Source: an optimization exercise on an open RTL-to-GDS flow (aim: small area). Production flows keep margins and buffers that such runs may drop. RTL that was checked went through simulation tests only; none was proved equivalent to the original. The series may have gaps, and a smaller design here may also do less where the tests do not look. Function not checked in runs 2 to 4 and 14: the RTL went through the layout flow alone. The flow treats the clock pin as an ideal source. Dropping or thinning the clock tree relies on that and would not hold on a real chip. No activity file was given, so power comes from the tool's default toggle rates.

Run 1, zoomed window:
Region (88, 21) to (113, 46) microns. Cells in gray, sequential cells in the stronger gray; small squares are vias.
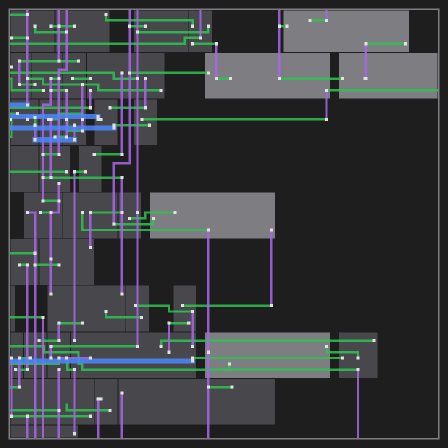
Run 1, cell outlines without signal wires:
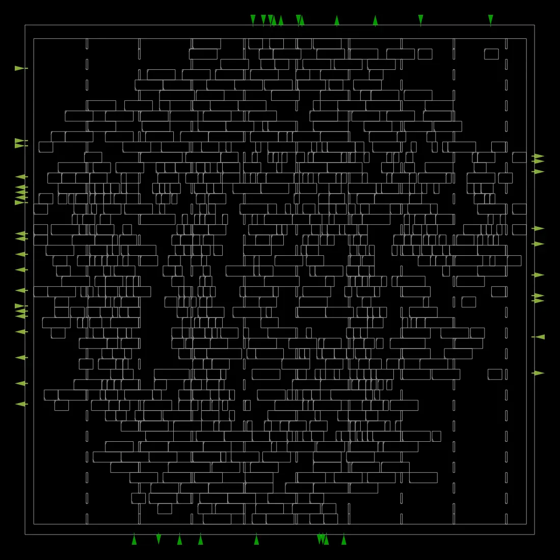
Run 1, metal 4:
Drawn at 6 px/micron. Supply wires on this layer in gray.
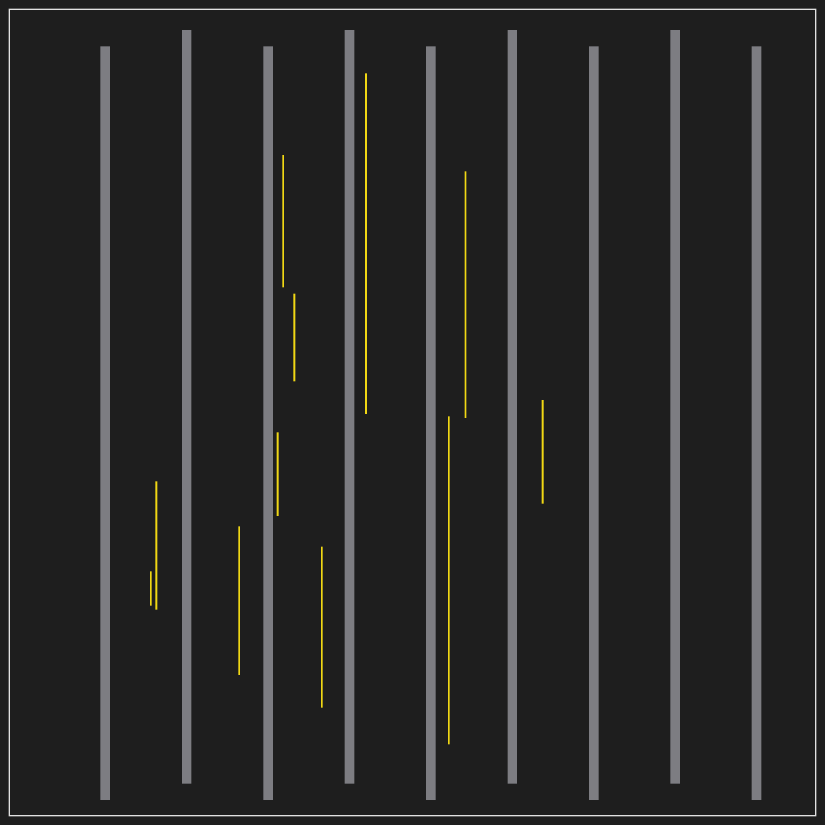
==> design/flow/design.v <==
module recursive_ma_fir(
	input logic clk, input logic reset_n,
	input  logic signed [15:0] d,
	output logic signed [15:0] q_8tap,
	output logic signed [15:0] q_rma
	);
	logic signed [15:0] del [7:0];
	integer i;
	always_ff@(posedge clk) begin
		del[0] <= d;
		for (i = 1; i <= 7; i = i+1)
			del[i] <= del[i-1];
	end
	logic [2:0] cnt;
	logic       v7;
	always_ff@(posedge clk)
		if (reset_n == 1'b0) begin
			cnt <= 3'd0;
			v7  <= 1'b0;
		end else begin
			if (cnt != 3'd7) cnt <= cnt + 3'd1;
			v7 <= (cnt == 3'd7);
		end
	logic signed [15:0] x6, x7;
	assign x6 = (cnt == 3'd7) ? del[6] : 16'sd0;
	assign x7 = v7 ? del[7] : 16'sd0;
	logic signed [18:0] sum;
	logic signed [15:0] y;
	logic signed [16:0] diff6;
	assign diff6 = d - x6;
	always_ff@(posedge clk)
		if (reset_n == 1'b0) begin
			sum <= 19'sd0;
			y   <= 16'sd0;
		end else begin
			sum <= sum + d - x7;
			y   <= y + 16'($signed(diff6[16:3]));
		end
	assign q_8tap = sum[18:3];
	assign q_rma  = y;
endmodule
==> design/flow/run.sh <==
#!/bin/bash
# synth_recipe.tcl (not shown) runs the flow's synth.tcl, then flattens the netlist and writes it again
# the make line also repeats each setting of config.mk as NAME=value (left out here)
make -C /OpenROAD-flow-scripts/flow DESIGN_CONFIG=/design/flow/config.mk WORK_HOME=/design/flow/orfs CLKGATE_MAP_FILE= SYNTH_SCRIPT=/design/flow/synth_recipe.tcl finish
==> design/flow/config.mk <==
export PLATFORM = sky130hd
export DESIGN_NAME = recursive_ma_fir
export DESIGN_NICKNAME = recursive_ma_fir
export VERILOG_FILES = /design/flow/design.v
export SDC_FILE = /design/flow/constraint.sdc
export NUM_CORES = 4
export LEC_CHECK = 0
export CAP_MARGIN = 20
export CORE_MARGIN = 2
export CORE_UTILIZATION = 40
export SLEW_MARGIN = 20
==> design/flow/constraint.sdc <==
create_clock -name core_clock -period 7.0 [get_ports {clk}]
set_input_delay 1.4000 -clock core_clock [delete_from_list [all_inputs] [get_ports {clk}]]
set_output_delay 1.4000 -clock core_clock [all_outputs]
set_load 0.01 [all_outputs]
==> flow_summary_export.csv, run 1 <==
group,metric,value,unit
final_layout,final_cell_mix,"dfxtp_1, inv_1, ha_1",
drt,drt-wirelength-per-cell,14.2,microns
status,run_status,"finished clean",
drt,drt_iter0_drc,310,
synthesis,ys_warn_count,2,
power_and_ir_drop,leakagePower,3.53,nW
timing,fin_crit_sh,65.1,%
cts,numCtsBuffers,17,
cts,cts_setup_buffers,0,
setup_path,crit_path_end_kind,"register",
cts,clk_pin_slew_worst_paths,0.07,ns
drt,routed_wl,13300,microns
setup_path,critical_path.slowest_cell,"clkdlybuf4s50_1",
final_layout,multi_input_cells,387,
final_layout,multi_input_area,0.00298,sq mm
grt,grt_pass1_wl,22300,microns
final_layout,fin_area,0.00799,sq mm
cts,clk_path_buf_depth,2,
timing,finalHoldViolCount,0,
synthesis,synth_ff_type,"dfxtp_1",
power_and_ir_drop,power.total,3.28,mW
final_layout,syn2layout_area_growth,17.9,%
setup_path,r2r-start,"cnt[0]$_SDFFE_PN0P_",
synthesis,synth_area,0.00678,sq mm
drt,vias,4543,
timing,holdWs,0.323,ns
setup_path,critPathMaxFanout,4,
timing,final.setup.tns,0,ns
timing,tightest_slew,0.724,ns
worst_hold_path,hold_class,"register to register",
worst_hold_path,hold_depth,0,
setup_path,path_class,"input port to register",
cts,h-tree-depth,4,
synthesis,synthAdderAreaFrac,15.6,%
final_layout,diodes,0,
synthesis,synth_top_family_by_area,"adder cells",
synthesis,syn_inst,659,
final_layout,inv_count,82,
setup_path,crit_chain,"clkdlybuf4s50_1, ha_1, a21oi_1, o211ai_1, and2_1, a21o_1, a21oi_1, xnor2_1, ha_1, or2_2, a31oi_1, a21oi_1, a31oi_1, xor2_1, nor2_1",
synthesis,synthMuxAreaShare,0.517,%
timing,slew_violations,0,
synthesis,synth_compound_area_share,12.9,%
setup_path,reg2reg_to,"y[13]$_SDFF_PN0_",
setup_path,critPathTopFamily,"compound AO/OA/AOI/OAI gates",
final_layout,final_nets,795,
setup_path,critPathMaxStageDelay,0.47,ns
floorplanning,die_height,134,microns
grt,grt_usage,16.0,%
grt,grt_pass1_vias,4660,
grt,grt_overflow,0,
synthesis,async_reset_ff_share,0,%
cts,root_buffer,"clkbuf_16",
setup_path,crit_required,7.29,ns
timing,max_freq,0.220,GHz
timing,finalClockSkew,0.00744,ns
placed_design,io_buffers,49,
worst_hold_path,hold_end,"del[2][9]$_DFF_P_",
drt,drc_errors,0,
timing,slew-limit-headroom,51.7,%
setup_path,cp.arrival,4.85,ns
setup_path,critical_path_buf_inv_count,1,
job,max-cap-violations,0,
final_layout,largest_reg_flops,128,
placed_design,hpwl,9860,microns
final_layout,seq_area,0.00334,sq mm
final_layout,buffers_excl_clock,49,
setup_path,path_common_cell,"a21oi_1",
synthesis,synth.avg_cell_area,10.3,sq um
cts,clk_latency,0.43,ns
floorplanning,die_w,134,microns
final_layout,largestRegisters,"del x128, sum x19, y x16",
About 'zoomed window':
metal 2: drawn in purple. metal 3: drawn in blue. metal 1: drawn in green.
35 logic cells have their middle in the window. Netlist names of flops here include del (3), sum (2). Sequential cells in the window: 5. Most frequent: inv_1 (10), dfxtp_1 (5), nor2_1 (4).

About 'cell outlines without signal wires':
Util after Layout: 48.2%
Rows: 47
core area: 0.0166 sq mm
seq_cells: 167
fraction of area in registers: 41.9%

About 'metal 4':
The layer carries 296 microns of wire. 8 nets have wire on it. The wires run mostly vertical.

-- run 1: synthesized netlist by cell type, drive strengths merged, types with 9 or more instances --
| master | n | area (sq um) |
|---|---|---|
| buf | 17 | 124 |
| inv | 82 | 308 |
| o21ai | 18 | 93.8 |
| ha | 54 | 676 |
| xnor2 | 18 | 158 |
| a211oi | 9 | 82.6 |
| nand2 | 39 | 149 |
| xor2 | 16 | 140 |
| a21o | 17 | 128 |
| fa | 19 | 380 |
| dfxtp | 167 | 3340 |
| and2 | 22 | 138 |
| nor2 | 47 | 176 |
| a21oi | 45 | 240 |
-- run 1: power breakdown --
group / leakage [nW] / switching, mW / internal (mW)
clock network: 0.286 / 0.400 / 0.535
logic: 1.84 / 0.641 / 0.565
registers: 1.40 / 0.0672 / 1.08
-- run 1: kinds of logic after synthesis --
logic type,Yosys count
AOI/OAI and AO/OA,128
xor gates and xnor gates,34
adders and majority gates,73
buffers and inverters,105
DFF,167
muxes,3
and+or+nand+nor,149
-- run 1: layer usage --
metal / track usage (%) / share of wire [%] / vias up
met3: 4.65 / 4.8 / 31
li1: - / - / 2253
met5: 0 / 0 / -
met4: 6.37 / 2.2 / 0
met2: 26.1 / 46 / 120
met1: 20.0 / 47 / 2139
Run 1, cell classes on the final placement:
Drawn at 4 px/micron. Fill, decap, tap and diode cells in gray.
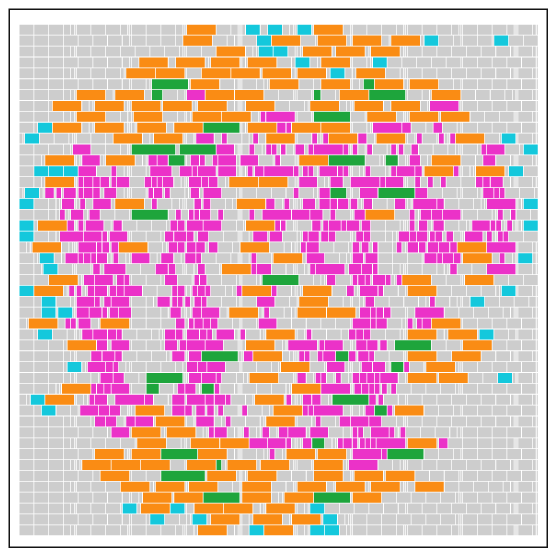

--- run 2 (diff from run 1) ---
==> design/flow/design.v (replaced) <==
module recursive_ma_fir(
	input logic clk, input logic reset_n,
	input  logic signed [15:0] d,
	output logic signed [15:0] q_8tap,
	output logic signed [15:0] q_rma
	);
	logic signed [15:0] del [7:0];
	integer i;
	always_ff@(posedge clk)
		if(reset_n == 1'b0)
			for (i = 0; i <= 7; i = i+1) begin : clear_fir
				del[i] <= 0;
			end
		else
			for (i = 0; i <= 7; i = i+1) begin : shift
				if(i == 0)
					del[i] <= d;
				else
					del[i] <= del[i-1];
			end
	logic signed [18:0] sum; assign sum =  del[0] + del[1] + del[2] + del[3] + del[4] + del[5] + del[6] + del[7];
	assign q_8tap = $signed(sum[18:3]); 
	logic signed [15:0] y_n_1;
	logic signed [15:0] x_n;
	assign x_n = del[0];
	logic signed [15:0] x_n_N;
	assign x_n_N = del[7];
	logic signed [18:0] diff;
	assign diff = x_n - x_n_N;
	logic signed [15:0] Navg;
	assign Navg = $signed(diff[18:3]);
	assign q_rma = y_n_1 + Navg;
	always_ff@(posedge clk)
	if(reset_n == 1'b0)
		 y_n_1 <= 15'd0;
	else
       y_n_1 <= q_rma;	
endmodule 
Run 2, cell classes on the final placement:
Drawn at 3 px/micron. Fill, decap, tap and diode cells in gray.
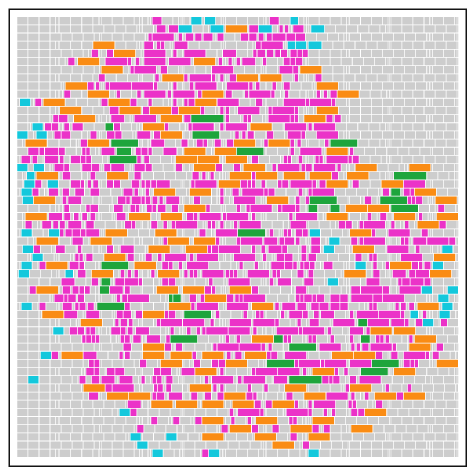
sequential cells: drawn in orange, cells 144, share of their area 29%. clock drivers and dummy loads: drawn in green, cells 32, share of their area 6.3%. combinational and other logic: drawn in magenta, cells 758, share of their area 59%. remaining buffers and delay cells: drawn in cyan, cells 53, share of their area 5.4%.

Run 2, cell outlines without signal wires:
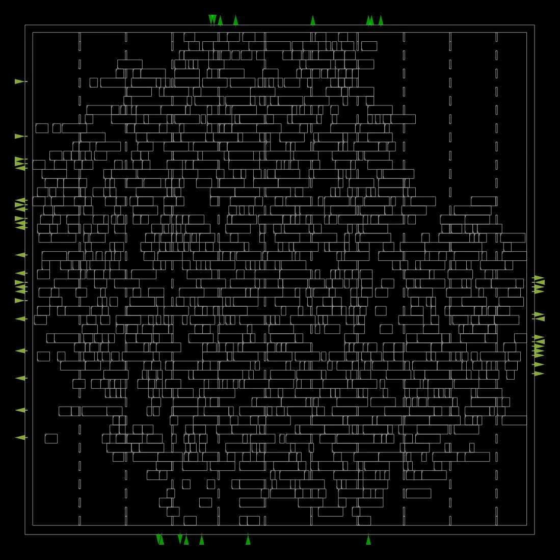
filler cell count: 2091
fraction of area in registers: 28.2%
seq_cells: 144

==> flow_summary_export.csv, run 2 <==
group,metric,value,unit
timing,fin_crit_sh,95.9,%
synthesis,async_reset_ff_share,0,%
synthesis,yosysMostFrequentCell,"inv_1",
setup_path,reg2reg_to,"y_n_1[15]$_SDFF_PN0_",
synthesis,synth_top_family_by_area,"adder cells",
drt,drc_errors,0,
job,max-cap-violations,0,
drt,wl_met2,6510,microns
synthesis,synth_ff_type,"dfxtp_1",
floorplanning,fp-row-count,54,
setup_path,crit_required,5.60,ns
timing,slew_violations,0,
worst_hold_path,hold_class,"register to register",
synthesis,synthMuxAreaShare,0.229,%
final_layout,final_nets,1139,
synthesis,synth_top_area_share,33.0,%
power_and_ir_drop,switching_share,30.4,%
synthesis,synth_top_area_cell,"dfxtp_1",
timing,slew-limit-headroom,61.1,%
synthesis,synth.avg_cell_area,9.52,sq um
grt,grt_pass1_vias,5801,
setup_path,r2r-start,"del[7][2]$_SDFF_PN0_",
setup_path,critPathMaxFanout,3,
setup_path,critical_path_buf_inv_count,5,
timing,max_freq,0.149,GHz
drt,wl_met1,7520,microns
placed_design,io_buffers,49,
drt,drt-wirelength-per-cell,11.6,microns
grt,grt_overflow,0,
grt,busiest_layer,"met2",
power_and_ir_drop,power_frac_comb,31.9,%
timing,finalHoldViolCount,0,
setup_path,cp.arrival,5.32,ns
power_and_ir_drop,p_sw,0.822,mW
cts,clk_latency,0.42,ns
setup_path,path_class,"register to output port",
power_and_ir_drop,power_frac_seq,33.0,%
placed_design,hpwl,11400,microns
final_layout,multi_input_area,0.00488,sq mm
status,run_status,"finished clean",
cts,clk_pin_slew_worst_paths,0.06,ns
final_layout,diodes,0,
final_layout,largest_reg_flops,128,
==> run 2: power groups by stage <==
stage	logic, mW	clock network, mW	registers, mW
detailed placement	0.866	0	0.910
global placement	0.864	0	0.910
finish	0.862	0.950	0.891
CTS	0.877	0.979	0.892
floorplan	0.553	0	0.904
global route	0.971	1.01	0.897
==> run 2: repair_timing <==
| item | CTS | global route |
|---|---|---|
| buffers inserted | 0 | 2 |
| pin swaps | 0 | 4 |
| resized for setup | 3 | 7 |
| endpoints found under the setup margin | 3 | 4 |
| hold buffers | 0 | 0 |
| cloned | 0 | 0 |
==> run 2: how the worst max path moves through the flow <==
stage	to	slack (ns)	depth (start not counted)
detailed placement	q_8tap[13]	0.36	17
global placement	q_8tap[13]	0.44	17
global route	q_8tap[8]	0.05	16
floorplan	q_8tap[13]	1.23	16
CTS	q_8tap[13]	0.04	17
finish	q_8tap[8]	0.28	16
==> run 2: stage by stage <==
step                cell area (sq um)  worst slack, ns
CTS                             10200           0.0437
floorplan                        8740             1.23
finish                          10200            0.284
global route                    10200           0.0469
detailed placement               9530            0.358
global placement                 9530            0.438
Run 2, zoomed window:
Region (101, 25) to (126, 50) microns. Cells in gray, sequential cells in the stronger gray; small squares are vias.
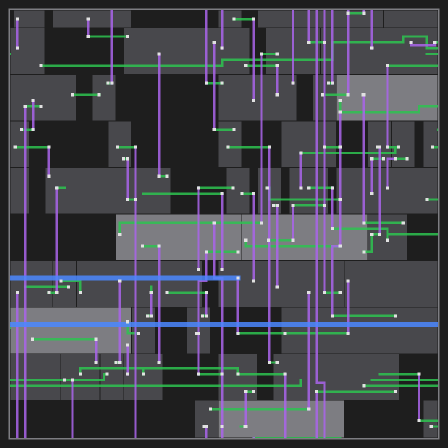

--- run 3 (diff from run 2) ---
==> design/flow/design.v (replaced) <==
module recursive_ma_fir(
	input logic clk, input logic reset_n,
	input  logic signed [15:0] d,
	output logic signed [15:0] q_8tap,
	output logic signed [15:0] q_rma
	);
	logic [15:0] del [6:0];
	logic [15:0] n7;     
	integer i;
	logic [2:0] cnt;
	always_ff@(posedge clk)
		if (reset_n == 1'b0)
			cnt <= 3'd0;
		else if (cnt != 3'd7)
			cnt <= cnt + 3'd1;
	logic m;
	assign m = reset_n & (cnt == 3'd7);
	logic [15:0] n6;     
	assign n6 = ~({16{m}} & del[6]);
	always_ff@(posedge clk) begin
		del[0] <= d;
		for (i = 1; i <= 6; i = i+1)
			del[i] <= del[i-1];
		n7 <= n6;
	end
	logic [18:0] sum;
	logic [15:0] y;
	genvar g;
	logic [18:0] sa, sb, sc, ss, sk, so;
	logic [19:0] sr;
	assign sa = sum;
	assign sb = {{3{d[15]}}, d};
	assign sc = {{3{n7[15]}}, n7};
	generate for (g = 0; g < 19; g = g + 1) begin : s_csa
		rma_fa u (.a(sa[g]), .b(sb[g]), .c(sc[g]), .s(ss[g]), .co(sk[g]));
	end endgenerate
	assign sr[0] = 1'b0;
	generate for (g = 0; g < 19; g = g + 1) begin : s_cpa
		logic p, q;
		assign p = ss[g];
		assign q = (g == 0) ? 1'b1 : sk[g-1];
		rma_fa u (.a(p), .b(q), .c(sr[g]), .s(so[g]), .co(sr[g+1]));
	end endgenerate
	logic [3:0] lc;
	assign lc[0] = 1'b1;
	generate for (g = 0; g < 3; g = g + 1) begin : y_low
		assign lc[g+1] = (d[g] & n6[g]) | (d[g] & lc[g]) | (n6[g] & lc[g]);
	end endgenerate
	logic [15:0] ya, yb, yc, ys, yk, yo;
	logic [16:0] yr;
	assign ya = y;
	assign yb = {{3{d[15]}}, d[15:3]};
	assign yc = {{3{n6[15]}}, n6[15:3]};
	generate for (g = 0; g < 16; g = g + 1) begin : y_csa
		rma_fa u (.a(ya[g]), .b(yb[g]), .c(yc[g]), .s(ys[g]), .co(yk[g]));
	end endgenerate
	assign yr[0] = 1'b0;
	generate for (g = 0; g < 16; g = g + 1) begin : y_cpa
		logic p, q;
		assign p = ys[g];
		assign q = (g == 0) ? lc[3] : yk[g-1];
		rma_fa u (.a(p), .b(q), .c(yr[g]), .s(yo[g]), .co(yr[g+1]));
	end endgenerate
	always_ff@(posedge clk)
		if (reset_n == 1'b0) begin
			sum <= 19'd0;
			y   <= 16'd0;
		end else begin
			sum <= so;
			y   <= yo;
		end
	assign q_8tap = sum[18:3];
	assign q_rma  = y;
endmodule
module rma_fa(input logic a, input logic b, input logic c, output logic s, output logic co);
	assign s  = a ^ b ^ c;
	assign co = (a & b) | (a & c) | (b & c);
endmodule
--- a/design/flow/config.mk
+++ b/design/flow/config.mk
@@ -9,3 +9,5 @@
 export CORE_MARGIN = 2
 export CORE_UTILIZATION = 40
 export SLEW_MARGIN = 20
+export SYNTH_HIERARCHICAL = 1
+export SYNTH_MINIMUM_KEEP_SIZE = 0
Run 3, zoomed window:
Region (77, 17) to (102, 42) microns. Cells in gray, sequential cells in the stronger gray; small squares are vias.
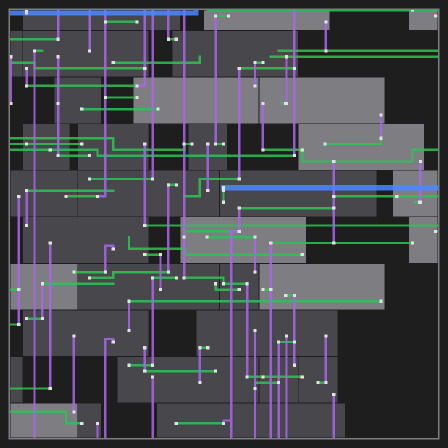
metal 2: drawn in purple. metal 3: drawn in blue. metal 1: drawn in green.
Most frequent: dfxtp_1 (7). Sequential cells in the window: 7. 26 logic cells have their middle in the window. Netlist names of flops here include n7 (3), del (2), sum (2).

==> flow_summary_export.csv, run 3 <==
group,metric,value,unit
status,run_status,"failed layout checks",
status,violations,"setup timing",
final_layout,drive_gt1_share,21.3,%
synthesis,synth_area,0.00529,sq mm
timing,tightest_slew,0.613,ns
drt,first_pass_iters,4,
synthesis,synth_compound_area_share,0.473,%
placed_design,gp_congestion,0.717,
setup_path,path_common_cell,"fa_2",
placed_design,placed_cell_area,0.00599,sq mm
setup_path,r2r-start,"sum[0]$_SDFF_PN0_",
synthesis,synth-seq-area-share,62.8,%
synthesis,synth_seq_cells,166,
synthesis,synth_top_area_cell,"dfxtp_1",
cts,root_buffer,"clkbuf_16",
setup_path,critical_path.slowest_cell,"fa_1",
cts,clk_latency,0.42,ns
timing,slew_violations,0,
grt,grt_overflow,0,
setup_path,worst_setup_path_start_kind,"input port",
final_layout,nFillCells,1119,
final_layout,syn2layout_area_growth,25.1,%
power_and_ir_drop,ir_worst_vdd,0.266,mV
setup_path,crit_path_end_kind,"register",
setup_path,cp.arrival,8.86,ns
floorplanning,core,0.0131,sq mm
timing,holdWs,0.325,ns
worst_hold_path,min_from,"del[3][6]$_DFF_P_",
timing,finalClockSkew,0.00844,ns
drt,drt_iter0_drc,115,
synthesis,synth_ff_type,"dfxtp_1",
timing,setup_viol,8,
timing,fin_crit_sh,122,%
drt,ant_nets,0,
synthesis,synth_top_area_share,62.8,%
cts,cts_tree,"done",
synthesis,synth_edf_count,0,
synthesis,synthMuxAreaShare,0.379,%
timing,max_freq,0.117,GHz
cts,clk_path_buf_depth,2,
setup_path,critPathLaunch,"d[0]",
worst_hold_path,hold_class,"register to register",
cts,clk_pin_slew_worst_paths,0.06,ns
final_layout,diodes,0,
setup_path,cp.depth,22,
cts,cts-resized-gates,17,
job,max-cap-violations,0,
floorplanning,die_height,119,microns
timing,finalHoldViolCount,0,
placed_design,hpwl,5360,microns
final_layout,multi_input_area,0.00192,sq mm
setup_path,critical_path_buf_inv_count,1,
drt,vias,2281,
setup_path,crit_required,7.31,ns
timing,slew-limit-headroom,59.0,%
final_layout,largest_reg_flops,112,
final_layout,final_common_cell,"dfxtp_1",
floorplanning,num_io_pins,50,
cts,cts.sinks,166,
cts,cts_setup_buffers,0,
cts,ctsHoldBuffers,0,
setup_path,r2r_slack,-0.81,ns
floorplanning,fp-row-count,42,
setup_path,reg2reg_to,"sum[18]$_SDFF_PN0_",
floorplanning,die_w,119,microns
synthesis,synth.avg_cell_area,16.3,sq um
timing,fin_crit,8.54,ns
grt,grt_max_degree,39,
placed_design,dp_slack,-2.39,ns
worst_hold_path,hold_end,"del[4][6]$_DFF_P_",
drt,drt-wirelength-per-cell,13.3,microns
synthesis,synth_simple_gate_area_share,5.87,%
final_layout,final_nets,471,
synthesis,synthAdderAreaFrac,27.0,%
final_layout,largestRegisters,"del x112, sum x19",
drt,drc_errors,0,
final_layout,largest-register,"del",
final_layout,fin_area,0.00662,sq mm
cts,numCtsBuffers,17,
grt,antenna_found_initial,0,
power_and_ir_drop,power_density,419,mW/mm^2
final_layout,final_cell_mix,"dfxtp_1, clkdlybuf4s50_1, fa_1",
synthesis,async_reset_ff_share,0,%
setup_path,crit_end,"sum[18]$_SDFF_PN0_",
setup_path,critPathTopFamily,"adder cells",
cts,h-tree-depth,4,
setup_path,crit_chain,"buf_6, fa_1, fa_2, fa_2, fa_2, fa_2, fa_2, fa_2, fa_2, fa_2, fa_2, fa_2, fa_2, fa_2, fa_2, fa_2, fa_2, fa_2, fa_2, fa_2, fa_1, and2_1",
setup_path,critPathMaxFanout,2,
synthesis,synth_top_family_by_area,"adder cells",
power_and_ir_drop,power.total,2.77,mW
final_layout,final_cells,570,
setup_path,reg2regPathDepth,21,
worst_hold_path,hold_depth,0,
grt,grt_pass1_vias,2666,
power_and_ir_drop,leakagePower,2.52,nW
placed_design,io_buffers,49,
setup_path,path_class,"input port to register",
timing,fin_ws,-1.54,ns
floorplanning,initial_core_util,40.4,%
synthesis,synth.top_cells.by_area,"dfxtp_1, fa_1, and2_1, buf_4, nand2_1",
synthesis,yosysMostFrequentCell,"dfxtp_1",
placed_design,placedCellCount,537,
synthesis,syn_inst,325,
setup_path,critPathMaxStageDelay,0.47,ns
Run 3, where the registers sit:
Drawn at 4 px/micron. Other sequential cells in the stronger gray, the rest of the logic in the fainter gray.
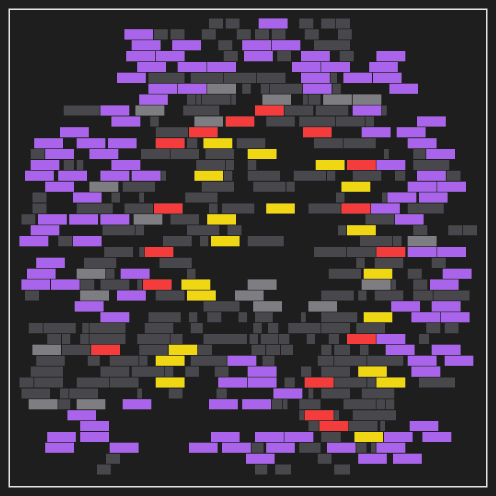
sum: drawn in yellow, sequential cells 19. n7: drawn in red, sequential cells 16. del: drawn in purple, sequential cells 112, where widely spread.
Another 19 sequential cells are not colored.
sequential cell area: 0.00332 sq mm
fraction of area in registers: 50.2%
Seq power: 1.15 mW

[run 3: changes by cell type after synthesis, moves of 21 or more]
cell	before	now
fa_1	99	70
inv_1	250	1
ha_1	48	2
and2_1	145	37
nor2_1	24	0
dfxtp_1	144	166
xnor2_1	22	1
a21oi_1	29	0
[run 3: cell type report]
| class | instances | share of cell area [%] |
|---|---|---|
| flip-flops and latches | 166 | 50.2 |
| multi-input cells | 137 | 29.0 |
| repair buffers | 58 | 8.44 |
| clock buffers | 18 | 6.64 |
| well taps | 176 | 3.33 |
| clock inverters | 14 | 2.29 |
| inverters | 1 | 0.0567 |
[run 3: metal layers]
layer | share of wire (%) | GRT usage (%) | wire length (microns)
met1 | 45 | 15.7 | 3400
met5 | 0 | 0 | 0
met4 | 2.5 | 6.92 | 187
met2 | 48 | 19.5 | 3660
met3 | 4.2 | 4.79 | 317
[run 3: where the power goes]
| group | leakage [nW] | switching (mW) | internal [mW] |
|---|---|---|---|
| sequential | 1.39 | 0.0830 | 1.07 |
| clock | 0.281 | 0.381 | 0.538 |
| combinational | 0.849 | 0.297 | 0.406 |
[run 3: Yosys stat by module (local to each module, per instance)]
module	copies in the design	flip-flops and latches
rma_fa	70	0
recursive_ma_fir	1	166
Run 3, cell outlines without signal wires:
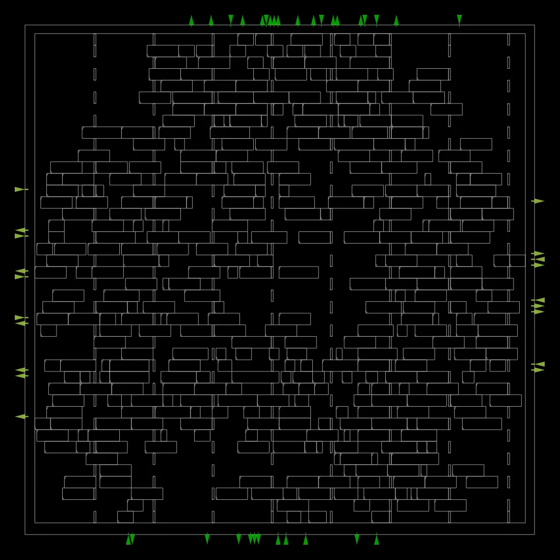

--- run 4 (diff from run 3) ---
==> design/flow/design.v (replaced) <==
module recursive_ma_fir(
	input logic clk, input logic reset_n,
	input  logic signed [15:0] d,
	output logic signed [15:0] q_8tap,
	output logic signed [15:0] q_rma
	);
	localparam int SK = 14;
	logic [15:0] del [6:0];
	logic [15:0] n7;     
	integer i;
	logic [2:0] cnt;
	always_ff@(posedge clk)
		if (reset_n == 1'b0)
			cnt <= 3'd0;
		else if (cnt != 3'd7)
			cnt <= cnt + 3'd1;
	logic m;
	assign m = reset_n & (cnt == 3'd7);
	logic [15:0] n6;     
	assign n6 = ~({16{m}} & del[6]);
	always_ff@(posedge clk) begin
		del[0] <= d;
		for (i = 1; i <= 6; i = i+1)
			del[i] <= del[i-1];
		n7 <= n6;
	end
	genvar g;
	logic [SK-1:0]  s_lo;      
	logic [18:SK]   s_hi;      
	logic           s_c;       
	logic [18:0]    s;         
	logic [19:SK] ic;
	assign ic[SK] = s_c;
	generate for (g = SK; g < 18; g = g + 1) begin : s_inc
		rma_ha u (.a(s_hi[g]), .b(ic[g]), .s(s[g]), .co(ic[g+1]));
	end endgenerate
	assign s[18] = s_hi[18] ^ ic[18];
	assign s[SK-1:0] = s_lo;
	logic [15:0] db, nb;
	assign db = {~d[15], d[14:0]};
	assign nb = {~n7[15], n7[14:0]};
	logic [15:0] ss, sk;
	generate for (g = 0; g < 16; g = g + 1) begin : s_csa
		rma_fa u (.a(s[g]), .b(db[g]), .c(nb[g]), .s(ss[g]), .co(sk[g]));
	end endgenerate
	logic [SK:0]   lc;
	logic [SK-1:0] lo_n;
	assign lo_n[0] = ~ss[0];
	assign lc[1]   = ss[0];
	generate for (g = 1; g < SK; g = g + 1) begin : s_lo_cpa
		rma_fa u (.a(ss[g]), .b(sk[g-1]), .c(lc[g]), .s(lo_n[g]), .co(lc[g+1]));
	end endgenerate
	logic [16:SK]  hc;
	logic [18:SK]  hi_n;
	rma_ha h0 (.a(ss[SK]), .b(sk[SK-1]), .s(hi_n[SK]), .co(hc[SK+1]));
	generate for (g = SK + 1; g < 16; g = g + 1) begin : s_hi_cpa
		rma_fa u (.a(ss[g]), .b(sk[g-1]), .c(hc[g]), .s(hi_n[g]), .co(hc[g+1]));
	end endgenerate
	assign hi_n[18:16] = s[18:16] + {2'b00, sk[15]} + {2'b00, hc[16]} + 3'b111;
	always_ff@(posedge clk)
		if (reset_n == 1'b0) begin
			s_lo <= '0;
			s_hi <= '0;
			s_c  <= 1'b0;
		end else begin
			s_lo <= lo_n;
			s_hi <= hi_n;
			s_c  <= lc[SK];
		end
	assign q_8tap = s[18:3];
	logic [15:0] y;
	logic c1, c2, c3;
	assign c1 = d[0] | n6[0];
	assign c2 = (d[1] & n6[1]) | (d[1] & c1) | (n6[1] & c1);
	assign c3 = (d[2] & n6[2]) | (d[2] & c2) | (n6[2] & c2);
	logic [12:0] ya, yb, ys, yk;
	assign ya = {~d[15], d[14:3]};
	assign yb = {~n6[15], n6[14:3]};
	generate for (g = 0; g < 13; g = g + 1) begin : y_csa
		rma_fa u (.a(y[g]), .b(ya[g]), .c(yb[g]), .s(ys[g]), .co(yk[g]));
	end endgenerate
	logic [13:0] yc;
	logic [15:0] y_n;
	rma_ha y0 (.a(ys[0]), .b(c3), .s(y_n[0]), .co(yc[1]));
	generate for (g = 1; g < 13; g = g + 1) begin : y_cpa
		rma_fa u (.a(ys[g]), .b(yk[g-1]), .c(yc[g]), .s(y_n[g]), .co(yc[g+1]));
	end endgenerate
	assign y_n[15:13] = y[15:13] + {2'b00, yk[12]} + {2'b00, yc[13]} + 3'b111;
	always_ff@(posedge clk)
		if (reset_n == 1'b0)
			y <= '0;
		else
			y <= y_n;
	assign q_rma = y;
endmodule
module rma_fa(input logic a, input logic b, input logic c, output logic s, output logic co);
	assign s  = a ^ b ^ c;
	assign co = (a & b) | (a & c) | (b & c);
endmodule
module rma_ha(input logic a, input logic b, output logic s, output logic co);
	assign s  = a ^ b;
	assign co = a & b;
endmodule
Run 4, cell outlines without signal wires:
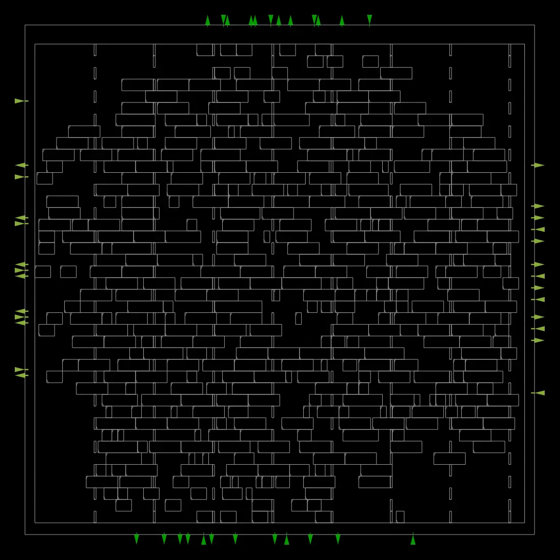
non-filler cells, final: 584
seq_cells: 167

==> flow_summary_export.csv, run 4 <==
group,metric,value,unit
status,run_status,"failed layout checks",
status,violations,"setup timing",
power_and_ir_drop,power.total,2.79,mW
worst_hold_path,hold_end,"del[6][12]$_DFF_P_",
grt,grt_overflow,0,
synthesis,async_reset_ff_share,0,%
cts,cts-resized-gates,24,
synthesis,synth_edf_count,0,
timing,slew_violations,0,
cts,numCtsBuffers,17,
cts,cts.sinks,167,
setup_path,critPathMaxFanout,3,
power_and_ir_drop,ir_worst_vdd,0.196,mV
cts,clk_path_buf_depth,2,
placed_design,placed_cell_area,0.00596,sq mm
synthesis,yosysMostFrequentCell,"dfxtp_1",
setup_path,r2r_slack,-0.03,ns
final_layout,fin_util,52.0,%
timing,setup_viol,2,
synthesis,synthAdderAreaFrac,24.5,%
cts,ctsHoldBuffers,0,
setup_path,path_class,"input port to register",
placed_design,hpwl,5300,microns
timing,holdWs,0.326,ns
final_layout,drive_gt1_share,21.8,%
cts,clk_pin_slew_worst_paths,0.06,ns
floorplanning,die_w,119,microns
setup_path,critPathLaunch,"reset_n",
synthesis,ys_types,20,
final_layout,nFillCells,1107,
setup_path,critical_path.slowest_cell,"fa_1",
floorplanning,die_height,119,microns
synthesis,synth_top_area_share,63.5,%
placed_design,io_buffers,49,
grt,grt_max_degree,40,
synthesis,synth.top_cells.by_area,"dfxtp_1, fa_1, and2_1, ha_1, buf_4",
synthesis,synth_seq_cells,167,
final_layout,largest_reg_flops,112,
final_layout,largest-register,"del",
setup_path,r2r-start,"cnt[0]$_SDFFE_PN0P_",
floorplanning,initial_core_util,41.4,%
setup_path,critPathTopFamily,"adder cells",
setup_path,reg2reg_to,"y[15]$_SDFF_PN0_",
timing,fin_ws,-0.417,ns
cts,clk_latency,0.42,ns
worst_hold_path,hold_class,"register to register",
floorplanning,core,0.0127,sq mm
placed_design,dp_slack,-1.37,ns
cts,cts_setup_buffers,1,
cts,h-tree-depth,4,
drt,drt_iter0_drc,101,
synthesis,synth.avg_cell_area,15.6,sq um
synthesis,synth_ff_type,"dfxtp_1",
synthesis,synth_area,0.00526,sq mm
setup_path,critPathMaxStageDelay,0.50,ns
cts,root_buffer,"clkbuf_16",
timing,fin_crit,7.42,ns
timing,tightest_slew,0.353,ns
grt,grt_pass1_vias,2706,
synthesis,synth_top_area_cell,"dfxtp_1",
setup_path,critical_path_buf_inv_count,4,
drt,first_pass_iters,4,
grt,antenna_found_initial,0,
worst_hold_path,hold_depth,0,
synthesis,synth_simple_gate_area_share,6.02,%
setup_path,crit_path_end_kind,"register",
final_layout,fin_area,0.00662,sq mm
worst_hold_path,min_from,"del[5][12]$_DFF_P_",
setup_path,reg2regPathDepth,27,
setup_path,crit_required,7.31,ns
synthesis,synth_top_family_by_area,"adder cells",
power_and_ir_drop,leakagePower,2.60,nW
floorplanning,fp-row-count,41,
timing,finalClockSkew,0.00706,ns
final_layout,diodes,0,
drt,drt-wirelength-per-cell,13.1,microns
timing,finalHoldViolCount,0,
synthesis,synth-seq-area-share,63.5,%
job,max-cap-violations,0,
cts,cts_tree,"done",
power_and_ir_drop,power_density,422,mW/mm^2
setup_path,cp.arrival,7.73,ns
floorplanning,num_io_pins,50,
synthesis,synth_compound_area_share,0.476,%
placed_design,gp_congestion,0.787,
timing,slew-limit-headroom,76.5,%
synthesis,syn_inst,338,
setup_path,path_common_cell,"fa_2",
final_layout,largestRegisters,"del x112, n7 x16, y x16",
drt,ant_nets,0,
setup_path,crit_end,"y[15]$_SDFF_PN0_",
final_layout,final_cell_mix,"dfxtp_1, clkdlybuf4s50_1, and2_1",
timing,fin_crit_sh,106,%
final_layout,final_common_cell,"dfxtp_1",
Run 4, zoomed window:
Region (77, 17) to (102, 42) microns. Cells in gray, sequential cells in the stronger gray; small squares are vias.
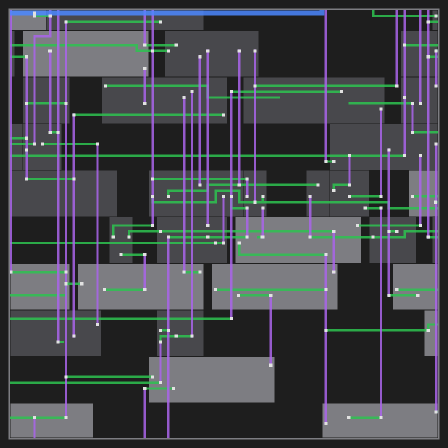
metal 3: drawn in blue. metal 1: drawn in green. metal 2: drawn in purple.
Most frequent: dfxtp_1 (7), and2_1 (3). Sequential cells in the window: 7. 25 logic cells have their middle in the window. Netlist names of flops here include del (3), n7 (2), s_lo (2).

## run 4: cell types whose count changed after synthesis, moves of 2 or more
cell / delta
fa_1: -13
inv_1: +11
ha_1: +10
nor2b_1: +4
and2_1: -3
xnor2_1: +3
conb_1: -2
## run 4: power by group
part	internal (mW)	switching, mW
clock network	0.500	0.373
logic	0.436	0.332
registers	1.07	0.0750
## run 4: cell type report
class                           count  area [sq um]  share of cell area (%)
Sequential cell                   167          3340                    50.5
Clock inverter                     13           125                    1.89
Multi-Input combinational cell    137          1840                    27.8
Timing Repair Buffer               65           603                    9.12
Clock buffer                       18           439                    6.64
Inverter                           12          47.5                   0.719
Tap cell                          172           215                    3.25
## run 4: routing by layer
| layer | share of wire [%] | track usage (%) | routed length (microns) | vias up |
|---|---|---|---|---|
| met1 | 47 | 16.5 | 3610 | 1179 |
| met4 | 1.7 | 5.58 | 130 | 0 |
| met2 | 47 | 18.9 | 3570 | 43 |
| li1 | - | - | - | 1138 |
| met5 | 0 | 0 | 0 | - |
| met3 | 4.4 | 4.73 | 336 | 12 |
Run 4, cell classes on the final placement:
Drawn at 4 px/micron. Fill, decap, tap and diode cells in gray.
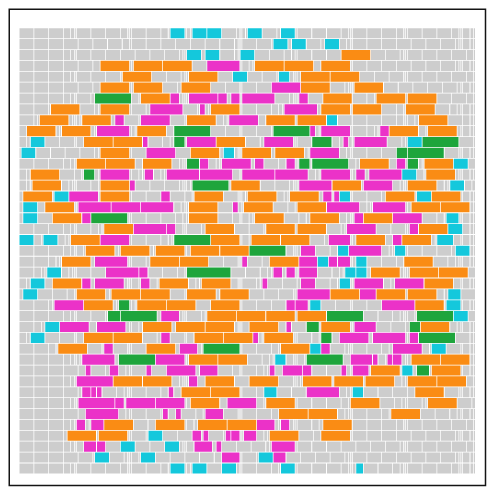

--- run 5 (diff from run 4) ---
--- a/design/flow/design.v
+++ b/design/flow/design.v
@@ -5,6 +5,7 @@
 	output logic signed [15:0] q_rma
 	);
 	localparam int SK = 14;
+	localparam int YK = 11;
 	logic [15:0] del [6:0];
 	logic [15:0] n7;     
 	integer i;
@@ -68,7 +69,17 @@
 			s_c  <= lc[SK];
 		end
 	assign q_8tap = s[18:3];
-	logic [15:0] y;
+	logic [YK-1:0] y_lo;      
+	logic [15:YK]  y_hi;      
+	logic          y_c;       
+	logic [15:0]   y;         
+	logic [16:YK] jc;
+	assign jc[YK] = y_c;
+	generate for (g = YK; g < 15; g = g + 1) begin : y_inc
+		rma_ha u (.a(y_hi[g]), .b(jc[g]), .s(y[g]), .co(jc[g+1]));
+	end endgenerate
+	assign y[15] = y_hi[15] ^ jc[15];
+	assign y[YK-1:0] = y_lo;
 	logic c1, c2, c3;
 	assign c1 = d[0] | n6[0];
 	assign c2 = (d[1] & n6[1]) | (d[1] & c1) | (n6[1] & c1);
@@ -79,18 +90,29 @@
 	generate for (g = 0; g < 13; g = g + 1) begin : y_csa
 		rma_fa u (.a(y[g]), .b(ya[g]), .c(yb[g]), .s(ys[g]), .co(yk[g]));
 	end endgenerate
-	logic [13:0] yc;
-	logic [15:0] y_n;
-	rma_ha y0 (.a(ys[0]), .b(c3), .s(y_n[0]), .co(yc[1]));
-	generate for (g = 1; g < 13; g = g + 1) begin : y_cpa
-		rma_fa u (.a(ys[g]), .b(yk[g-1]), .c(yc[g]), .s(y_n[g]), .co(yc[g+1]));
+	logic [YK:1]   yc;
+	logic [YK-1:0] ylo_n;
+	rma_ha y0 (.a(ys[0]), .b(c3), .s(ylo_n[0]), .co(yc[1]));
+	generate for (g = 1; g < YK; g = g + 1) begin : y_lo_cpa
+		rma_fa u (.a(ys[g]), .b(yk[g-1]), .c(yc[g]), .s(ylo_n[g]), .co(yc[g+1]));
 	end endgenerate
-	assign y_n[15:13] = y[15:13] + {2'b00, yk[12]} + {2'b00, yc[13]} + 3'b111;
+	logic [13:YK]  yh;
+	logic [15:YK]  yhi_n;
+	rma_ha y1 (.a(ys[YK]), .b(yk[YK-1]), .s(yhi_n[YK]), .co(yh[YK+1]));
+	generate for (g = YK + 1; g < 13; g = g + 1) begin : y_hi_cpa
+		rma_fa u (.a(ys[g]), .b(yk[g-1]), .c(yh[g]), .s(yhi_n[g]), .co(yh[g+1]));
+	end endgenerate
+	assign yhi_n[15:13] = y[15:13] + {2'b00, yk[12]} + {2'b00, yh[13]} + 3'b111;
 	always_ff@(posedge clk)
-		if (reset_n == 1'b0)
-			y <= '0;
-		else
-			y <= y_n;
+		if (reset_n == 1'b0) begin
+			y_lo <= '0;
+			y_hi <= '0;
+			y_c  <= 1'b0;
+		end else begin
+			y_lo <= ylo_n;
+			y_hi <= yhi_n;
+			y_c  <= yc[YK];
+		end
 	assign q_rma = y;
 endmodule
 module rma_fa(input logic a, input logic b, input logic c, output logic s, output logic co);
Run 5, cell classes on the final placement:
Drawn at 4 px/micron. Fill, decap, tap and diode cells in gray.
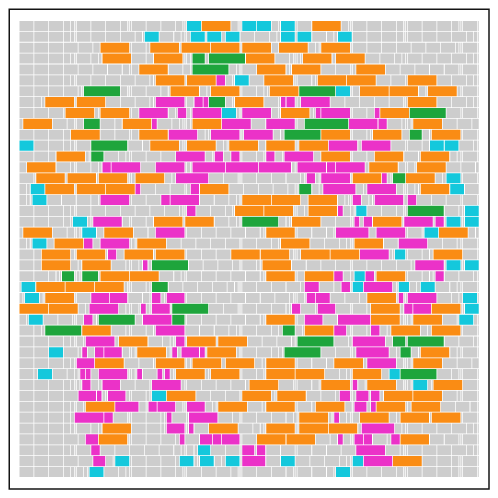
combinational and other logic: drawn in magenta, cells 155, share of their area 29%. remaining buffers and delay cells: drawn in cyan, cells 56, share of their area 8.5%. sequential cells: drawn in orange, cells 168, share of their area 53%. clock drivers and dummy loads: drawn in green, cells 32, share of their area 9.3%.
core area: 0.0131 sq mm
final std cell area, no fill: 0.00656 sq mm
Util after Layout: 49.9%

==> flow_summary_export.csv, run 5 <==
group,metric,value,unit
cts,root_buffer,"clkbuf_16",
final_layout,multi_input_cells,143,
placed_design,gp_congestion,0.717,
synthesis,synth.avg_cell_area,15.5,sq um
final_layout,seq-cell-share,51.3,%
setup_path,crit_required,7.31,ns
setup_path,critPathMaxFanout,2,
floorplanning,die_height,120,microns
power_and_ir_drop,clock_power,0.910,mW
final_layout,final-nonclk-buf-share,8.26,%
final_layout,final_cells,587,
synthesis,yosysMostFrequentCell,"dfxtp_1",
drt,ant_nets,0,
timing,holdWs,0.325,ns
final_layout,nClkBuffers,17,
grt,use_met2,17.5,%
final_layout,multi_input_area,0.00180,sq mm
drt,drt-wirelength-per-cell,12.9,microns
power_and_ir_drop,p_sw,0.807,mW
setup_path,critical_path.slowest_cell,"clkdlybuf4s50_1",
drt,first_pass_iters,4,
final_layout,multi_input_area_share,27.5,%
final_layout,seq_cell_count,168,
synthesis,synth_edf_count,0,
drt,wl_met1,3570,microns
final_layout,drive_gt1_share,12.4,%
cts,numCtsBuffers,17,
status,run_status,"finished clean",
final_layout,final-clk-cell-share,8.95,%
timing,finalHoldViolCount,0,
cts,ctsHoldBuffers,0,
final_layout,diodes,0,
power_and_ir_drop,switching_share,28.7,%
power_and_ir_drop,clkPwrFrac,32.3,%
power_and_ir_drop,power_frac_seq,40.9,%
final_layout,final_common_cell,"dfxtp_1",
cts,cts-resized-gates,5,
grt,grt_overflow,0,
final_layout,seq_area,0.00336,sq mm
grt,globalRouteMet3Util,4.33,%
floorplanning,fp-row-count,42,
placed_design,hpwl,5330,microns
synthesis,synth_top_area_share,62.9,%
timing,slew-limit-headroom,75.1,%
grt,busiest_layer,"met2",
final_layout,area_dominant_class,"flip-flops and latches",
final_layout,largestRegisters,"del x112, n7 x16, s_lo x14",
grt,grt_max_degree,41,
timing,setup_viol,0,
timing,finalClockSkew,0.00618,ns
timing,fin_crit,6.86,ns
final_layout,buffers_excl_clock,56,
final_layout,final_cell_mix,"dfxtp_1, clkdlybuf4s50_1, fa_1",
setup_path,path_class,"input port to register",
setup_path,cp.arrival,7.18,ns
placed_design,io_buffers,49,
power_and_ir_drop,ir_worst_vdd,0.208,mV
synthesis,ys_types,18,
final_layout,inv_count,12,
power_and_ir_drop,powerComb,0.756,mW
synthesis,async_reset_ff_share,0,%
final_layout,largest_reg_flops,112,
floorplanning,die_w,120,microns
worst_hold_path,hold_class,"register to register",
power_and_ir_drop,power_leader,"registers",
power_and_ir_drop,leakagePower,2.65,nW
power_and_ir_drop,power_frac_comb,26.8,%
setup_path,path_common_cell,"fa_2",
synthesis,synth_seq_cells,168,
cts,clk_path_buf_depth,2,
final_layout,nFillCells,1128,
drt,dr_wl_met3,332,microns
power_and_ir_drop,p_int,2.01,mW
cts,cts.sinks,168,
synthesis,synth_area,0.00534,sq mm
power_and_ir_drop,power_density,430,mW/mm^2
synthesis,synth.top_cells.by_area,"dfxtp_1, fa_1, and2_1, ha_1, buf_4",
cts,clk_latency,0.42,ns
Run 5, zoomed window:
Region (77, 17) to (102, 42) microns. Cells in gray, sequential cells in the stronger gray; small squares are vias.
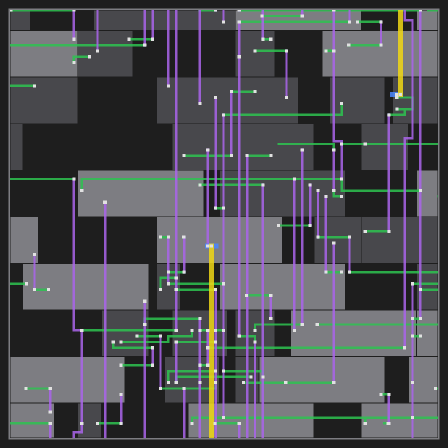
metal 3: drawn in blue. metal 2: drawn in purple. metal 1: drawn in green. metal 4: drawn in yellow.
26 logic cells have their middle in the window. Sequential cells in the window: 11. Netlist names of flops here include del (6), n7 (2), s_lo (2). Most frequent: dfxtp_1 (11).

==> run 5: cell count changes in the layout (fill, tap and decap cells not counted), moves of 7 or more <==
cell and change:
fa_1 +15, clkinvlp_4 -7, fa_2 -16, buf_4 -9, ha_1 +8
==> run 5: logic make-up after synthesis <==
kind of cell	synth area share (%)
multiplexers	0.375
AND/OR/NAND/NOR	6.04
AO/OA/AOI/OAI	0.468
adder cells (fa/ha/maj)	25.0
buffers and inverters	3.79
XOR/XNOR	1.43
flip-flops	62.9
==> run 5: final timing paths <==
path / endpoint / slack [ns] / cells after the start / from
worst min register to register: del[5][4]$_DFF_P_ / 0.32 / 0 / del[4][4]$_DFF_P_
worst max register to register: y_lo[10]$_SDFF_PN0_ / 1.04 / 17 / cnt[0]$_SDFFE_PN0P_
worst max-delay path: s_lo[13]$_SDFF_PN0_ / 0.14 / 16 / d[1]
worst min-delay path: del[5][4]$_DFF_P_ / 0.32 / 0 / del[4][4]$_DFF_P_
==> run 5: worst max-delay path: cells and delay by family <==
kind	cells	cell delay, ns
adders and majority gates	14	5.13
buffers and inverters	1	0.49
and+or+nand+nor	1	0.16
Run 5, metal 4:
Drawn at 6 px/micron. Supply wires on this layer in gray.
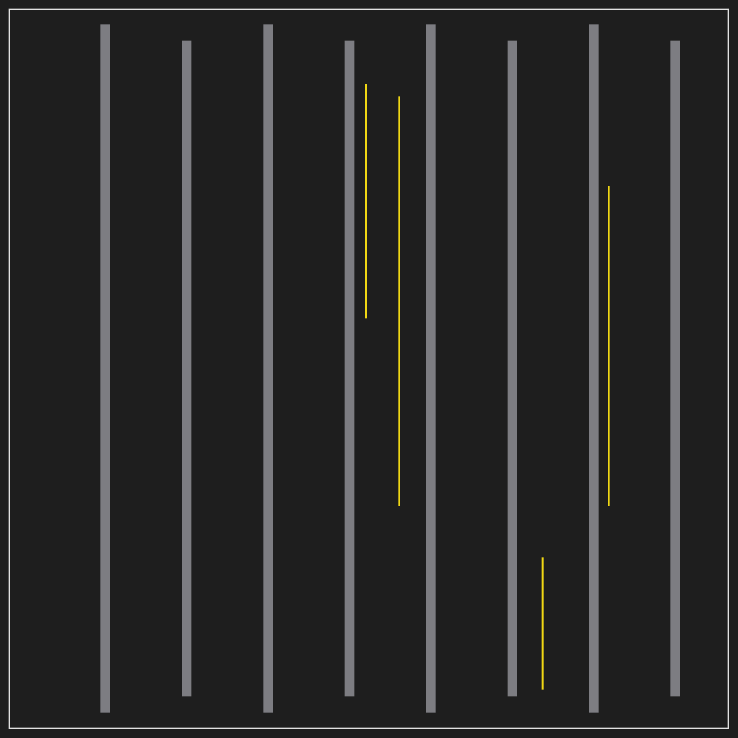

--- run 6 (diff from run 5) ---
==> design/flow/flow/run.sh (new file) <==
#!/bin/bash
# The standard layout (standard.sh, standard synthesis unchanged) with
# two changes: the port buffers are buf_1 instead of the flow's default
# delay buffer, and clock tree synthesis inserts no dummy loads and uses a
# smaller clock buffer. The full make output goes to flow.log here.
set -euo pipefail
bash standard.sh \
  "BUFFER_PORTS_ARGS=-buffer_cell sky130_fd_sc_hd__buf_1" \
  "CTS_ARGS=-sink_clustering_enable -repair_clock_nets -dont_use_dummy_load -buf_list sky130_fd_sc_hd__clkbuf_8" \
  finish > flow.log 2>&1
==> design/flow/standard.sh (new file) <==
#!/bin/bash
# synth_recipe.tcl (not shown) runs the flow's synth.tcl, then flattens the netlist and writes it again
# the make line also repeats each setting of config.mk as NAME=value (left out here)
make -C /OpenROAD-flow-scripts/flow DESIGN_CONFIG=/design/flow/config.mk WORK_HOME=/design/flow/orfs CLKGATE_MAP_FILE= SYNTH_SCRIPT=/design/flow/synth_recipe.tcl "${@:-finish}"
removed: design/flow/run.sh
Run 6, metal 4:
Drawn at 6 px/micron. Supply wires on this layer in gray.
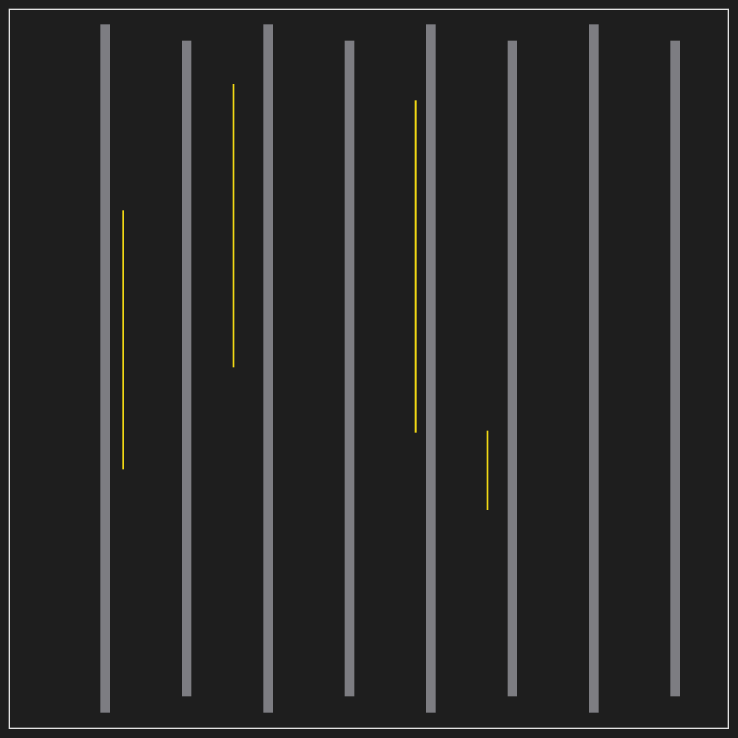
final WL: 7360 microns
vias: 2332

Run 6, cell outlines without signal wires:
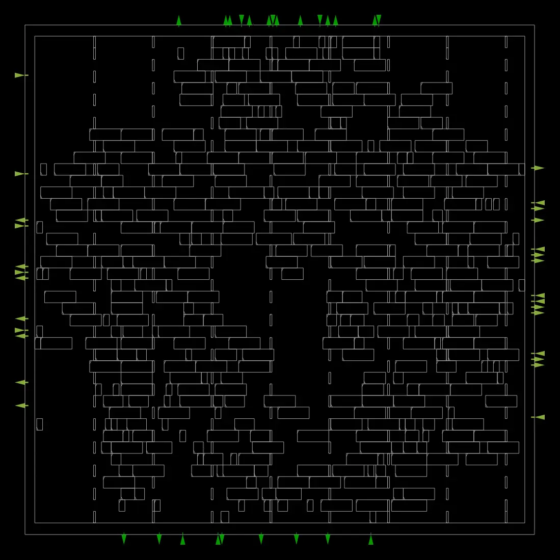
filler cell count: 1214
fraction of area in registers: 57.2%
Tapcells: 176
seq_cells: 168
non-filler cells, final: 570

==> flow_summary_export.csv, run 6 <==
group,metric,value,unit
drt,first_pass_iters,4,
final_layout,largest_reg_flops,112,
final_layout,fin_util,44.7,%
setup_path,critical_path_buf_inv_count,1,
power_and_ir_drop,power.total,2.29,mW
synthesis,synth-seq-area-share,62.9,%
drt,wl_met1,3290,microns
worst_hold_path,hold_class,"register to register",
power_and_ir_drop,power_density,390,mW/mm^2
setup_path,critPathLaunch,"d[1]",
cts,cts.sinks,168,
floorplanning,num_io_pins,50,
cts,ctsHoldBuffers,0,
worst_hold_path,min_from,"del[3][12]$_DFF_P_",
drt,drt_iter0_drc,85,
synthesis,synth.avg_cell_area,15.5,sq um
setup_path,r2r_slack,0.90,ns
synthesis,yosysMostFrequentCell,"dfxtp_1",
power_and_ir_drop,power_frac_comb,28.4,%
cts,cts_setup_buffers,0,
cts,h-tree-depth,4,
setup_path,worst_setup_path_start_kind,"input port",
timing,fin_ws,0.177,ns
synthesis,synth_commonest_cells,"dfxtp_1, fa_1, and2_1, buf_4, ha_1",
floorplanning,core,0.0131,sq mm
timing,setup_viol,0,
setup_path,r2r-start,"s_lo[1]$_SDFF_PN0_",
timing,finalClockSkew,0.0201,ns
power_and_ir_drop,leakagePower,2.35,nW
grt,use_met2,18.9,%
setup_path,critPathTopFamily,"adder cells",
placed_design,io_buffers,49,
drt,routed.top_layer,"met4",
synthesis,syn_inst,345,
final_layout,diodes,0,
power_and_ir_drop,p_sw,0.678,mW
grt,grt_max_degree,41,
drt,drt-wirelength-per-cell,12.9,microns
power_and_ir_drop,p_int,1.61,mW
grt,grt_pass1_vias,2636,
synthesis,async_reset_ff_share,0,%
power_and_ir_drop,clkPwrFrac,21.3,%
synthesis,synth.top_cells.by_area,"dfxtp_1, fa_1, and2_1, ha_1, buf_4",
timing,holdWs,0.312,ns
setup_path,reg2reg_to,"s_lo[13]$_SDFF_PN0_",
final_layout,final_common_cell,"dfxtp_1",
cts,clk_latency,0.44,ns
cts,clk_path_buf_depth,2,
drt,wl_met2,3510,microns
setup_path,path_class,"input port to register",
final_layout,fin_area,0.00588,sq mm
final_layout,largest-register,"del",
floorplanning,die_w,120,microns
final_layout,largestRegisters,"del x112, n7 x16, s_lo x14",
setup_path,critical_path.slowest_cell,"fa_1",
power_and_ir_drop,switching_share,29.6,%
grt,grt_overflow,0,
power_and_ir_drop,ir_worst_vdd,0.162,mV
placed_design,hpwl,5430,microns
setup_path,critPathMaxFanout,2,
grt,busiest_layer,"met2",
drt,dr_wl_met3,408,microns
setup_path,cp.arrival,7.14,ns
drt,via_per_inst,4.09,
worst_hold_path,hold_end,"del[4][12]$_DFF_P_",
synthesis,synth_area,0.00534,sq mm
setup_path,path_common_cell,"fa_1",
timing,finalHoldViolCount,0,
drt,ant_nets,0,
setup_path,cp.depth,16,
cts,root_buffer,"clkbuf_8",
worst_hold_path,hold_depth,0,
placed_design,gp_congestion,0.716,
setup_path,crit_end,"s_lo[13]$_SDFF_PN0_",
cts,clk_pin_slew_worst_paths,0.07,ns
synthesis,ys_types,18,
timing,fin_crit,6.82,ns
grt,globalRouteMet3Util,5.18,%
cts,cts-resized-gates,0,
status,run_status,"finished clean",
synthesis,synth_top_area_cell,"dfxtp_1",
setup_path,crit_required,7.32,ns
synthesis,synth_seq_cells,168,
timing,slew-limit-headroom,76.2,%
final_layout,drive_gt1_share,7.61,%
cts,numCtsBuffers,17,
setup_path,reg2regPathDepth,15,
synthesis,synth_top_area_share,62.9,%
floorplanning,fp-row-count,42,
grt,grtUsageMet1,14.9,%
synthesis,synth_edf_count,0,
floorplanning,die_height,120,microns
grt,antenna_found_initial,0,
final_layout,final_cell_mix,"dfxtp_1, fa_1, buf_1",
timing,tightest_slew,0.358,ns
power_and_ir_drop,power_frac_seq,50.2,%
[run 6: cells by family (layout without fill, tap and decap cells)]
family                     after synthesis  after routing  synth area share, %
DFF                                    168            168                 62.9
and+or+nand+nor                         58             58                 6.04
xor gates and xnor gates                 7              7                 1.43
buffers and inverters                   34             83                 3.79
AOI/OAI and AO/OA                        3              3                0.468
muxes                                    2              2                0.375
adders and majority gates               73             73                 25.0
[run 6: area by class of cell]
type	count	area [sq um]	share of cell area, %
Clock buffer	17	234	3.98
Inverter	12	45.0	0.767
Multi-Input combinational cell	143	1790	30.5
Sequential cell	168	3360	57.2
Tap cell	176	220	3.75
Timing Repair Buffer	54	223	3.79
[run 6: power by group through the flow]
| stage | Sequential, mW | Combinational, mW | Clock (mW) |
|---|---|---|---|
| after floorplan | 1.17 | 0.527 | 0 |
| after global placement | 1.17 | 0.637 | 0 |
| after detailed placement | 1.18 | 0.674 | 0 |
| after CTS | 1.16 | 0.680 | 0.515 |
| after global routing | 1.17 | 0.792 | 0.549 |
| final | 1.15 | 0.652 | 0.489 |
Run 6, cell classes on the final placement:
Drawn at 4 px/micron. Fill, decap, tap and diode cells in gray.
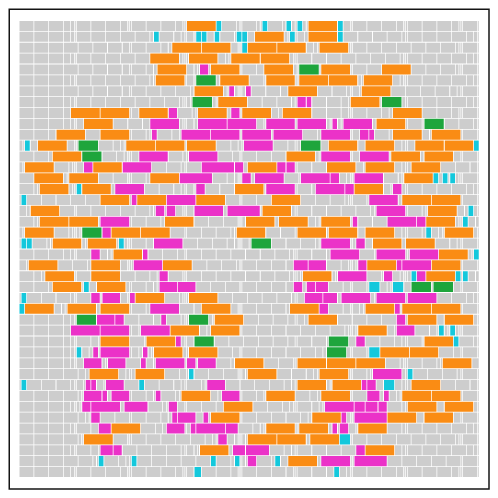

--- run 7 (diff from run 6) ---
--- a/design/flow/config.mk
+++ b/design/flow/config.mk
@@ -7,7 +7,8 @@
 export LEC_CHECK = 0
 export CAP_MARGIN = 20
 export CORE_MARGIN = 2
-export CORE_UTILIZATION = 40
+export CORE_UTILIZATION = 65
+export PLACE_DENSITY = 0.75
 export SLEW_MARGIN = 20
 export SYNTH_HIERARCHICAL = 1
 export SYNTH_MINIMUM_KEEP_SIZE = 0
Run 7, cell classes on the final placement:
Drawn at 4 px/micron. Fill, decap, tap and diode cells in gray.
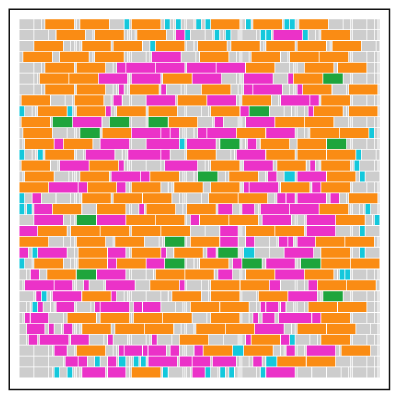
sequential cells: drawn in orange, cells 168, share of their area 60%. remaining buffers and delay cells: drawn in cyan, cells 53, share of their area 3.8%. clock drivers: drawn in green, cells 17, share of their area 4.1%. combinational and other logic: drawn in magenta, cells 155, share of their area 32%.

Run 7, zoomed window:
Region (59, 11) to (84, 36) microns. Cells in gray, sequential cells in the stronger gray; small squares are vias.
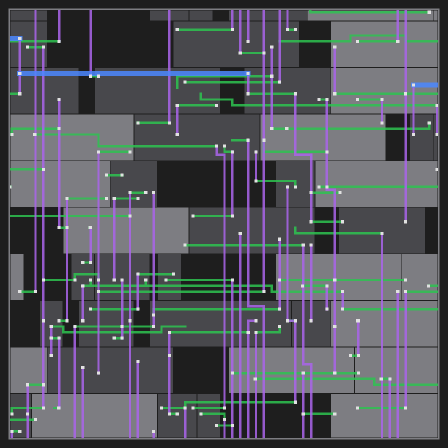
metal 1: drawn in green. metal 3: drawn in blue. metal 2: drawn in purple.
Netlist names of flops here include del (8), s_lo (3), n7 (2). Most frequent: dfxtp_1 (13), fa_1 (5). 35 logic cells have their middle in the window. Sequential cells in the window: 13.

==> flow_summary_export.csv, run 7 <==
group,metric,value,unit
floorplanning,num_io_pins,50,
synthesis,async_reset_ff_share,0,%
power_and_ir_drop,p_int,1.61,mW
power_and_ir_drop,powerSeq,1.15,mW
power_and_ir_drop,switching_share,29.1,%
drt,drt-wirelength-per-cell,13.9,microns
setup_path,path_class,"input port to register",
setup_path,reg2reg_to,"s_lo[13]$_SDFF_PN0_",
power_and_ir_drop,clock_power,0.481,mW
power_and_ir_drop,power.total,2.28,mW
final_layout,diodes,0,
synthesis,synth_edf_count,0,
cts,clk_latency,0.42,ns
cts,h-tree-depth,4,
placed_design,hpwl,5220,microns
power_and_ir_drop,power_frac_seq,50.5,%
final_layout,drive_gt1_share,7.12,%
worst_hold_path,hold_end,"del[1][6]$_DFF_P_",
setup_path,critPathTopFamily,"adder cells",
drt,drt_iter0_drc,26,
final_layout,final_cell_mix,"dfxtp_1, fa_1, buf_1",
setup_path,r2r_slack,0.91,ns
final_layout,final_common_cell,"dfxtp_1",
synthesis,syn_inst,345,
power_and_ir_drop,p_sw,0.662,mW
setup_path,crit_end,"s_lo[13]$_SDFF_PN0_",
grt,antenna_found_initial,0,
cts,clk_pin_slew_worst_paths,0.08,ns
timing,finalClockSkew,0.0340,ns
power_and_ir_drop,clkPwrFrac,21.1,%
setup_path,critPathLaunch,"d[0]",
floorplanning,fp-row-count,33,
power_and_ir_drop,power_density,394,mW/mm^2
placed_design,gp_congestion,0.714,
setup_path,critPathMaxFanout,3,
cts,cts_setup_buffers,0,
setup_path,cp.depth,16,
final_layout,largest_reg_flops,112,
final_layout,fin_util,71.4,%
timing,finalHoldViolCount,0,
drt,vias,2328,
drt,via_per_inst,4.67,
grt,grt_pass1_vias,2578,
timing,fin_crit,6.82,ns
final_layout,final_cells,498,
synthesis,synth_area,0.00534,sq mm
drt,ant_nets,0,
grt,grt_max_degree,41,
synthesis,synth-seq-area-share,62.9,%
synthesis,synth.avg_cell_area,15.5,sq um
final_layout,fin_area,0.00578,sq mm
power_and_ir_drop,power_frac_comb,28.3,%
cts,root_buffer,"clkbuf_8",
timing,holdWs,0.301,ns
power_and_ir_drop,powerComb,0.645,mW
worst_hold_path,hold_depth,0,
status,run_status,"finished clean",
setup_path,crit_required,7.29,ns
floorplanning,core,0.00809,sq mm
cts,clk_path_buf_depth,2,
final_layout,largest-register,"del",
grt,grt_overflow,0,
setup_path,critical_path_buf_inv_count,1,
setup_path,critical_path.slowest_cell,"fa_1",
timing,setup_viol,0,
cts,numCtsBuffers,17,
synthesis,synth_seq_cells,168,
timing,slew-limit-headroom,76.6,%
setup_path,path_common_cell,"fa_1",
run 7: cell counts after synthesis:
Identical to the previous run, type by type.
run 7: kinds of logic after synthesis:
family / synth area share (%)
DFF: 62.9
xor gates and xnor gates: 1.43
muxes: 0.375
adders and majority gates: 25.0
AOI/OAI and AO/OA: 0.468
buffers and inverters: 3.79
and+or+nand+nor: 6.04
run 7: area by class of cell:
| type | instances | area (sq um) |
|---|---|---|
| sequential | 168 | 3360 |
| fill | 584 | 2320 |
| multi-input combinational | 143 | 1790 |
| clock buffer | 17 | 234 |
| timing repair buffer | 53 | 215 |
| tap | 105 | 131 |
| inverter | 12 | 45.0 |
run 7: what timing repair did:
item                                   in CTS  in global routing
hold buffers                                0                  0
endpoints found under the hold margin       0                  0
gates resized for setup                     0                  1
setup endpoints to repair                   0                  2
run 7: per-layer routing:
layer | global-route usage [%] | wire length, microns
met3 | 6.23 | 273
met5 | 0 | 0
met1 | 23.3 | 3090
met2 | 29.6 | 3490
met4 | 6.16 | 64
run 7: modules after synthesis (local to each module, per instance):
module,copies in the design,cells inside,area [sq um],flip-flops and latches
rma_fa,54,1,20.0,0
recursive_ma_fir,1,280,4130,168
rma_ha,11,1,12.5,0
--- run 8 (diff from run 7) ---
--- a/design/flow/flow/run.sh
+++ b/design/flow/flow/run.sh
@@ -6,5 +6,5 @@
 set -euo pipefail
 bash standard.sh \
   "BUFFER_PORTS_ARGS=-buffer_cell sky130_fd_sc_hd__buf_1" \
-  "CTS_ARGS=-sink_clustering_enable -repair_clock_nets -dont_use_dummy_load -buf_list sky130_fd_sc_hd__clkbuf_8" \
+  "CTS_ARGS=-sink_clustering_enable -repair_clock_nets -dont_use_dummy_load -buf_list sky130_fd_sc_hd__clkbuf_8 -sink_clustering_size 40 -sink_clustering_max_diameter 150" \
   finish > flow.log 2>&1
Run 8, where the registers sit:
Drawn at 4 px/micron. Other sequential cells in the stronger gray, the rest of the logic in the fainter gray.
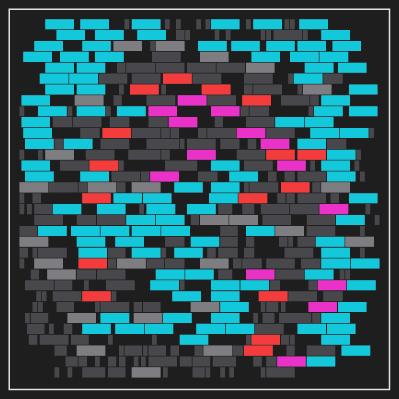
n7: drawn in red, sequential cells 16. s_lo: drawn in magenta, sequential cells 14. del: drawn in cyan, sequential cells 112, where widely spread.
Another 26 sequential cells are not colored.

==> flow_summary_export.csv, run 8 <==
group,metric,value,unit
grt,grt_overflow,0,
cts,cts-resized-gates,0,
setup_path,critPathMaxFanout,3,
grt,grtUsageMet1,23.3,%
cts,root_buffer,"clkbuf_8",
setup_path,crit_end,"s_lo[13]$_SDFF_PN0_",
cts,ctsHoldBuffers,0,
final_layout,diodes,0,
synthesis,synth_seq_cells,168,
setup_path,crit_required,7.29,ns
drt,vias,2328,
timing,fin_crit,6.82,ns
power_and_ir_drop,power_density,394,mW/mm^2
cts,cts_setup_buffers,0,
power_and_ir_drop,switching_share,29.1,%
floorplanning,core,0.00809,sq mm
setup_path,cp.depth,16,
drt,dr_wl_met3,273,microns
floorplanning,num_io_pins,50,
drt,via_per_inst,4.67,
synthesis,syn_inst,345,
synthesis,synth_edf_count,0,
setup_path,reg2reg_to,"s_lo[13]$_SDFF_PN0_",
drt,drt_iter0_drc,26,
power_and_ir_drop,power.total,2.28,mW
final_layout,drive_gt1_share,7.12,%
grt,grt_max_degree,41,
placed_design,gp_congestion,0.714,
drt,routed.top_layer,"met4",
power_and_ir_drop,powerComb,0.645,mW
worst_hold_path,hold_depth,0,
timing,finalHoldViolCount,0,
timing,setup_viol,0,
timing,finalClockSkew,0.0340,ns
final_layout,final_common_cell,"dfxtp_1",
synthesis,synth-seq-area-share,62.9,%
cts,clk_pin_slew_worst_paths,0.08,ns
grt,globalRouteMet3Util,6.23,%
placed_design,hpwl,5220,microns
power_and_ir_drop,power_frac_seq,50.5,%
power_and_ir_drop,clock_power,0.481,mW
status,run_status,"finished clean",
synthesis,async_reset_ff_share,0,%
grt,busiest_layer,"met2",
final_layout,largest_reg_flops,112,
final_layout,final_cell_mix,"dfxtp_1, fa_1, buf_1",
cts,numCtsBuffers,17,
grt,use_met2,29.6,%
Run 8, met2 routing:
Drawn at 4 px/micron.
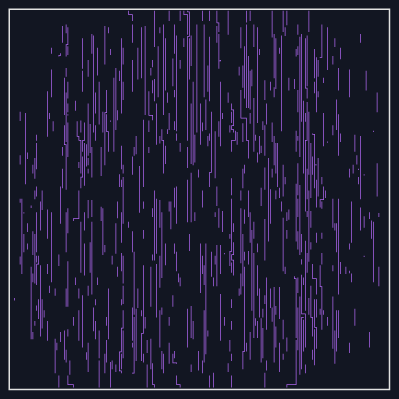
The layer holds 50% of the routed length. The longest straight run is 29.9 microns. The wires run mostly vertical.

## run 8: cell counts in the layout (fill, tap and decap cells not counted)
Identical to the previous run, type by type.
## run 8: stage by stage
stage,util (%),instance area [sq um],setup WS (ns),hold slack [ns]
after detailed placement,68.5,5540,-0.309,0.312
final,71.4,5780,0.181,0.301
after CTS,71.4,5780,0.136,0.303
after floorplan,-,5350,0.00189,0.310
after global placement,68.5,5540,-0.251,0.310
after global routing,71.4,5780,0.00426,0.309
## run 8: cell type report
class                   count  area, sq um
multi-input cells         143         1790
repair buffers             53          215
inverters                  12         45.0
fillers                   584         2320
flip-flops and latches    168         3360
well taps                 105          131
clock buffers              17          234
## run 8: per-module statistics from Yosys, one instance, submodules excluded
module	flip-flops and latches	times used	cell area [sq um]	cells
rma_ha	0	11	12.5	1
recursive_ma_fir	168	1	4130	280
rma_fa	0	54	20.0	1
## run 8: cells by family (layout without fill, tap and decap cells)
kind of cell	count (synthesis)	count (layout)	share of synthesized area [%]
mux	2	2	0.375
fa+ha+maj	73	73	25.0
compound gates	3	3	0.468
xor+xnor	7	7	1.43
simple gates	58	58	6.04
buf+inv	34	82	3.79
flops	168	168	62.9
--- run 9 (diff from run 8) ---
--- a/design/flow/flow/run.sh
+++ b/design/flow/flow/run.sh
@@ -6,5 +6,5 @@
 set -euo pipefail
 bash standard.sh \
   "BUFFER_PORTS_ARGS=-buffer_cell sky130_fd_sc_hd__buf_1" \
-  "CTS_ARGS=-sink_clustering_enable -repair_clock_nets -dont_use_dummy_load -buf_list sky130_fd_sc_hd__clkbuf_8 -sink_clustering_size 40 -sink_clustering_max_diameter 150" \
+  "CTS_ARGS=-sink_clustering_enable -repair_clock_nets -dont_use_dummy_load -buf_list {sky130_fd_sc_hd__clkbuf_4 sky130_fd_sc_hd__clkbuf_8}" \
   finish > flow.log 2>&1
Run 9, cell outlines without signal wires:
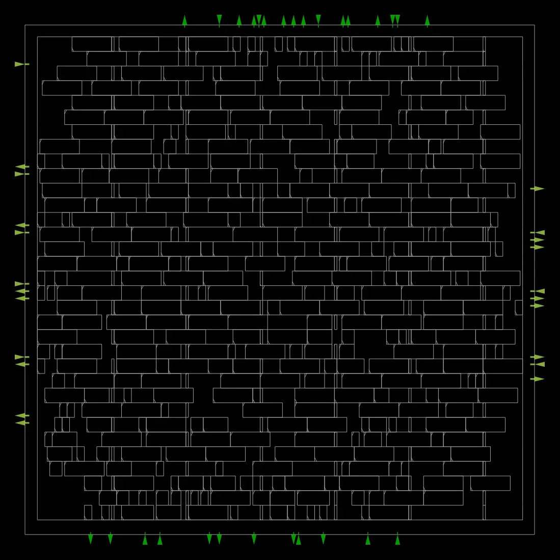
Util after Layout: 71.4%
Rows: 33
core area: 0.00809 sq mm
non-filler cells, final: 498
Tapcells: 105

==> flow_summary_export.csv, run 9 <==
group,metric,value,unit
power_and_ir_drop,power_frac_seq,50.5,%
synthesis,synth_edf_count,0,
synthesis,synth.avg_cell_area,15.5,sq um
worst_hold_path,hold_end,"del[1][6]$_DFF_P_",
drt,drt_iter0_drc,26,
cts,ctsHoldBuffers,0,
timing,finalHoldViolCount,0,
drt,dr_wl_met3,273,microns
grt,grt_overflow,0,
floorplanning,num_io_pins,50,
placed_design,placedCellCount,481,
synthesis,synth_area,0.00534,sq mm
cts,clk_pin_slew_worst_paths,0.08,ns
timing,slew-limit-headroom,76.6,%
drt,drc_errors,0,
setup_path,crit_end,"s_lo[13]$_SDFF_PN0_",
worst_hold_path,hold_depth,0,
job,max-cap-violations,0,
setup_path,reg2reg_to,"s_lo[13]$_SDFF_PN0_",
power_and_ir_drop,leakagePower,2.35,nW
setup_path,r2r_slack,0.91,ns
power_and_ir_drop,power.total,2.28,mW
placed_design,gp_congestion,0.714,
cts,cts_setup_buffers,0,
drt,via_per_inst,4.67,
grt,grt_max_degree,41,
final_layout,nFillCells,584,
placed_design,dp_slack,-0.309,ns
setup_path,crit_path_end_kind,"register",
grt,globalRouteMet3Util,6.23,%
timing,fin_crit,6.82,ns
floorplanning,die_w,94.7,microns
timing,finalClockSkew,0.0340,ns
drt,routed.top_layer,"met4",
final_layout,fin_area,0.00578,sq mm
synthesis,synth_seq_cells,168,
placed_design,placed_cell_area,0.00554,sq mm
cts,cts.sinks,168,
grt,grt_usage,18.3,%
power_and_ir_drop,power_frac_comb,28.3,%
cts,cts-resized-gates,0,
power_and_ir_drop,powerComb,0.645,mW
grt,busiest_layer,"met2",
synthesis,synth_top_area_cell,"dfxtp_1",
setup_path,critPathMaxFanout,3,
timing,setup_viol,0,
power_and_ir_drop,power_density,394,mW/mm^2
cts,numCtsBuffers,17,
drt,wl_met2,3490,microns
setup_path,crit_required,7.29,ns
final_layout,drive_gt1_share,7.12,%
final_layout,final_common_cell,"dfxtp_1",
synthesis,synth-seq-area-share,62.9,%
final_layout,largest_reg_flops,112,
synthesis,syn_inst,345,
setup_path,reg2regPathDepth,15,
cts,root_buffer,"clkbuf_8",
cts,clk_latency,0.42,ns
final_layout,diodes,0,
grt,grt_pass1_vias,2578,
synthesis,yosysMostFrequentCell,"dfxtp_1",
setup_path,worst_setup_path_start_kind,"input port",
grt,grtUsageMet1,23.3,%
status,run_status,"finished clean",
power_and_ir_drop,power_leader,"registers",
drt,wl_met1,3090,microns
placed_design,hpwl,5220,microns
final_layout,final_cell_mix,"dfxtp_1, fa_1, buf_1",
setup_path,r2r-start,"s_lo[1]$_SDFF_PN0_",
grt,use_met2,29.6,%
timing,fin_ws,0.181,ns
power_and_ir_drop,clock_power,0.481,mW
power_and_ir_drop,switching_share,29.1,%
synthesis,async_reset_ff_share,0,%
drt,vias,2328,
timing,holdWs,0.301,ns
synthesis,synth_commonest_cells,"dfxtp_1, fa_1, and2_1, buf_4, ha_1",
timing,final.setup.tns,0,ns
-- run 9: final cells by class --
cell class	instances	area, sq um	share of cell area [%]
sequential	168	3360	58.2
inverter	12	45.0	0.780
clock buffer	17	234	4.05
tap	105	131	2.27
multi-input combinational	143	1790	31.0
timing repair buffer	53	215	3.73
-- run 9: modules after synthesis, one instance, submodules excluded --
module	flip-flops and latches	times used
rma_fa	0	54
rma_ha	0	11
recursive_ma_fir	168	1
-- run 9: logic make-up (layout without fill, tap and decap cells) --
| group | Yosys count | count (layout) | synth area share (%) |
|---|---|---|---|
| buffers and inverters | 34 | 82 | 3.79 |
| xor gates and xnor gates | 7 | 7 | 1.43 |
| and+or+nand+nor | 58 | 58 | 6.04 |
| AOI/OAI and AO/OA | 3 | 3 | 0.468 |
| adders and majority gates | 73 | 73 | 25.0 |
| DFF | 168 | 168 | 62.9 |
| muxes | 2 | 2 | 0.375 |
-- run 9: critical path: stages --
cell and delay (ns):
clkbuf_2 0.12, fa_1 0.50, fa_2 0.36, fa_1 0.39, fa_1 0.40, fa_1 0.40
fa_1 0.39, fa_1 0.39, fa_1 0.39, fa_1 0.38, fa_1 0.39, fa_2 0.35
fa_2 0.34, fa_2 0.34, fa_1 0.42, and2_1 0.15
--- run 10 (diff from run 9) ---
--- a/design/flow/flow/run.sh
+++ b/design/flow/flow/run.sh
@@ -6,5 +6,5 @@
 set -euo pipefail
 bash standard.sh \
   "BUFFER_PORTS_ARGS=-buffer_cell sky130_fd_sc_hd__buf_1" \
-  "CTS_ARGS=-sink_clustering_enable -repair_clock_nets -dont_use_dummy_load -buf_list {sky130_fd_sc_hd__clkbuf_4 sky130_fd_sc_hd__clkbuf_8}" \
+  "CTS_ARGS=-sink_clustering_enable -repair_clock_nets -dont_use_dummy_load -buf_list sky130_fd_sc_hd__clkbuf_8 -sink_clustering_levels 1 -sink_clustering_size 30 -sink_clustering_max_diameter 300" \
   finish > flow.log 2>&1
==> flow_summary_export.csv, run 10 <==
group,metric,value,unit
cts,cts-resized-gates,0,
setup_path,cp.depth,16,
timing,fin_crit,6.82,ns
power_and_ir_drop,powerComb,0.645,mW
cts,cts.sinks,168,
cts,cts_setup_buffers,0,
final_layout,final_cell_mix,"dfxtp_1, fa_1, buf_1",
setup_path,crit_path_end_kind,"register",
synthesis,synth_area,0.00534,sq mm
synthesis,async_reset_ff_share,0,%
grt,grt_usage,18.3,%
setup_path,r2r-start,"s_lo[1]$_SDFF_PN0_",
setup_path,path_common_cell,"fa_1",
synthesis,synth_seq_cells,168,
floorplanning,die_w,94.7,microns
grt,grt_max_degree,41,
synthesis,synth_compound_area_share,0.468,%
final_layout,drive_gt1_share,7.12,%
floorplanning,core,0.00809,sq mm
timing,finalClockSkew,0.0340,ns
synthesis,synthAdderAreaFrac,25.0,%
final_layout,fin_area,0.00578,sq mm
power_and_ir_drop,power_density,394,mW/mm^2
worst_hold_path,hold_depth,0,
status,run_status,"finished clean",
grt,grt_overflow,0,
setup_path,critPathTopFamily,"adder cells",
power_and_ir_drop,clock_power,0.481,mW
drt,drc_errors,0,
setup_path,worst_setup_path_start_kind,"input port",
drt,vias,2328,
setup_path,reg2reg_to,"s_lo[13]$_SDFF_PN0_",
setup_path,r2r_slack,0.91,ns
placed_design,placed_cell_area,0.00554,sq mm
synthesis,yosysMostFrequentCell,"dfxtp_1",
setup_path,reg2regPathDepth,15,
cts,clk_pin_slew_worst_paths,0.08,ns
power_and_ir_drop,power_frac_comb,28.3,%
setup_path,crit_chain,"clkbuf_2, fa_1, fa_2, fa_1, fa_1, fa_1, fa_1, fa_1, fa_1, fa_1, fa_1, fa_2, fa_2, fa_2, fa_1, and2_1",
synthesis,synth-seq-area-share,62.9,%
final_layout,diodes,0,
setup_path,critPathMaxStageDelay,0.50,ns
power_and_ir_drop,switching_share,29.1,%
floorplanning,num_io_pins,50,
synthesis,synth_commonest_cells,"dfxtp_1, fa_1, and2_1, buf_4, ha_1",
timing,setup_viol,0,
## run 10: cell counts after synthesis
No cell type changed its count.
## run 10: worst min-delay path by stage
stage | endpoint
after global routing | del[1][6]$_DFF_P_
after CTS | del[1][6]$_DFF_P_
after global placement | del[2][13]$_DFF_P_
final | del[1][6]$_DFF_P_
after floorplan | del[1][0]$_DFF_P_
after detailed placement | del[1][6]$_DFF_P_
## run 10: metrics by stage
step	TNS, ns	std cells	hold WS, ns	utilization [%]	setup WS [ns]
floorplan	0	345	0.310	-	0.00189
global placement	-0.429	481	0.310	68.5	-0.251
detailed placement	-0.549	481	0.312	68.5	-0.309
CTS	0	498	0.303	71.4	0.136
global route	0	498	0.309	71.4	0.00426
finish	0	498	0.301	71.4	0.181
## run 10: area by class of cell
cell class                 count  area, sq um
inverter                      12         45.0
sequential                   168         3360
multi-input combinational    143         1790
timing repair buffer          53          215
clock buffer                  17          234
fill                         584         2320
tap                          105          131
## run 10: layer usage
metal  up-vias  GRT usage (%)  wire, microns
met3         7           6.23            273
met5         -              0              0
met4         0           6.16             64
li1       1124              -              -
met1      1158           23.3           3090
met2        39           29.6           3490
--- run 11 (diff from run 10) ---
==> design/flow/flow/run.sh (replaced) <==
#!/bin/bash
# The standard layout (standard.sh, with the standard synthesis unchanged)
# with three changes:
# * the port buffers are buf_1 instead of the flow's default delay buffer;
# * clock tree synthesis inserts no dummy loads and builds with clkbuf_8;
# * after CTS, flow/clock_trim.tcl merges and downsizes leaf clock buffers
#   while every flip-flop clock pin keeps its slew well under the limit.
# The full make output goes to flow.log in the work folder; ORFS keeps each
# step's own log under orfs/logs.
set -euo pipefail
here=$(pwd)
bash standard.sh \
  "BUFFER_PORTS_ARGS=-buffer_cell sky130_fd_sc_hd__buf_1" \
  "CTS_ARGS=-sink_clustering_enable -repair_clock_nets -dont_use_dummy_load -buf_list sky130_fd_sc_hd__clkbuf_8" \
  "POST_CTS_TCL=$here/flow/clock_trim.tcl" \
  finish > flow.log 2>&1
==> design/flow/flow/clock_trim.tcl (new file) <==
set block [ord::get_db_block]
set max_sinks 24
set slew_limit 0.110
if {[info exists ::env(CLK_MERGE_MAX_SINKS)]} { set max_sinks $::env(CLK_MERGE_MAX_SINKS) }
if {[info exists ::env(CLK_SLEW_LIMIT)]} { set slew_limit $::env(CLK_SLEW_LIMIT) }

proc leaf_sinks {inst} {
  set out {}
  foreach it [[[$inst findITerm X] getNet] getITerms] {
    if {[$it isInputSignal]} { lappend out $it }
  }
  return $out
}
proc sink_centre {sinks} {
  set x 0; set y 0
  foreach it $sinks {
    set b [[$it getInst] getBBox]
    set x [expr {$x + ([$b xMin] + [$b xMax]) / 2}]
    set y [expr {$y + ([$b yMin] + [$b yMax]) / 2}]
  }
  set n [llength $sinks]
  return [list [expr {$x / $n}] [expr {$y / $n}]]
}
proc worst_sink_slew {inst} {
  set w 0
  foreach it [leaf_sinks $inst] {
    set s [get_property [get_pins [[$it getInst] getName]/[[$it getMTerm] getName]] slew_max]
    if {$s > $w} { set w $s }
  }
  return $w
}
proc move_to_centre {inst} {
  lassign [sink_centre [leaf_sinks $inst]] cx cy
  $inst setLocation [expr {int($cx)}] [expr {int($cy)}]
  $inst setPlacementStatus PLACED
}

# leaf buffers: clock buffers that drive flip-flop clock pins
set leaves {}
foreach inst [$block getInsts] {
  if {![string match sky130_fd_sc_hd__clkbuf_* [[$inst getMaster] getName]]} { continue }
  set ff 0
  foreach it [leaf_sinks $inst] { if {[[$it getMTerm] getName] eq "CLK"} { set ff 1 } }
  if {$ff} { lappend leaves $inst }
}
puts "clock trim: [llength $leaves] leaf buffers"
estimate_parasitics -placement

# candidate pairs, nearest first
set pairs {}
foreach a $leaves {
  lassign [sink_centre [leaf_sinks $a]] ax ay
  foreach b $leaves {
    if {[$a getId] >= [$b getId]} { continue }
    lassign [sink_centre [leaf_sinks $b]] bx by
    lappend pairs [list [expr {abs($ax - $bx) + abs($ay - $by)}] $a $b]
  }
}
set pairs [lsort -real -index 0 $pairs]
set used {}
foreach p $pairs {
  lassign $p dd a b
  if {[lsearch -exact $used $a] >= 0 || [lsearch -exact $used $b] >= 0} { continue }
  set sa [leaf_sinks $a]
  set sb [leaf_sinks $b]
  if {[llength $sa] + [llength $sb] > $max_sinks} { continue }
  set anet [[$a findITerm X] getNet]
  set bnet [[$b findITerm X] getNet]
  set aloc [$a getLocation]
  foreach it $sb { $it disconnect; $it connect $anet }
  move_to_centre $a
  estimate_parasitics -placement
  set w [worst_sink_slew $a]
  if {$w > $slew_limit} {
    foreach it $sb { $it disconnect; $it connect $bnet }
    $a setLocation [lindex $aloc 0] [lindex $aloc 1]
    estimate_parasitics -placement
    continue
  }
  lappend used $a $b
  set bname [$b getName]
  [$b findITerm A] disconnect
  [$b findITerm X] disconnect
  odb::dbInst_destroy $b
  odb::dbNet_destroy $bnet
  puts "clock trim: merged $bname into [$a getName] ([llength [leaf_sinks $a]] sinks, slew $w)"
}
detailed_placement
estimate_parasitics -placement

foreach inst [$block getInsts] {
  if {![string match sky130_fd_sc_hd__clkbuf_* [[$inst getMaster] getName]]} { continue }
  set ff 0
  foreach it [leaf_sinks $inst] { if {[[$it getMTerm] getName] eq "CLK"} { set ff 1 } }
  if {!$ff} { continue }
  set keep [[$inst getMaster] getName]
  foreach cand {sky130_fd_sc_hd__clkbuf_4 sky130_fd_sc_hd__clkbuf_2} {
    replace_cell [$inst getName] $cand
    estimate_parasitics -placement
    if {[worst_sink_slew $inst] <= $slew_limit} { set keep $cand } else { break }
  }
  replace_cell [$inst getName] $keep
  estimate_parasitics -placement
  puts "clock trim: [$inst getName] $keep [llength [leaf_sinks $inst]] sinks, worst slew [worst_sink_slew $inst]"
}
detailed_placement
estimate_parasitics -placement
Run 11, cell classes on the final placement:
Drawn at 4 px/micron. Fill, decap, tap and diode cells in gray.
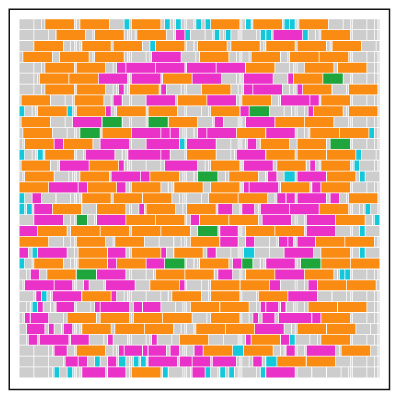
sequential cells: drawn in orange, cells 168, share of their area 60%. remaining buffers and delay cells: drawn in cyan, cells 53, share of their area 3.9%. clock drivers: drawn in green, cells 13, share of their area 3.0%. combinational and other logic: drawn in magenta, cells 155, share of their area 33%.

==> flow_summary_export.csv, run 11 <==
group,metric,value,unit
grt,grt_overflow,0,
drt,vias,2315,
final_layout,final_cell_mix,"dfxtp_1, fa_1, buf_1",
setup_path,r2r-start,"n7[1]$_DFF_P_",
final_layout,drive_gt1_share,6.17,%
synthesis,synth_seq_cells,168,
floorplanning,num_io_pins,50,
timing,slew_violations,0,
grt,grt_max_degree,41,
timing,holdWs,0.298,ns
status,run_status,"finished clean",
power_and_ir_drop,power_frac_comb,29.3,%
final_layout,final_cells,494,
setup_path,critical_path_buf_inv_count,1,
final_layout,diodes,0,
setup_path,r2r_slack,0.95,ns
floorplanning,core,0.00809,sq mm
power_and_ir_drop,switching_share,29.6,%
setup_path,critPathTopFamily,"adder cells",
power_and_ir_drop,powerComb,0.646,mW
setup_path,worst_setup_path_start_kind,"input port",
synthesis,synth_commonest_cells,"dfxtp_1, fa_1, and2_1, buf_4, ha_1",
grt,grt_usage,18.1,%
drt,drc_errors,0,
power_and_ir_drop,power_density,387,mW/mm^2
power_and_ir_drop,clock_power,0.413,mW
floorplanning,die_w,94.7,microns
setup_path,crit_path_end_kind,"register",
timing,final.setup.tns,0,ns
floorplanning,fp-row-count,33,
placed_design,placedCellCount,481,
synthesis,synth_compound_area_share,0.468,%
synthesis,async_reset_ff_share,0,%
synthesis,synth-seq-area-share,62.9,%
timing,fin_crit,6.81,ns
power_and_ir_drop,p_int,1.55,mW
setup_path,crit_chain,"clkbuf_2, fa_1, fa_2, fa_1, fa_1, fa_1, fa_1, fa_1, fa_1, fa_1, fa_1, fa_2, fa_2, fa_2, fa_1, and2_1",
synthesis,synth_area,0.00534,sq mm
synthesis,yosysMostFrequentCell,"dfxtp_1",
placed_design,placed_cell_area,0.00554,sq mm
floorplanning,design.die.area,0.00896,sq mm
Run 11, cell outlines without signal wires:
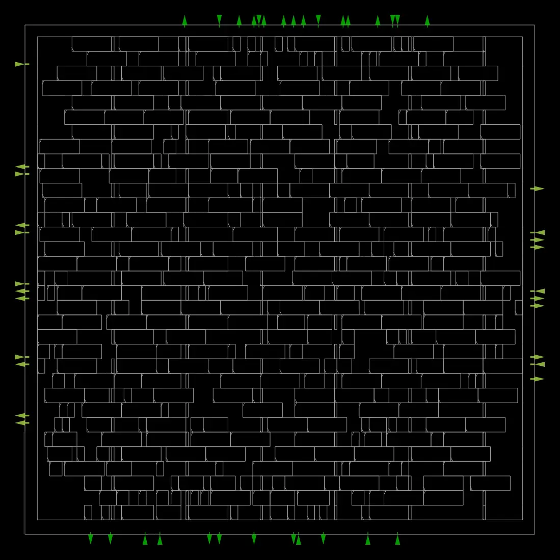
filler cell count: 593
Util after Layout: 70.5%
fraction of area in registers: 58.9%

run 11: cell counts after synthesis:
No cell type changed its count.
run 11: logic make-up after synthesis:
kind of cell,count (synthesis)
compound gates,3
flops,168
mux,2
xor+xnor,7
buf+inv,34
simple gates,58
fa+ha+maj,73
run 11: layout make-up:
type / instances / area [sq um] / area share (%)
flip-flops and latches: 168 / 3360 / 58.9
repair buffers: 53 / 215 / 3.77
clock buffers: 13 / 166 / 2.91
well taps: 105 / 131 / 2.30
inverters: 12 / 45.0 / 0.789
multi-input cells: 143 / 1790 / 31.3
run 11: metal layers:
layer / routed length, microns / GRT usage [%] / part of all wire [%] / vias to the layer above
li1: - / - / - / 1118
met1: 3150 / 23.6 / 45 / 1155
met2: 3470 / 29.1 / 50 / 35
met3: 258 / 5.99 / 3.7 / 7
met4: 53 / 5.43 / 0.76 / 0
met5: 0 / 0 / 0 / -
run 11: path summary, 6_finish.rpt:
kind / end / cells past startpoint
worst max register to register: s_lo[13]$_SDFF_PN0_ / 15
worst max-delay path: s_lo[13]$_SDFF_PN0_ / 16
worst min register to register: del[5][0]$_DFF_P_ / 0
worst min-delay path: del[5][0]$_DFF_P_ / 0
Run 11, zoomed window:
Region (59, 11) to (84, 36) microns. Cells in gray, sequential cells in the stronger gray; small squares are vias.
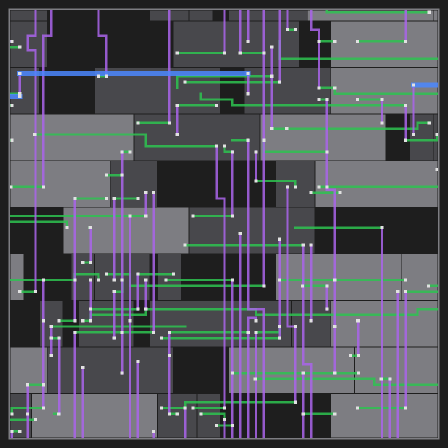

--- run 12 (diff from run 11) ---
--- a/design/flow/design.v
+++ b/design/flow/design.v
@@ -5,7 +5,7 @@
 	output logic signed [15:0] q_rma
 	);
 	localparam int SK = 14;
-	localparam int YK = 11;
+	localparam int YK = 12;
 	logic [15:0] del [6:0];
 	logic [15:0] n7;     
 	integer i;
Run 12, zoomed window:
Region (58, 11) to (83, 36) microns. Cells in gray, sequential cells in the stronger gray; small squares are vias.
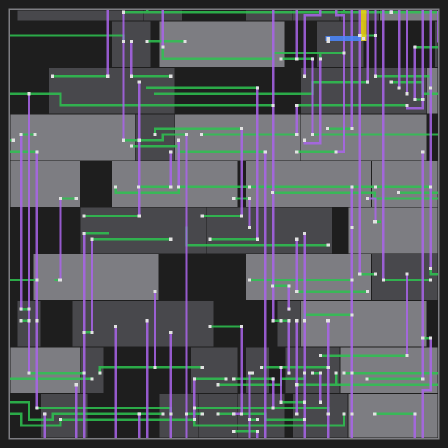
metal 2: drawn in purple. metal 3: drawn in blue. metal 4: drawn in yellow. metal 1: drawn in green.
Netlist names of flops here include del (9), n7 (4), s_lo (2). 35 logic cells have their middle in the window. Most frequent: dfxtp_1 (15), fa_1 (4). Sequential cells in the window: 15.

Run 12, where the registers sit:
Drawn at 4 px/micron. Other sequential cells in the stronger gray, the rest of the logic in the fainter gray.
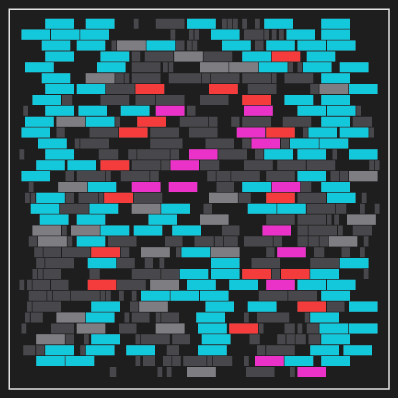
sequential cell area: 0.00336 sq mm
Util after Layout: 70.4%
fraction of area in registers: 59.0%

==> flow_summary_export.csv, run 12 <==
group,metric,value,unit
status,run_status,"finished clean",
synthesis,synth_edf_count,0,
final_layout,fin_area,0.00570,sq mm
timing,tightest_slew,0.357,ns
setup_path,crit_path_end_kind,"register",
timing,holdWs,0.308,ns
power_and_ir_drop,powerSeq,1.15,mW
setup_path,reg2regPathDepth,18,
drt,vias,2355,
synthesis,async_reset_ff_share,0,%
final_layout,final_cell_mix,"dfxtp_1, fa_1, buf_1",
power_and_ir_drop,power_frac_comb,29.5,%
job,max-cap-violations,0,
worst_hold_path,hold_end,"del[1][4]$_DFF_P_",
setup_path,r2r-start,"cnt[0]$_SDFFE_PN0P_",
drt,drt-wirelength-per-cell,14.4,microns
setup_path,cp.depth,17,
grt,grt_max_degree,41,
synthesis,syn_inst,344,
floorplanning,design.die.area,0.00894,sq mm
placed_design,placedCellCount,482,
setup_path,crit_chain,"buf_1, and2_1, nand2_1, fa_1, ha_1, fa_1, fa_1, fa_1, fa_1, fa_1, fa_1, fa_1, fa_1, fa_1, fa_1, fa_1, and2_1",
final_layout,syn2layout_area_growth,6.90,%
final_layout,final_cells,495,
synthesis,yosysMostFrequentCell,"dfxtp_1",
worst_hold_path,hold_depth,0,
synthesis,synth_commonest_cells,"dfxtp_1, fa_1, and2_1, buf_4",
power_and_ir_drop,clock_power,0.403,mW
drt,wl_met1,3270,microns
cts,cts.sinks,168,
final_layout,diodes,0,
setup_path,critPathTopFamily,"adder cells",
floorplanning,num_io_pins,50,
final_layout,nFillCells,582,
grt,grt_overflow,0,
power_and_ir_drop,switching_share,30.0,%
timing,final.setup.tns,0,ns
drt,via_per_inst,4.76,
final_layout,largestRegisters,"del x112, n7 x16, s_lo x14",
grt,grt_usage,19.1,%
placed_design,placed_cell_area,0.00554,sq mm
floorplanning,core,0.00809,sq mm
final_layout,largest-register,"del",
power_and_ir_drop,power_density,387,mW/mm^2
drt,dr_wl_met3,314,microns
setup_path,critical_path.slowest_cell,"fa_1",
drt,wl_met2,3290,microns
setup_path,critical_path_buf_inv_count,1,
drt,routed.top_layer,"met4",
drt,drc_errors,0,
floorplanning,die_w,94.6,microns
power_and_ir_drop,power_leader,"registers",
power_and_ir_drop,powerComb,0.651,mW
timing,slew_violations,0,
final_layout,drive_gt1_share,6.67,%
synthesis,synth-seq-area-share,63.1,%
timing,fin_crit,6.89,ns
synthesis,synth_area,0.00533,sq mm
setup_path,reg2reg_to,"y_lo[11]$_SDFF_PN0_",
synthesis,synth_seq_cells,168,
synthesis,ys_types,18,
setup_path,r2r_slack,0.40,ns
setup_path,crit_end,"y_lo[11]$_SDFF_PN0_",
setup_path,worst_setup_path_start_kind,"input port",
power_and_ir_drop,p_int,1.54,mW
run 12: cell families after synthesis:
logic type	after synthesis	share of synthesized area, %
DFF	168	63.1
adders and majority gates	72	24.8
and+or+nand+nor	58	6.05
buffers and inverters	34	3.80
xor gates and xnor gates	7	1.43
AOI/OAI and AO/OA	3	0.469
muxes	2	0.376
run 12: final cells by class:
| type | count | area (sq um) | area share [%] |
|---|---|---|---|
| inverter | 12 | 45.0 | 0.790 |
| sequential | 168 | 3360 | 59.0 |
| clock buffer | 13 | 154 | 2.70 |
| timing repair buffer | 55 | 230 | 4.04 |
| tap | 105 | 131 | 2.31 |
| multi-input combinational | 142 | 1780 | 31.2 |
run 12: per-module statistics from Yosys (local to each module, per instance):
module | cell area (sq um) | cells | flops+latches | copies in the design
rma_ha | 12.5 | 1 | 0 | 10
recursive_ma_fir | 4130 | 280 | 168 | 1
rma_fa | 20.0 | 1 | 0 | 54
run 12: routing by layer:
metal,up-vias,GRT usage (%)
met2,55,27.9
li1,1117,-
met3,26,5.83
met4,0,11.6
met5,-,0
met1,1157,25.3
Run 12, metal 4:
Drawn at 8 px/micron. Supply wires on this layer in gray.
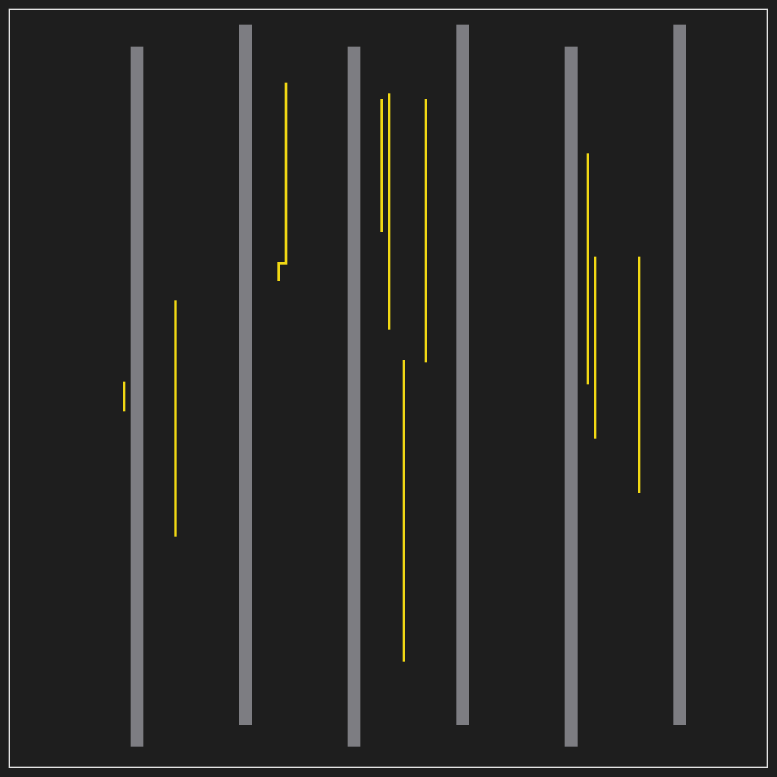

--- run 13 (diff from run 12) ---
--- a/design/flow/flow/clock_trim.tcl
+++ b/design/flow/flow/clock_trim.tcl
@@ -1,6 +1,6 @@
 set block [ord::get_db_block]
 set max_sinks 24
-set slew_limit 0.110
+set slew_limit 0.115
 if {[info exists ::env(CLK_MERGE_MAX_SINKS)]} { set max_sinks $::env(CLK_MERGE_MAX_SINKS) }
 if {[info exists ::env(CLK_SLEW_LIMIT)]} { set slew_limit $::env(CLK_SLEW_LIMIT) }
 
@@ -46,44 +46,63 @@
 puts "clock trim: [llength $leaves] leaf buffers"
 estimate_parasitics -placement
 
-# candidate pairs, nearest first
-set pairs {}
-foreach a $leaves {
-  lassign [sink_centre [leaf_sinks $a]] ax ay
-  foreach b $leaves {
-    if {[$a getId] >= [$b getId]} { continue }
-    lassign [sink_centre [leaf_sinks $b]] bx by
-    lappend pairs [list [expr {abs($ax - $bx) + abs($ay - $by)}] $a $b]
+proc current_leaves {block} {
+  set out {}
+  foreach inst [$block getInsts] {
+    if {![string match sky130_fd_sc_hd__clkbuf_* [[$inst getMaster] getName]]} { continue }
+    set ff 0
+    foreach it [leaf_sinks $inst] { if {[[$it getMTerm] getName] eq "CLK"} { set ff 1 } }
+    if {$ff} { lappend out $inst }
   }
+  return $out
 }
-set pairs [lsort -real -index 0 $pairs]
-set used {}
-foreach p $pairs {
-  lassign $p dd a b
-  if {[lsearch -exact $used $a] >= 0 || [lsearch -exact $used $b] >= 0} { continue }
-  set sa [leaf_sinks $a]
-  set sb [leaf_sinks $b]
-  if {[llength $sa] + [llength $sb] > $max_sinks} { continue }
-  set anet [[$a findITerm X] getNet]
-  set bnet [[$b findITerm X] getNet]
-  set aloc [$a getLocation]
-  foreach it $sb { $it disconnect; $it connect $anet }
-  move_to_centre $a
-  estimate_parasitics -placement
-  set w [worst_sink_slew $a]
-  if {$w > $slew_limit} {
-    foreach it $sb { $it disconnect; $it connect $bnet }
-    $a setLocation [lindex $aloc 0] [lindex $aloc 1]
+
+# merge rounds: in each round, candidate pairs are tried nearest first
+set merged_any 1
+while {$merged_any} {
+  set merged_any 0
+  set leaves [current_leaves $block]
+  # candidate pairs, nearest first
+  set pairs {}
+  foreach a $leaves {
+    lassign [sink_centre [leaf_sinks $a]] ax ay
+    foreach b $leaves {
+      if {[$a getId] >= [$b getId]} { continue }
+      lassign [sink_centre [leaf_sinks $b]] bx by
+      lappend pairs [list [expr {abs($ax - $bx) + abs($ay - $by)}] $a $b]
+    }
+  }
+  set pairs [lsort -real -index 0 $pairs]
+  set used {}
+  foreach p $pairs {
+    lassign $p dd a b
+    if {[lsearch -exact $used $a] >= 0 || [lsearch -exact $used $b] >= 0} { continue }
+    set sa [leaf_sinks $a]
+    set sb [leaf_sinks $b]
+    if {[llength $sa] + [llength $sb] > $max_sinks} { continue }
+    set anet [[$a findITerm X] getNet]
+    set bnet [[$b findITerm X] getNet]
+    set aloc [$a getLocation]
+    foreach it $sb { $it disconnect; $it connect $anet }
+    move_to_centre $a
     estimate_parasitics -placement
-    continue
+    set w [worst_sink_slew $a]
+    if {$w > $slew_limit} {
+      foreach it $sb { $it disconnect; $it connect $bnet }
+      $a setLocation [lindex $aloc 0] [lindex $aloc 1]
+      estimate_parasitics -placement
+      continue
+    }
+    lappend used $a $b
+    set merged_any 1
+    set bname [$b getName]
+    [$b findITerm A] disconnect
+    [$b findITerm X] disconnect
+    odb::dbInst_destroy $b
+    odb::dbNet_destroy $bnet
+    puts "clock trim: merged $bname into [$a getName] ([llength [leaf_sinks $a]] sinks, slew $w)"
   }
-  lappend used $a $b
-  set bname [$b getName]
-  [$b findITerm A] disconnect
-  [$b findITerm X] disconnect
-  odb::dbInst_destroy $b
-  odb::dbNet_destroy $bnet
-  puts "clock trim: merged $bname into [$a getName] ([llength [leaf_sinks $a]] sinks, slew $w)"
+
 }
 detailed_placement
 estimate_parasitics -placement
Run 13, metal 4:
Drawn at 8 px/micron. Supply wires on this layer in gray.
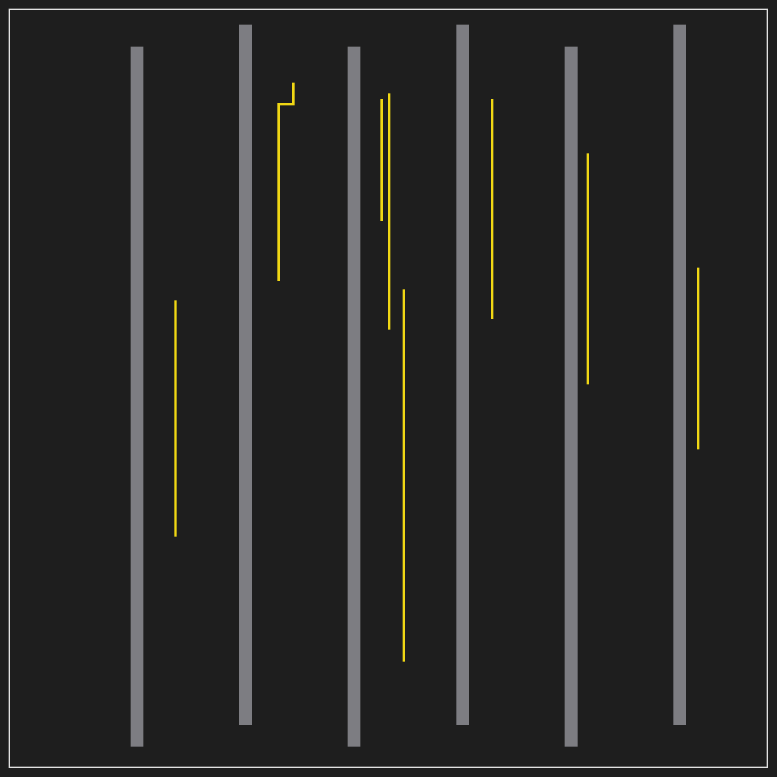
final WL: 7140 microns
vias: 2348

==> flow_summary_export.csv, run 13 <==
group,metric,value,unit
timing,fin_crit_sh,98.5,%
power_and_ir_drop,power_frac_comb,29.6,%
final_layout,largest-register,"del",
setup_path,crit_path_end_kind,"register",
synthesis,synth-seq-area-share,63.1,%
synthesis,ys_warn_count,8,
grt,grt_overflow,0,
floorplanning,design.die.area,0.00894,sq mm
power_and_ir_drop,powerSeq,1.15,mW
final_layout,syn2layout_area_growth,6.88,%
setup_path,critical_path.slowest_cell,"fa_1",
setup_path,worst_setup_path_start_kind,"input port",
placed_design,placedCellCount,482,
synthesis,synthAdderAreaFrac,24.8,%
setup_path,r2r_slack,0.40,ns
power_and_ir_drop,clock_power,0.401,mW
drt,drt-wirelength-per-cell,14.5,microns
synthesis,synth_top_family_by_area,"adder cells",
timing,tightest_slew,0.361,ns
synthesis,async_reset_ff_share,0,%
synthesis,synth_compound_area_share,0.469,%
setup_path,reg2regPathDepth,18,
synthesis,synthMuxAreaShare,0.375,%
grt,grt_usage,19.0,%
placed_design,placed_cell_area,0.00554,sq mm
setup_path,r2r-start,"cnt[0]$_SDFFE_PN0P_",
drt,via_per_inst,4.75,
timing,slew_violations,0,
floorplanning,die_height,94.6,microns
synthesis,syn_inst,344,
synthesis,synth_simple_gate_area_share,6.05,%
job,max-cap-violations,0,
worst_hold_path,min_from,"del[0][4]$_DFF_P_",
setup_path,crit_chain,"buf_1, and2_1, nand2_1, fa_1, ha_1, fa_1, fa_1, fa_1, fa_1, fa_1, fa_1, fa_1, fa_1, fa_1, fa_1, fa_1, and2_1",
setup_path,reg2reg_to,"y_lo[11]$_SDFF_PN0_",
power_and_ir_drop,switching_share,30.0,%
drt,drc_errors,0,
setup_path,crit_end,"y_lo[11]$_SDFF_PN0_",
status,run_status,"finished clean",
power_and_ir_drop,powerComb,0.652,mW
power_and_ir_drop,power_density,387,mW/mm^2
power_and_ir_drop,power_leader,"registers",
cts,cts.sinks,168,
setup_path,critPathTopFamily,"adder cells",
synthesis,synth_area,0.00533,sq mm
worst_hold_path,hold_depth,0,
final_layout,diodes,0,
setup_path,critical_path_buf_inv_count,1,
final_layout,final_cell_mix,"dfxtp_1, fa_1, buf_1",
floorplanning,core,0.00809,sq mm
setup_path,cp.depth,17,
synthesis,ys_types,18,
synthesis,synth_edf_count,0,
floorplanning,fp-row-count,33,
synthesis,yosysMostFrequentCell,"dfxtp_1",
floorplanning,die_w,94.6,microns
power_and_ir_drop,p_int,1.54,mW
grt,grt_max_degree,41,
worst_hold_path,hold_end,"del[1][4]$_DFF_P_",
Run 13, cell outlines without signal wires:
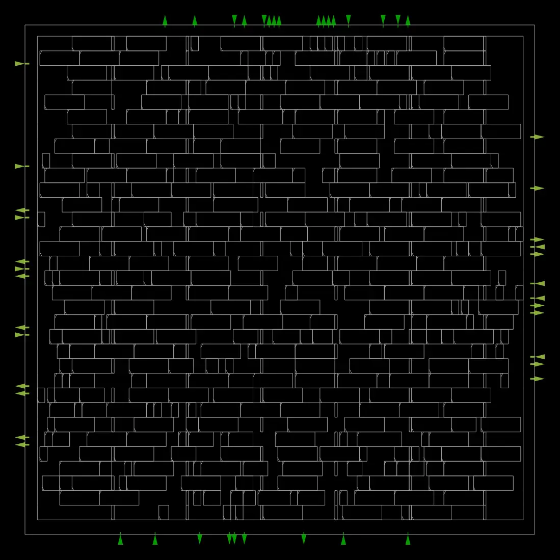
non-filler cells, final: 494
filler cell count: 581
fraction of area in registers: 59.0%
Util after Layout: 70.4%

==> run 13: layout make-up <==
type | instances | area [sq um] | area share (%)
flip-flops and latches | 168 | 3360 | 59.0
multi-input cells | 142 | 1780 | 31.2
repair buffers | 55 | 230 | 4.04
clock buffers | 12 | 153 | 2.68
well taps | 105 | 131 | 2.31
inverters | 12 | 45.0 | 0.791
==> run 13: per-stage QoR <==
stage          total power, mW  utilization, %  hold slack [ns]  TNS, ns
3_3_place_gp              1.80            68.5            0.310   -0.516
6_report                  2.20            70.4            0.305        0
2_1_floorplan             1.69               -            0.310        0
5_1_grt                   2.40            70.4            0.314        0
3_5_place_dp              1.84            68.5            0.312    -1.11
==> run 13: layer usage <==
layer | wire length, microns | part of all wire [%] | track usage, %
met2 | 3390 | 47 | 28.2
met1 | 3250 | 46 | 25.3
met4 | 224 | 3.1 | 11.1
met3 | 280 | 3.9 | 5.35
met5 | 0 | 0 | 0
==> run 13: modules after synthesis (local to each module, per instance) <==
module / cell area (sq um) / cells inside / copies in the design / flip-flops and latches
recursive_ma_fir: 4130 / 280 / 1 / 168
rma_ha: 12.5 / 1 / 10 / 0
rma_fa: 20.0 / 1 / 54 / 0
Run 13, cell classes on the final placement:
Drawn at 4 px/micron. Fill, decap, tap and diode cells in gray.
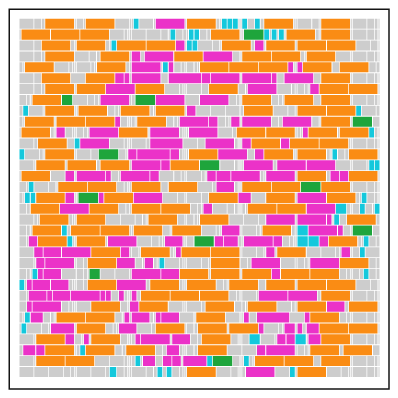

--- run 14 (diff from run 13) ---
--- a/design/flow/design.v
+++ b/design/flow/design.v
@@ -9,14 +9,25 @@
 	logic [15:0] del [6:0];
 	logic [15:0] n7;     
 	integer i;
-	logic [2:0] cnt;
+	logic [2:0] st, st_n;
+	always_comb
+		case (st)
+			3'b000:  st_n = 3'b111;
+			3'b111:  st_n = 3'b001;
+			3'b001:  st_n = 3'b101;
+			3'b101:  st_n = 3'b100;
+			3'b100:  st_n = 3'b110;
+			3'b110:  st_n = 3'b010;
+			3'b010:  st_n = 3'b011;
+			default: st_n = 3'b011;
+		endcase
 	always_ff@(posedge clk)
 		if (reset_n == 1'b0)
-			cnt <= 3'd0;
-		else if (cnt != 3'd7)
-			cnt <= cnt + 3'd1;
+			st <= 3'd0;
+		else
+			st <= st_n;
 	logic m;
-	assign m = reset_n & (cnt == 3'd7);
+	assign m = reset_n & (st == 3'b011);
 	logic [15:0] n6;     
 	assign n6 = ~({16{m}} & del[6]);
 	always_ff@(posedge clk) begin
Run 14, cell classes on the final placement:
Drawn at 4 px/micron. Fill, decap, tap and diode cells in gray.
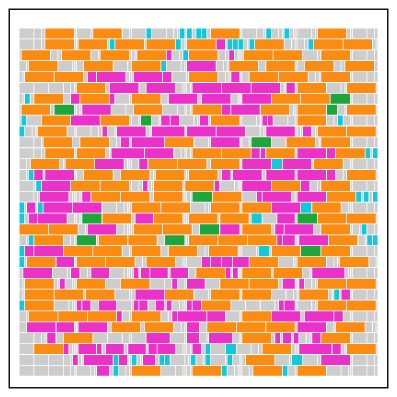
Util after Layout: 72.7%
fraction of area in registers: 59.3%
final std cell area, no fill: 0.00567 sq mm
Rows: 32
core area: 0.00781 sq mm

Run 14, met2 routing:
Drawn at 4 px/micron.
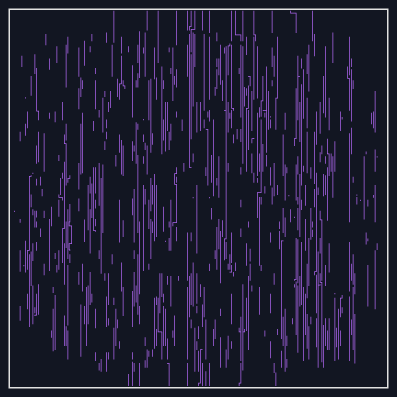
final WL: 7200 microns
vias: 2297
met2 global-route usage: 30.5%

==> flow_summary_export.csv, run 14 <==
group,metric,value,unit
synthesis,ys_types,19,
grt,globalRouteMet3Util,5.62,%
placed_design,placed_cell_area,0.00552,sq mm
placed_design,placedCellCount,477,
final_layout,syn2layout_area_growth,7.09,%
final_layout,buffers_excl_clock,55,
final_layout,final_cell_mix,"dfxtp_1, fa_1, buf_1",
power_and_ir_drop,power_density,396,mW/mm^2
grt,busiest_layer,"met2",
final_layout,largest-register,"del",
timing,slew-limit-headroom,76.2,%
drt,wl_met2,3560,microns
final_layout,final_cells,489,
final_layout,diodes,0,
drt,routed.top_layer,"met4",
setup_path,critical_path_buf_inv_count,1,
drt,drt-wirelength-per-cell,14.7,microns
grt,grt_usage,19.1,%
grt,grtUsageMet1,25.5,%
timing,tightest_slew,0.357,ns
synthesis,syn_inst,341,
final_layout,seq_cell_count,168,
worst_hold_path,min_from,"del[1][14]$_DFF_P_",
floorplanning,taps,102,
setup_path,crit_end,"s_lo[13]$_SDFF_PN0_",
setup_path,reg2reg_to,"s_lo[13]$_SDFF_PN0_",
synthesis,synth-seq-area-share,63.5,%
timing,setup_viol,0,
grt,grt_overflow,0,
floorplanning,die_w,94.3,microns
timing,holdWs,0.307,ns
final_layout,drive_gt1_share,6.98,%
setup_path,reg2regPathDepth,15,
floorplanning,design.die.area,0.00889,sq mm
setup_path,critical_path.slowest_cell,"fa_1",
synthesis,synth_area,0.00530,sq mm
timing,fin_crit_sh,97.6,%
status,run_status,"finished clean",
final_layout,inv_count,11,
final_layout,area_dominant_class,"flip-flops and latches",
final_layout,final-clk-cell-share,2.69,%
final_layout,nClkBuffers,12,
job,max-cap-violations,0,
setup_path,cp.depth,16,
final_layout,multi_input_cells,141,
timing,slew_violations,0,
grt,grt_max_degree,41,
synthesis,ys_warn_count,8,
synthesis,synth_edf_count,0,
setup_path,crit_chain,"buf_1, fa_1, fa_2, fa_1, fa_2, fa_1, fa_1, fa_1, fa_1, fa_1, fa_1, fa_2, fa_2, fa_2, fa_1, and2_1",
final_layout,multi_input_area,0.00176,sq mm
final_layout,final-nonclk-buf-share,4.04,%
placed_design,io_buffers,49,
floorplanning,num_io_pins,50,
power_and_ir_drop,power.total,2.24,mW
final_layout,multi_input_area_share,31.0,%
drt,wl_met1,3260,microns
drt,via_per_inst,4.70,
floorplanning,die_height,94.3,microns
cts,cts.sinks,168,
## run 14: worst min path at each step
stage,slack (ns),depth (start not counted),to
2_1_floorplan,0.31,0,del[1][0]$_DFF_P_
3_3_place_gp,0.31,0,del[2][8]$_DFF_P_
3_5_place_dp,0.31,0,del[6][13]$_DFF_P_
5_1_grt,0.30,0,del[2][14]$_DFF_P_
6_report,0.31,0,del[2][14]$_DFF_P_
## run 14: power breakdown
part | internal [mW] | total [mW] | leakage, nW | switching (mW)
Clock | 0.143 | 0.399 | 0.0811 | 0.257
Sequential | 1.08 | 1.16 | 1.41 | 0.0736
Combinational | 0.339 | 0.689 | 0.792 | 0.350
Total | 1.56 | 2.24 | 2.28 | 0.681
## run 14: cells by family after synthesis
| group | Yosys count | synth area share, % |
|---|---|---|
| simple gates | 60 | 6.47 |
| fa+ha+maj | 70 | 24.5 |
| flops | 168 | 63.5 |
| buf+inv | 32 | 3.54 |
| compound gates | 5 | 0.756 |
| xor+xnor | 6 | 1.28 |
## run 14: per-module statistics from Yosys (local to each module, per instance)
module	cells	flops+latches	cell area, sq um	copies in the design
rma_ha	1	0	12.5	10
rma_fa	1	0	20.0	54
recursive_ma_fir	277	168	4090	1

## Gallery

Zoomed window.
(a)
Region (58, 11) to (83, 36) microns. Cells in gray, sequential cells in the stronger gray; small squares are vias.
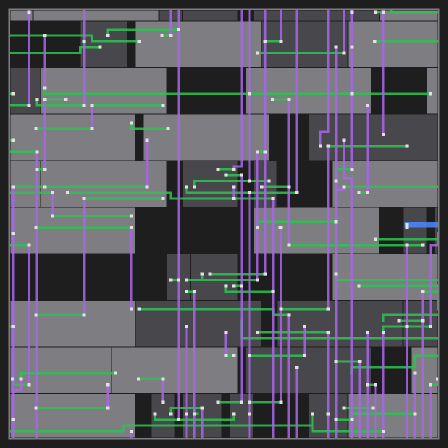
(b)
Region (58, 11) to (83, 36) microns. Cells in gray, sequential cells in the stronger gray; small squares are vias.
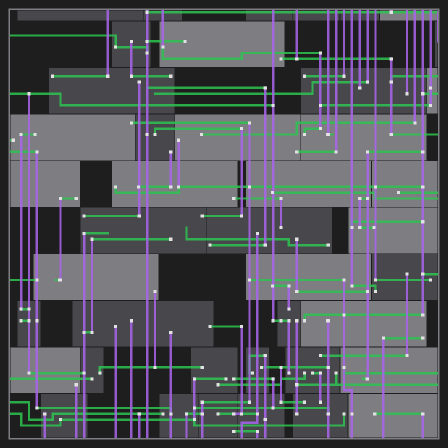
(c)
Region (77, 17) to (102, 42) microns. Cells in gray, sequential cells in the stronger gray; small squares are vias.
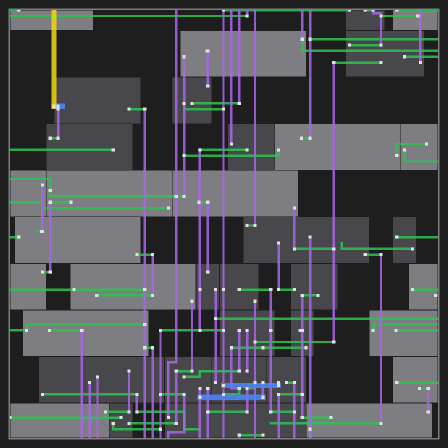
Run 13 is (b).
Run 14 is (a).
Run 6 is (c).

Key to (a):
metal 2: drawn in purple. metal 3: drawn in blue. metal 1: drawn in green.
Most frequent: dfxtp_1 (16), nand2_1 (3), fa_1 (3). Netlist names of flops here include del (11), n7 (3), s_lo (2). Sequential cells in the window: 16. 32 logic cells have their middle in the window.

-- separate check: timing with driven ports --
No port has a modelled driver above. Below, the same layouts with a new extraction and two added sets of constraints. Step 1 sets driving cells, clkbuf_16 on the clock port and buf_2 on the other inputs (assumed; they add their load-dependent delay and slew). Step 2, shift: input delay + t, output delay - t, t = (earliest + latest rising clock arrival at the registers) / 2. This alone moves slack from input paths to output paths. a / b / c = ideal / step 1 / step 2; a / b = the first two.
run	shift t [ns]	setup slack, ns	worst setup path after step 2	worst register clock-pin slew, ns
run 1	0.469	2.446 / 2.461 / 1.992	input to register	0.07 / 0.07
run 2	0.461	0.284 / 0.239 / 0.700	register to output	0.07 / 0.07
run 3	0.454	-1.543 / -1.538 / -1.991	input to register	0.06 / 0.06
run 4	0.452	-0.417 / -0.422 / -0.873	input to register	0.07 / 0.07
run 5	0.456	0.137 / 0.153 / -0.303	input to register	0.07 / 0.07
run 6	0.458	0.177 / 0.191 / -0.267	input to register	0.08 / 0.08
run 7	0.439	0.181 / 0.188 / -0.250	input to register	0.09 / 0.09
run 8	0.439	0.181 / 0.188 / -0.250	input to register	0.09 / 0.09
run 9	0.439	0.181 / 0.188 / -0.250	input to register	0.09 / 0.09
run 10	0.439	0.181 / 0.188 / -0.250	input to register	0.09 / 0.09
run 11	0.408	0.193 / 0.200 / -0.208	input to register	0.11 / 0.11
run 12	0.426	0.110 / 0.117 / -0.309	input to register	0.11 / 0.11
run 13	0.424	0.105 / 0.113 / -0.311	input to register	0.11 / 0.11
run 14	0.412	0.169 / 0.178 / -0.234	input to register	0.11 / 0.11
Met with ideal ports but missed after step 2: setup timing in 10 of these runs. The setup slack of run 4, which loses most, moves by -0.005 ns with the drivers and by -0.456 ns with both steps.
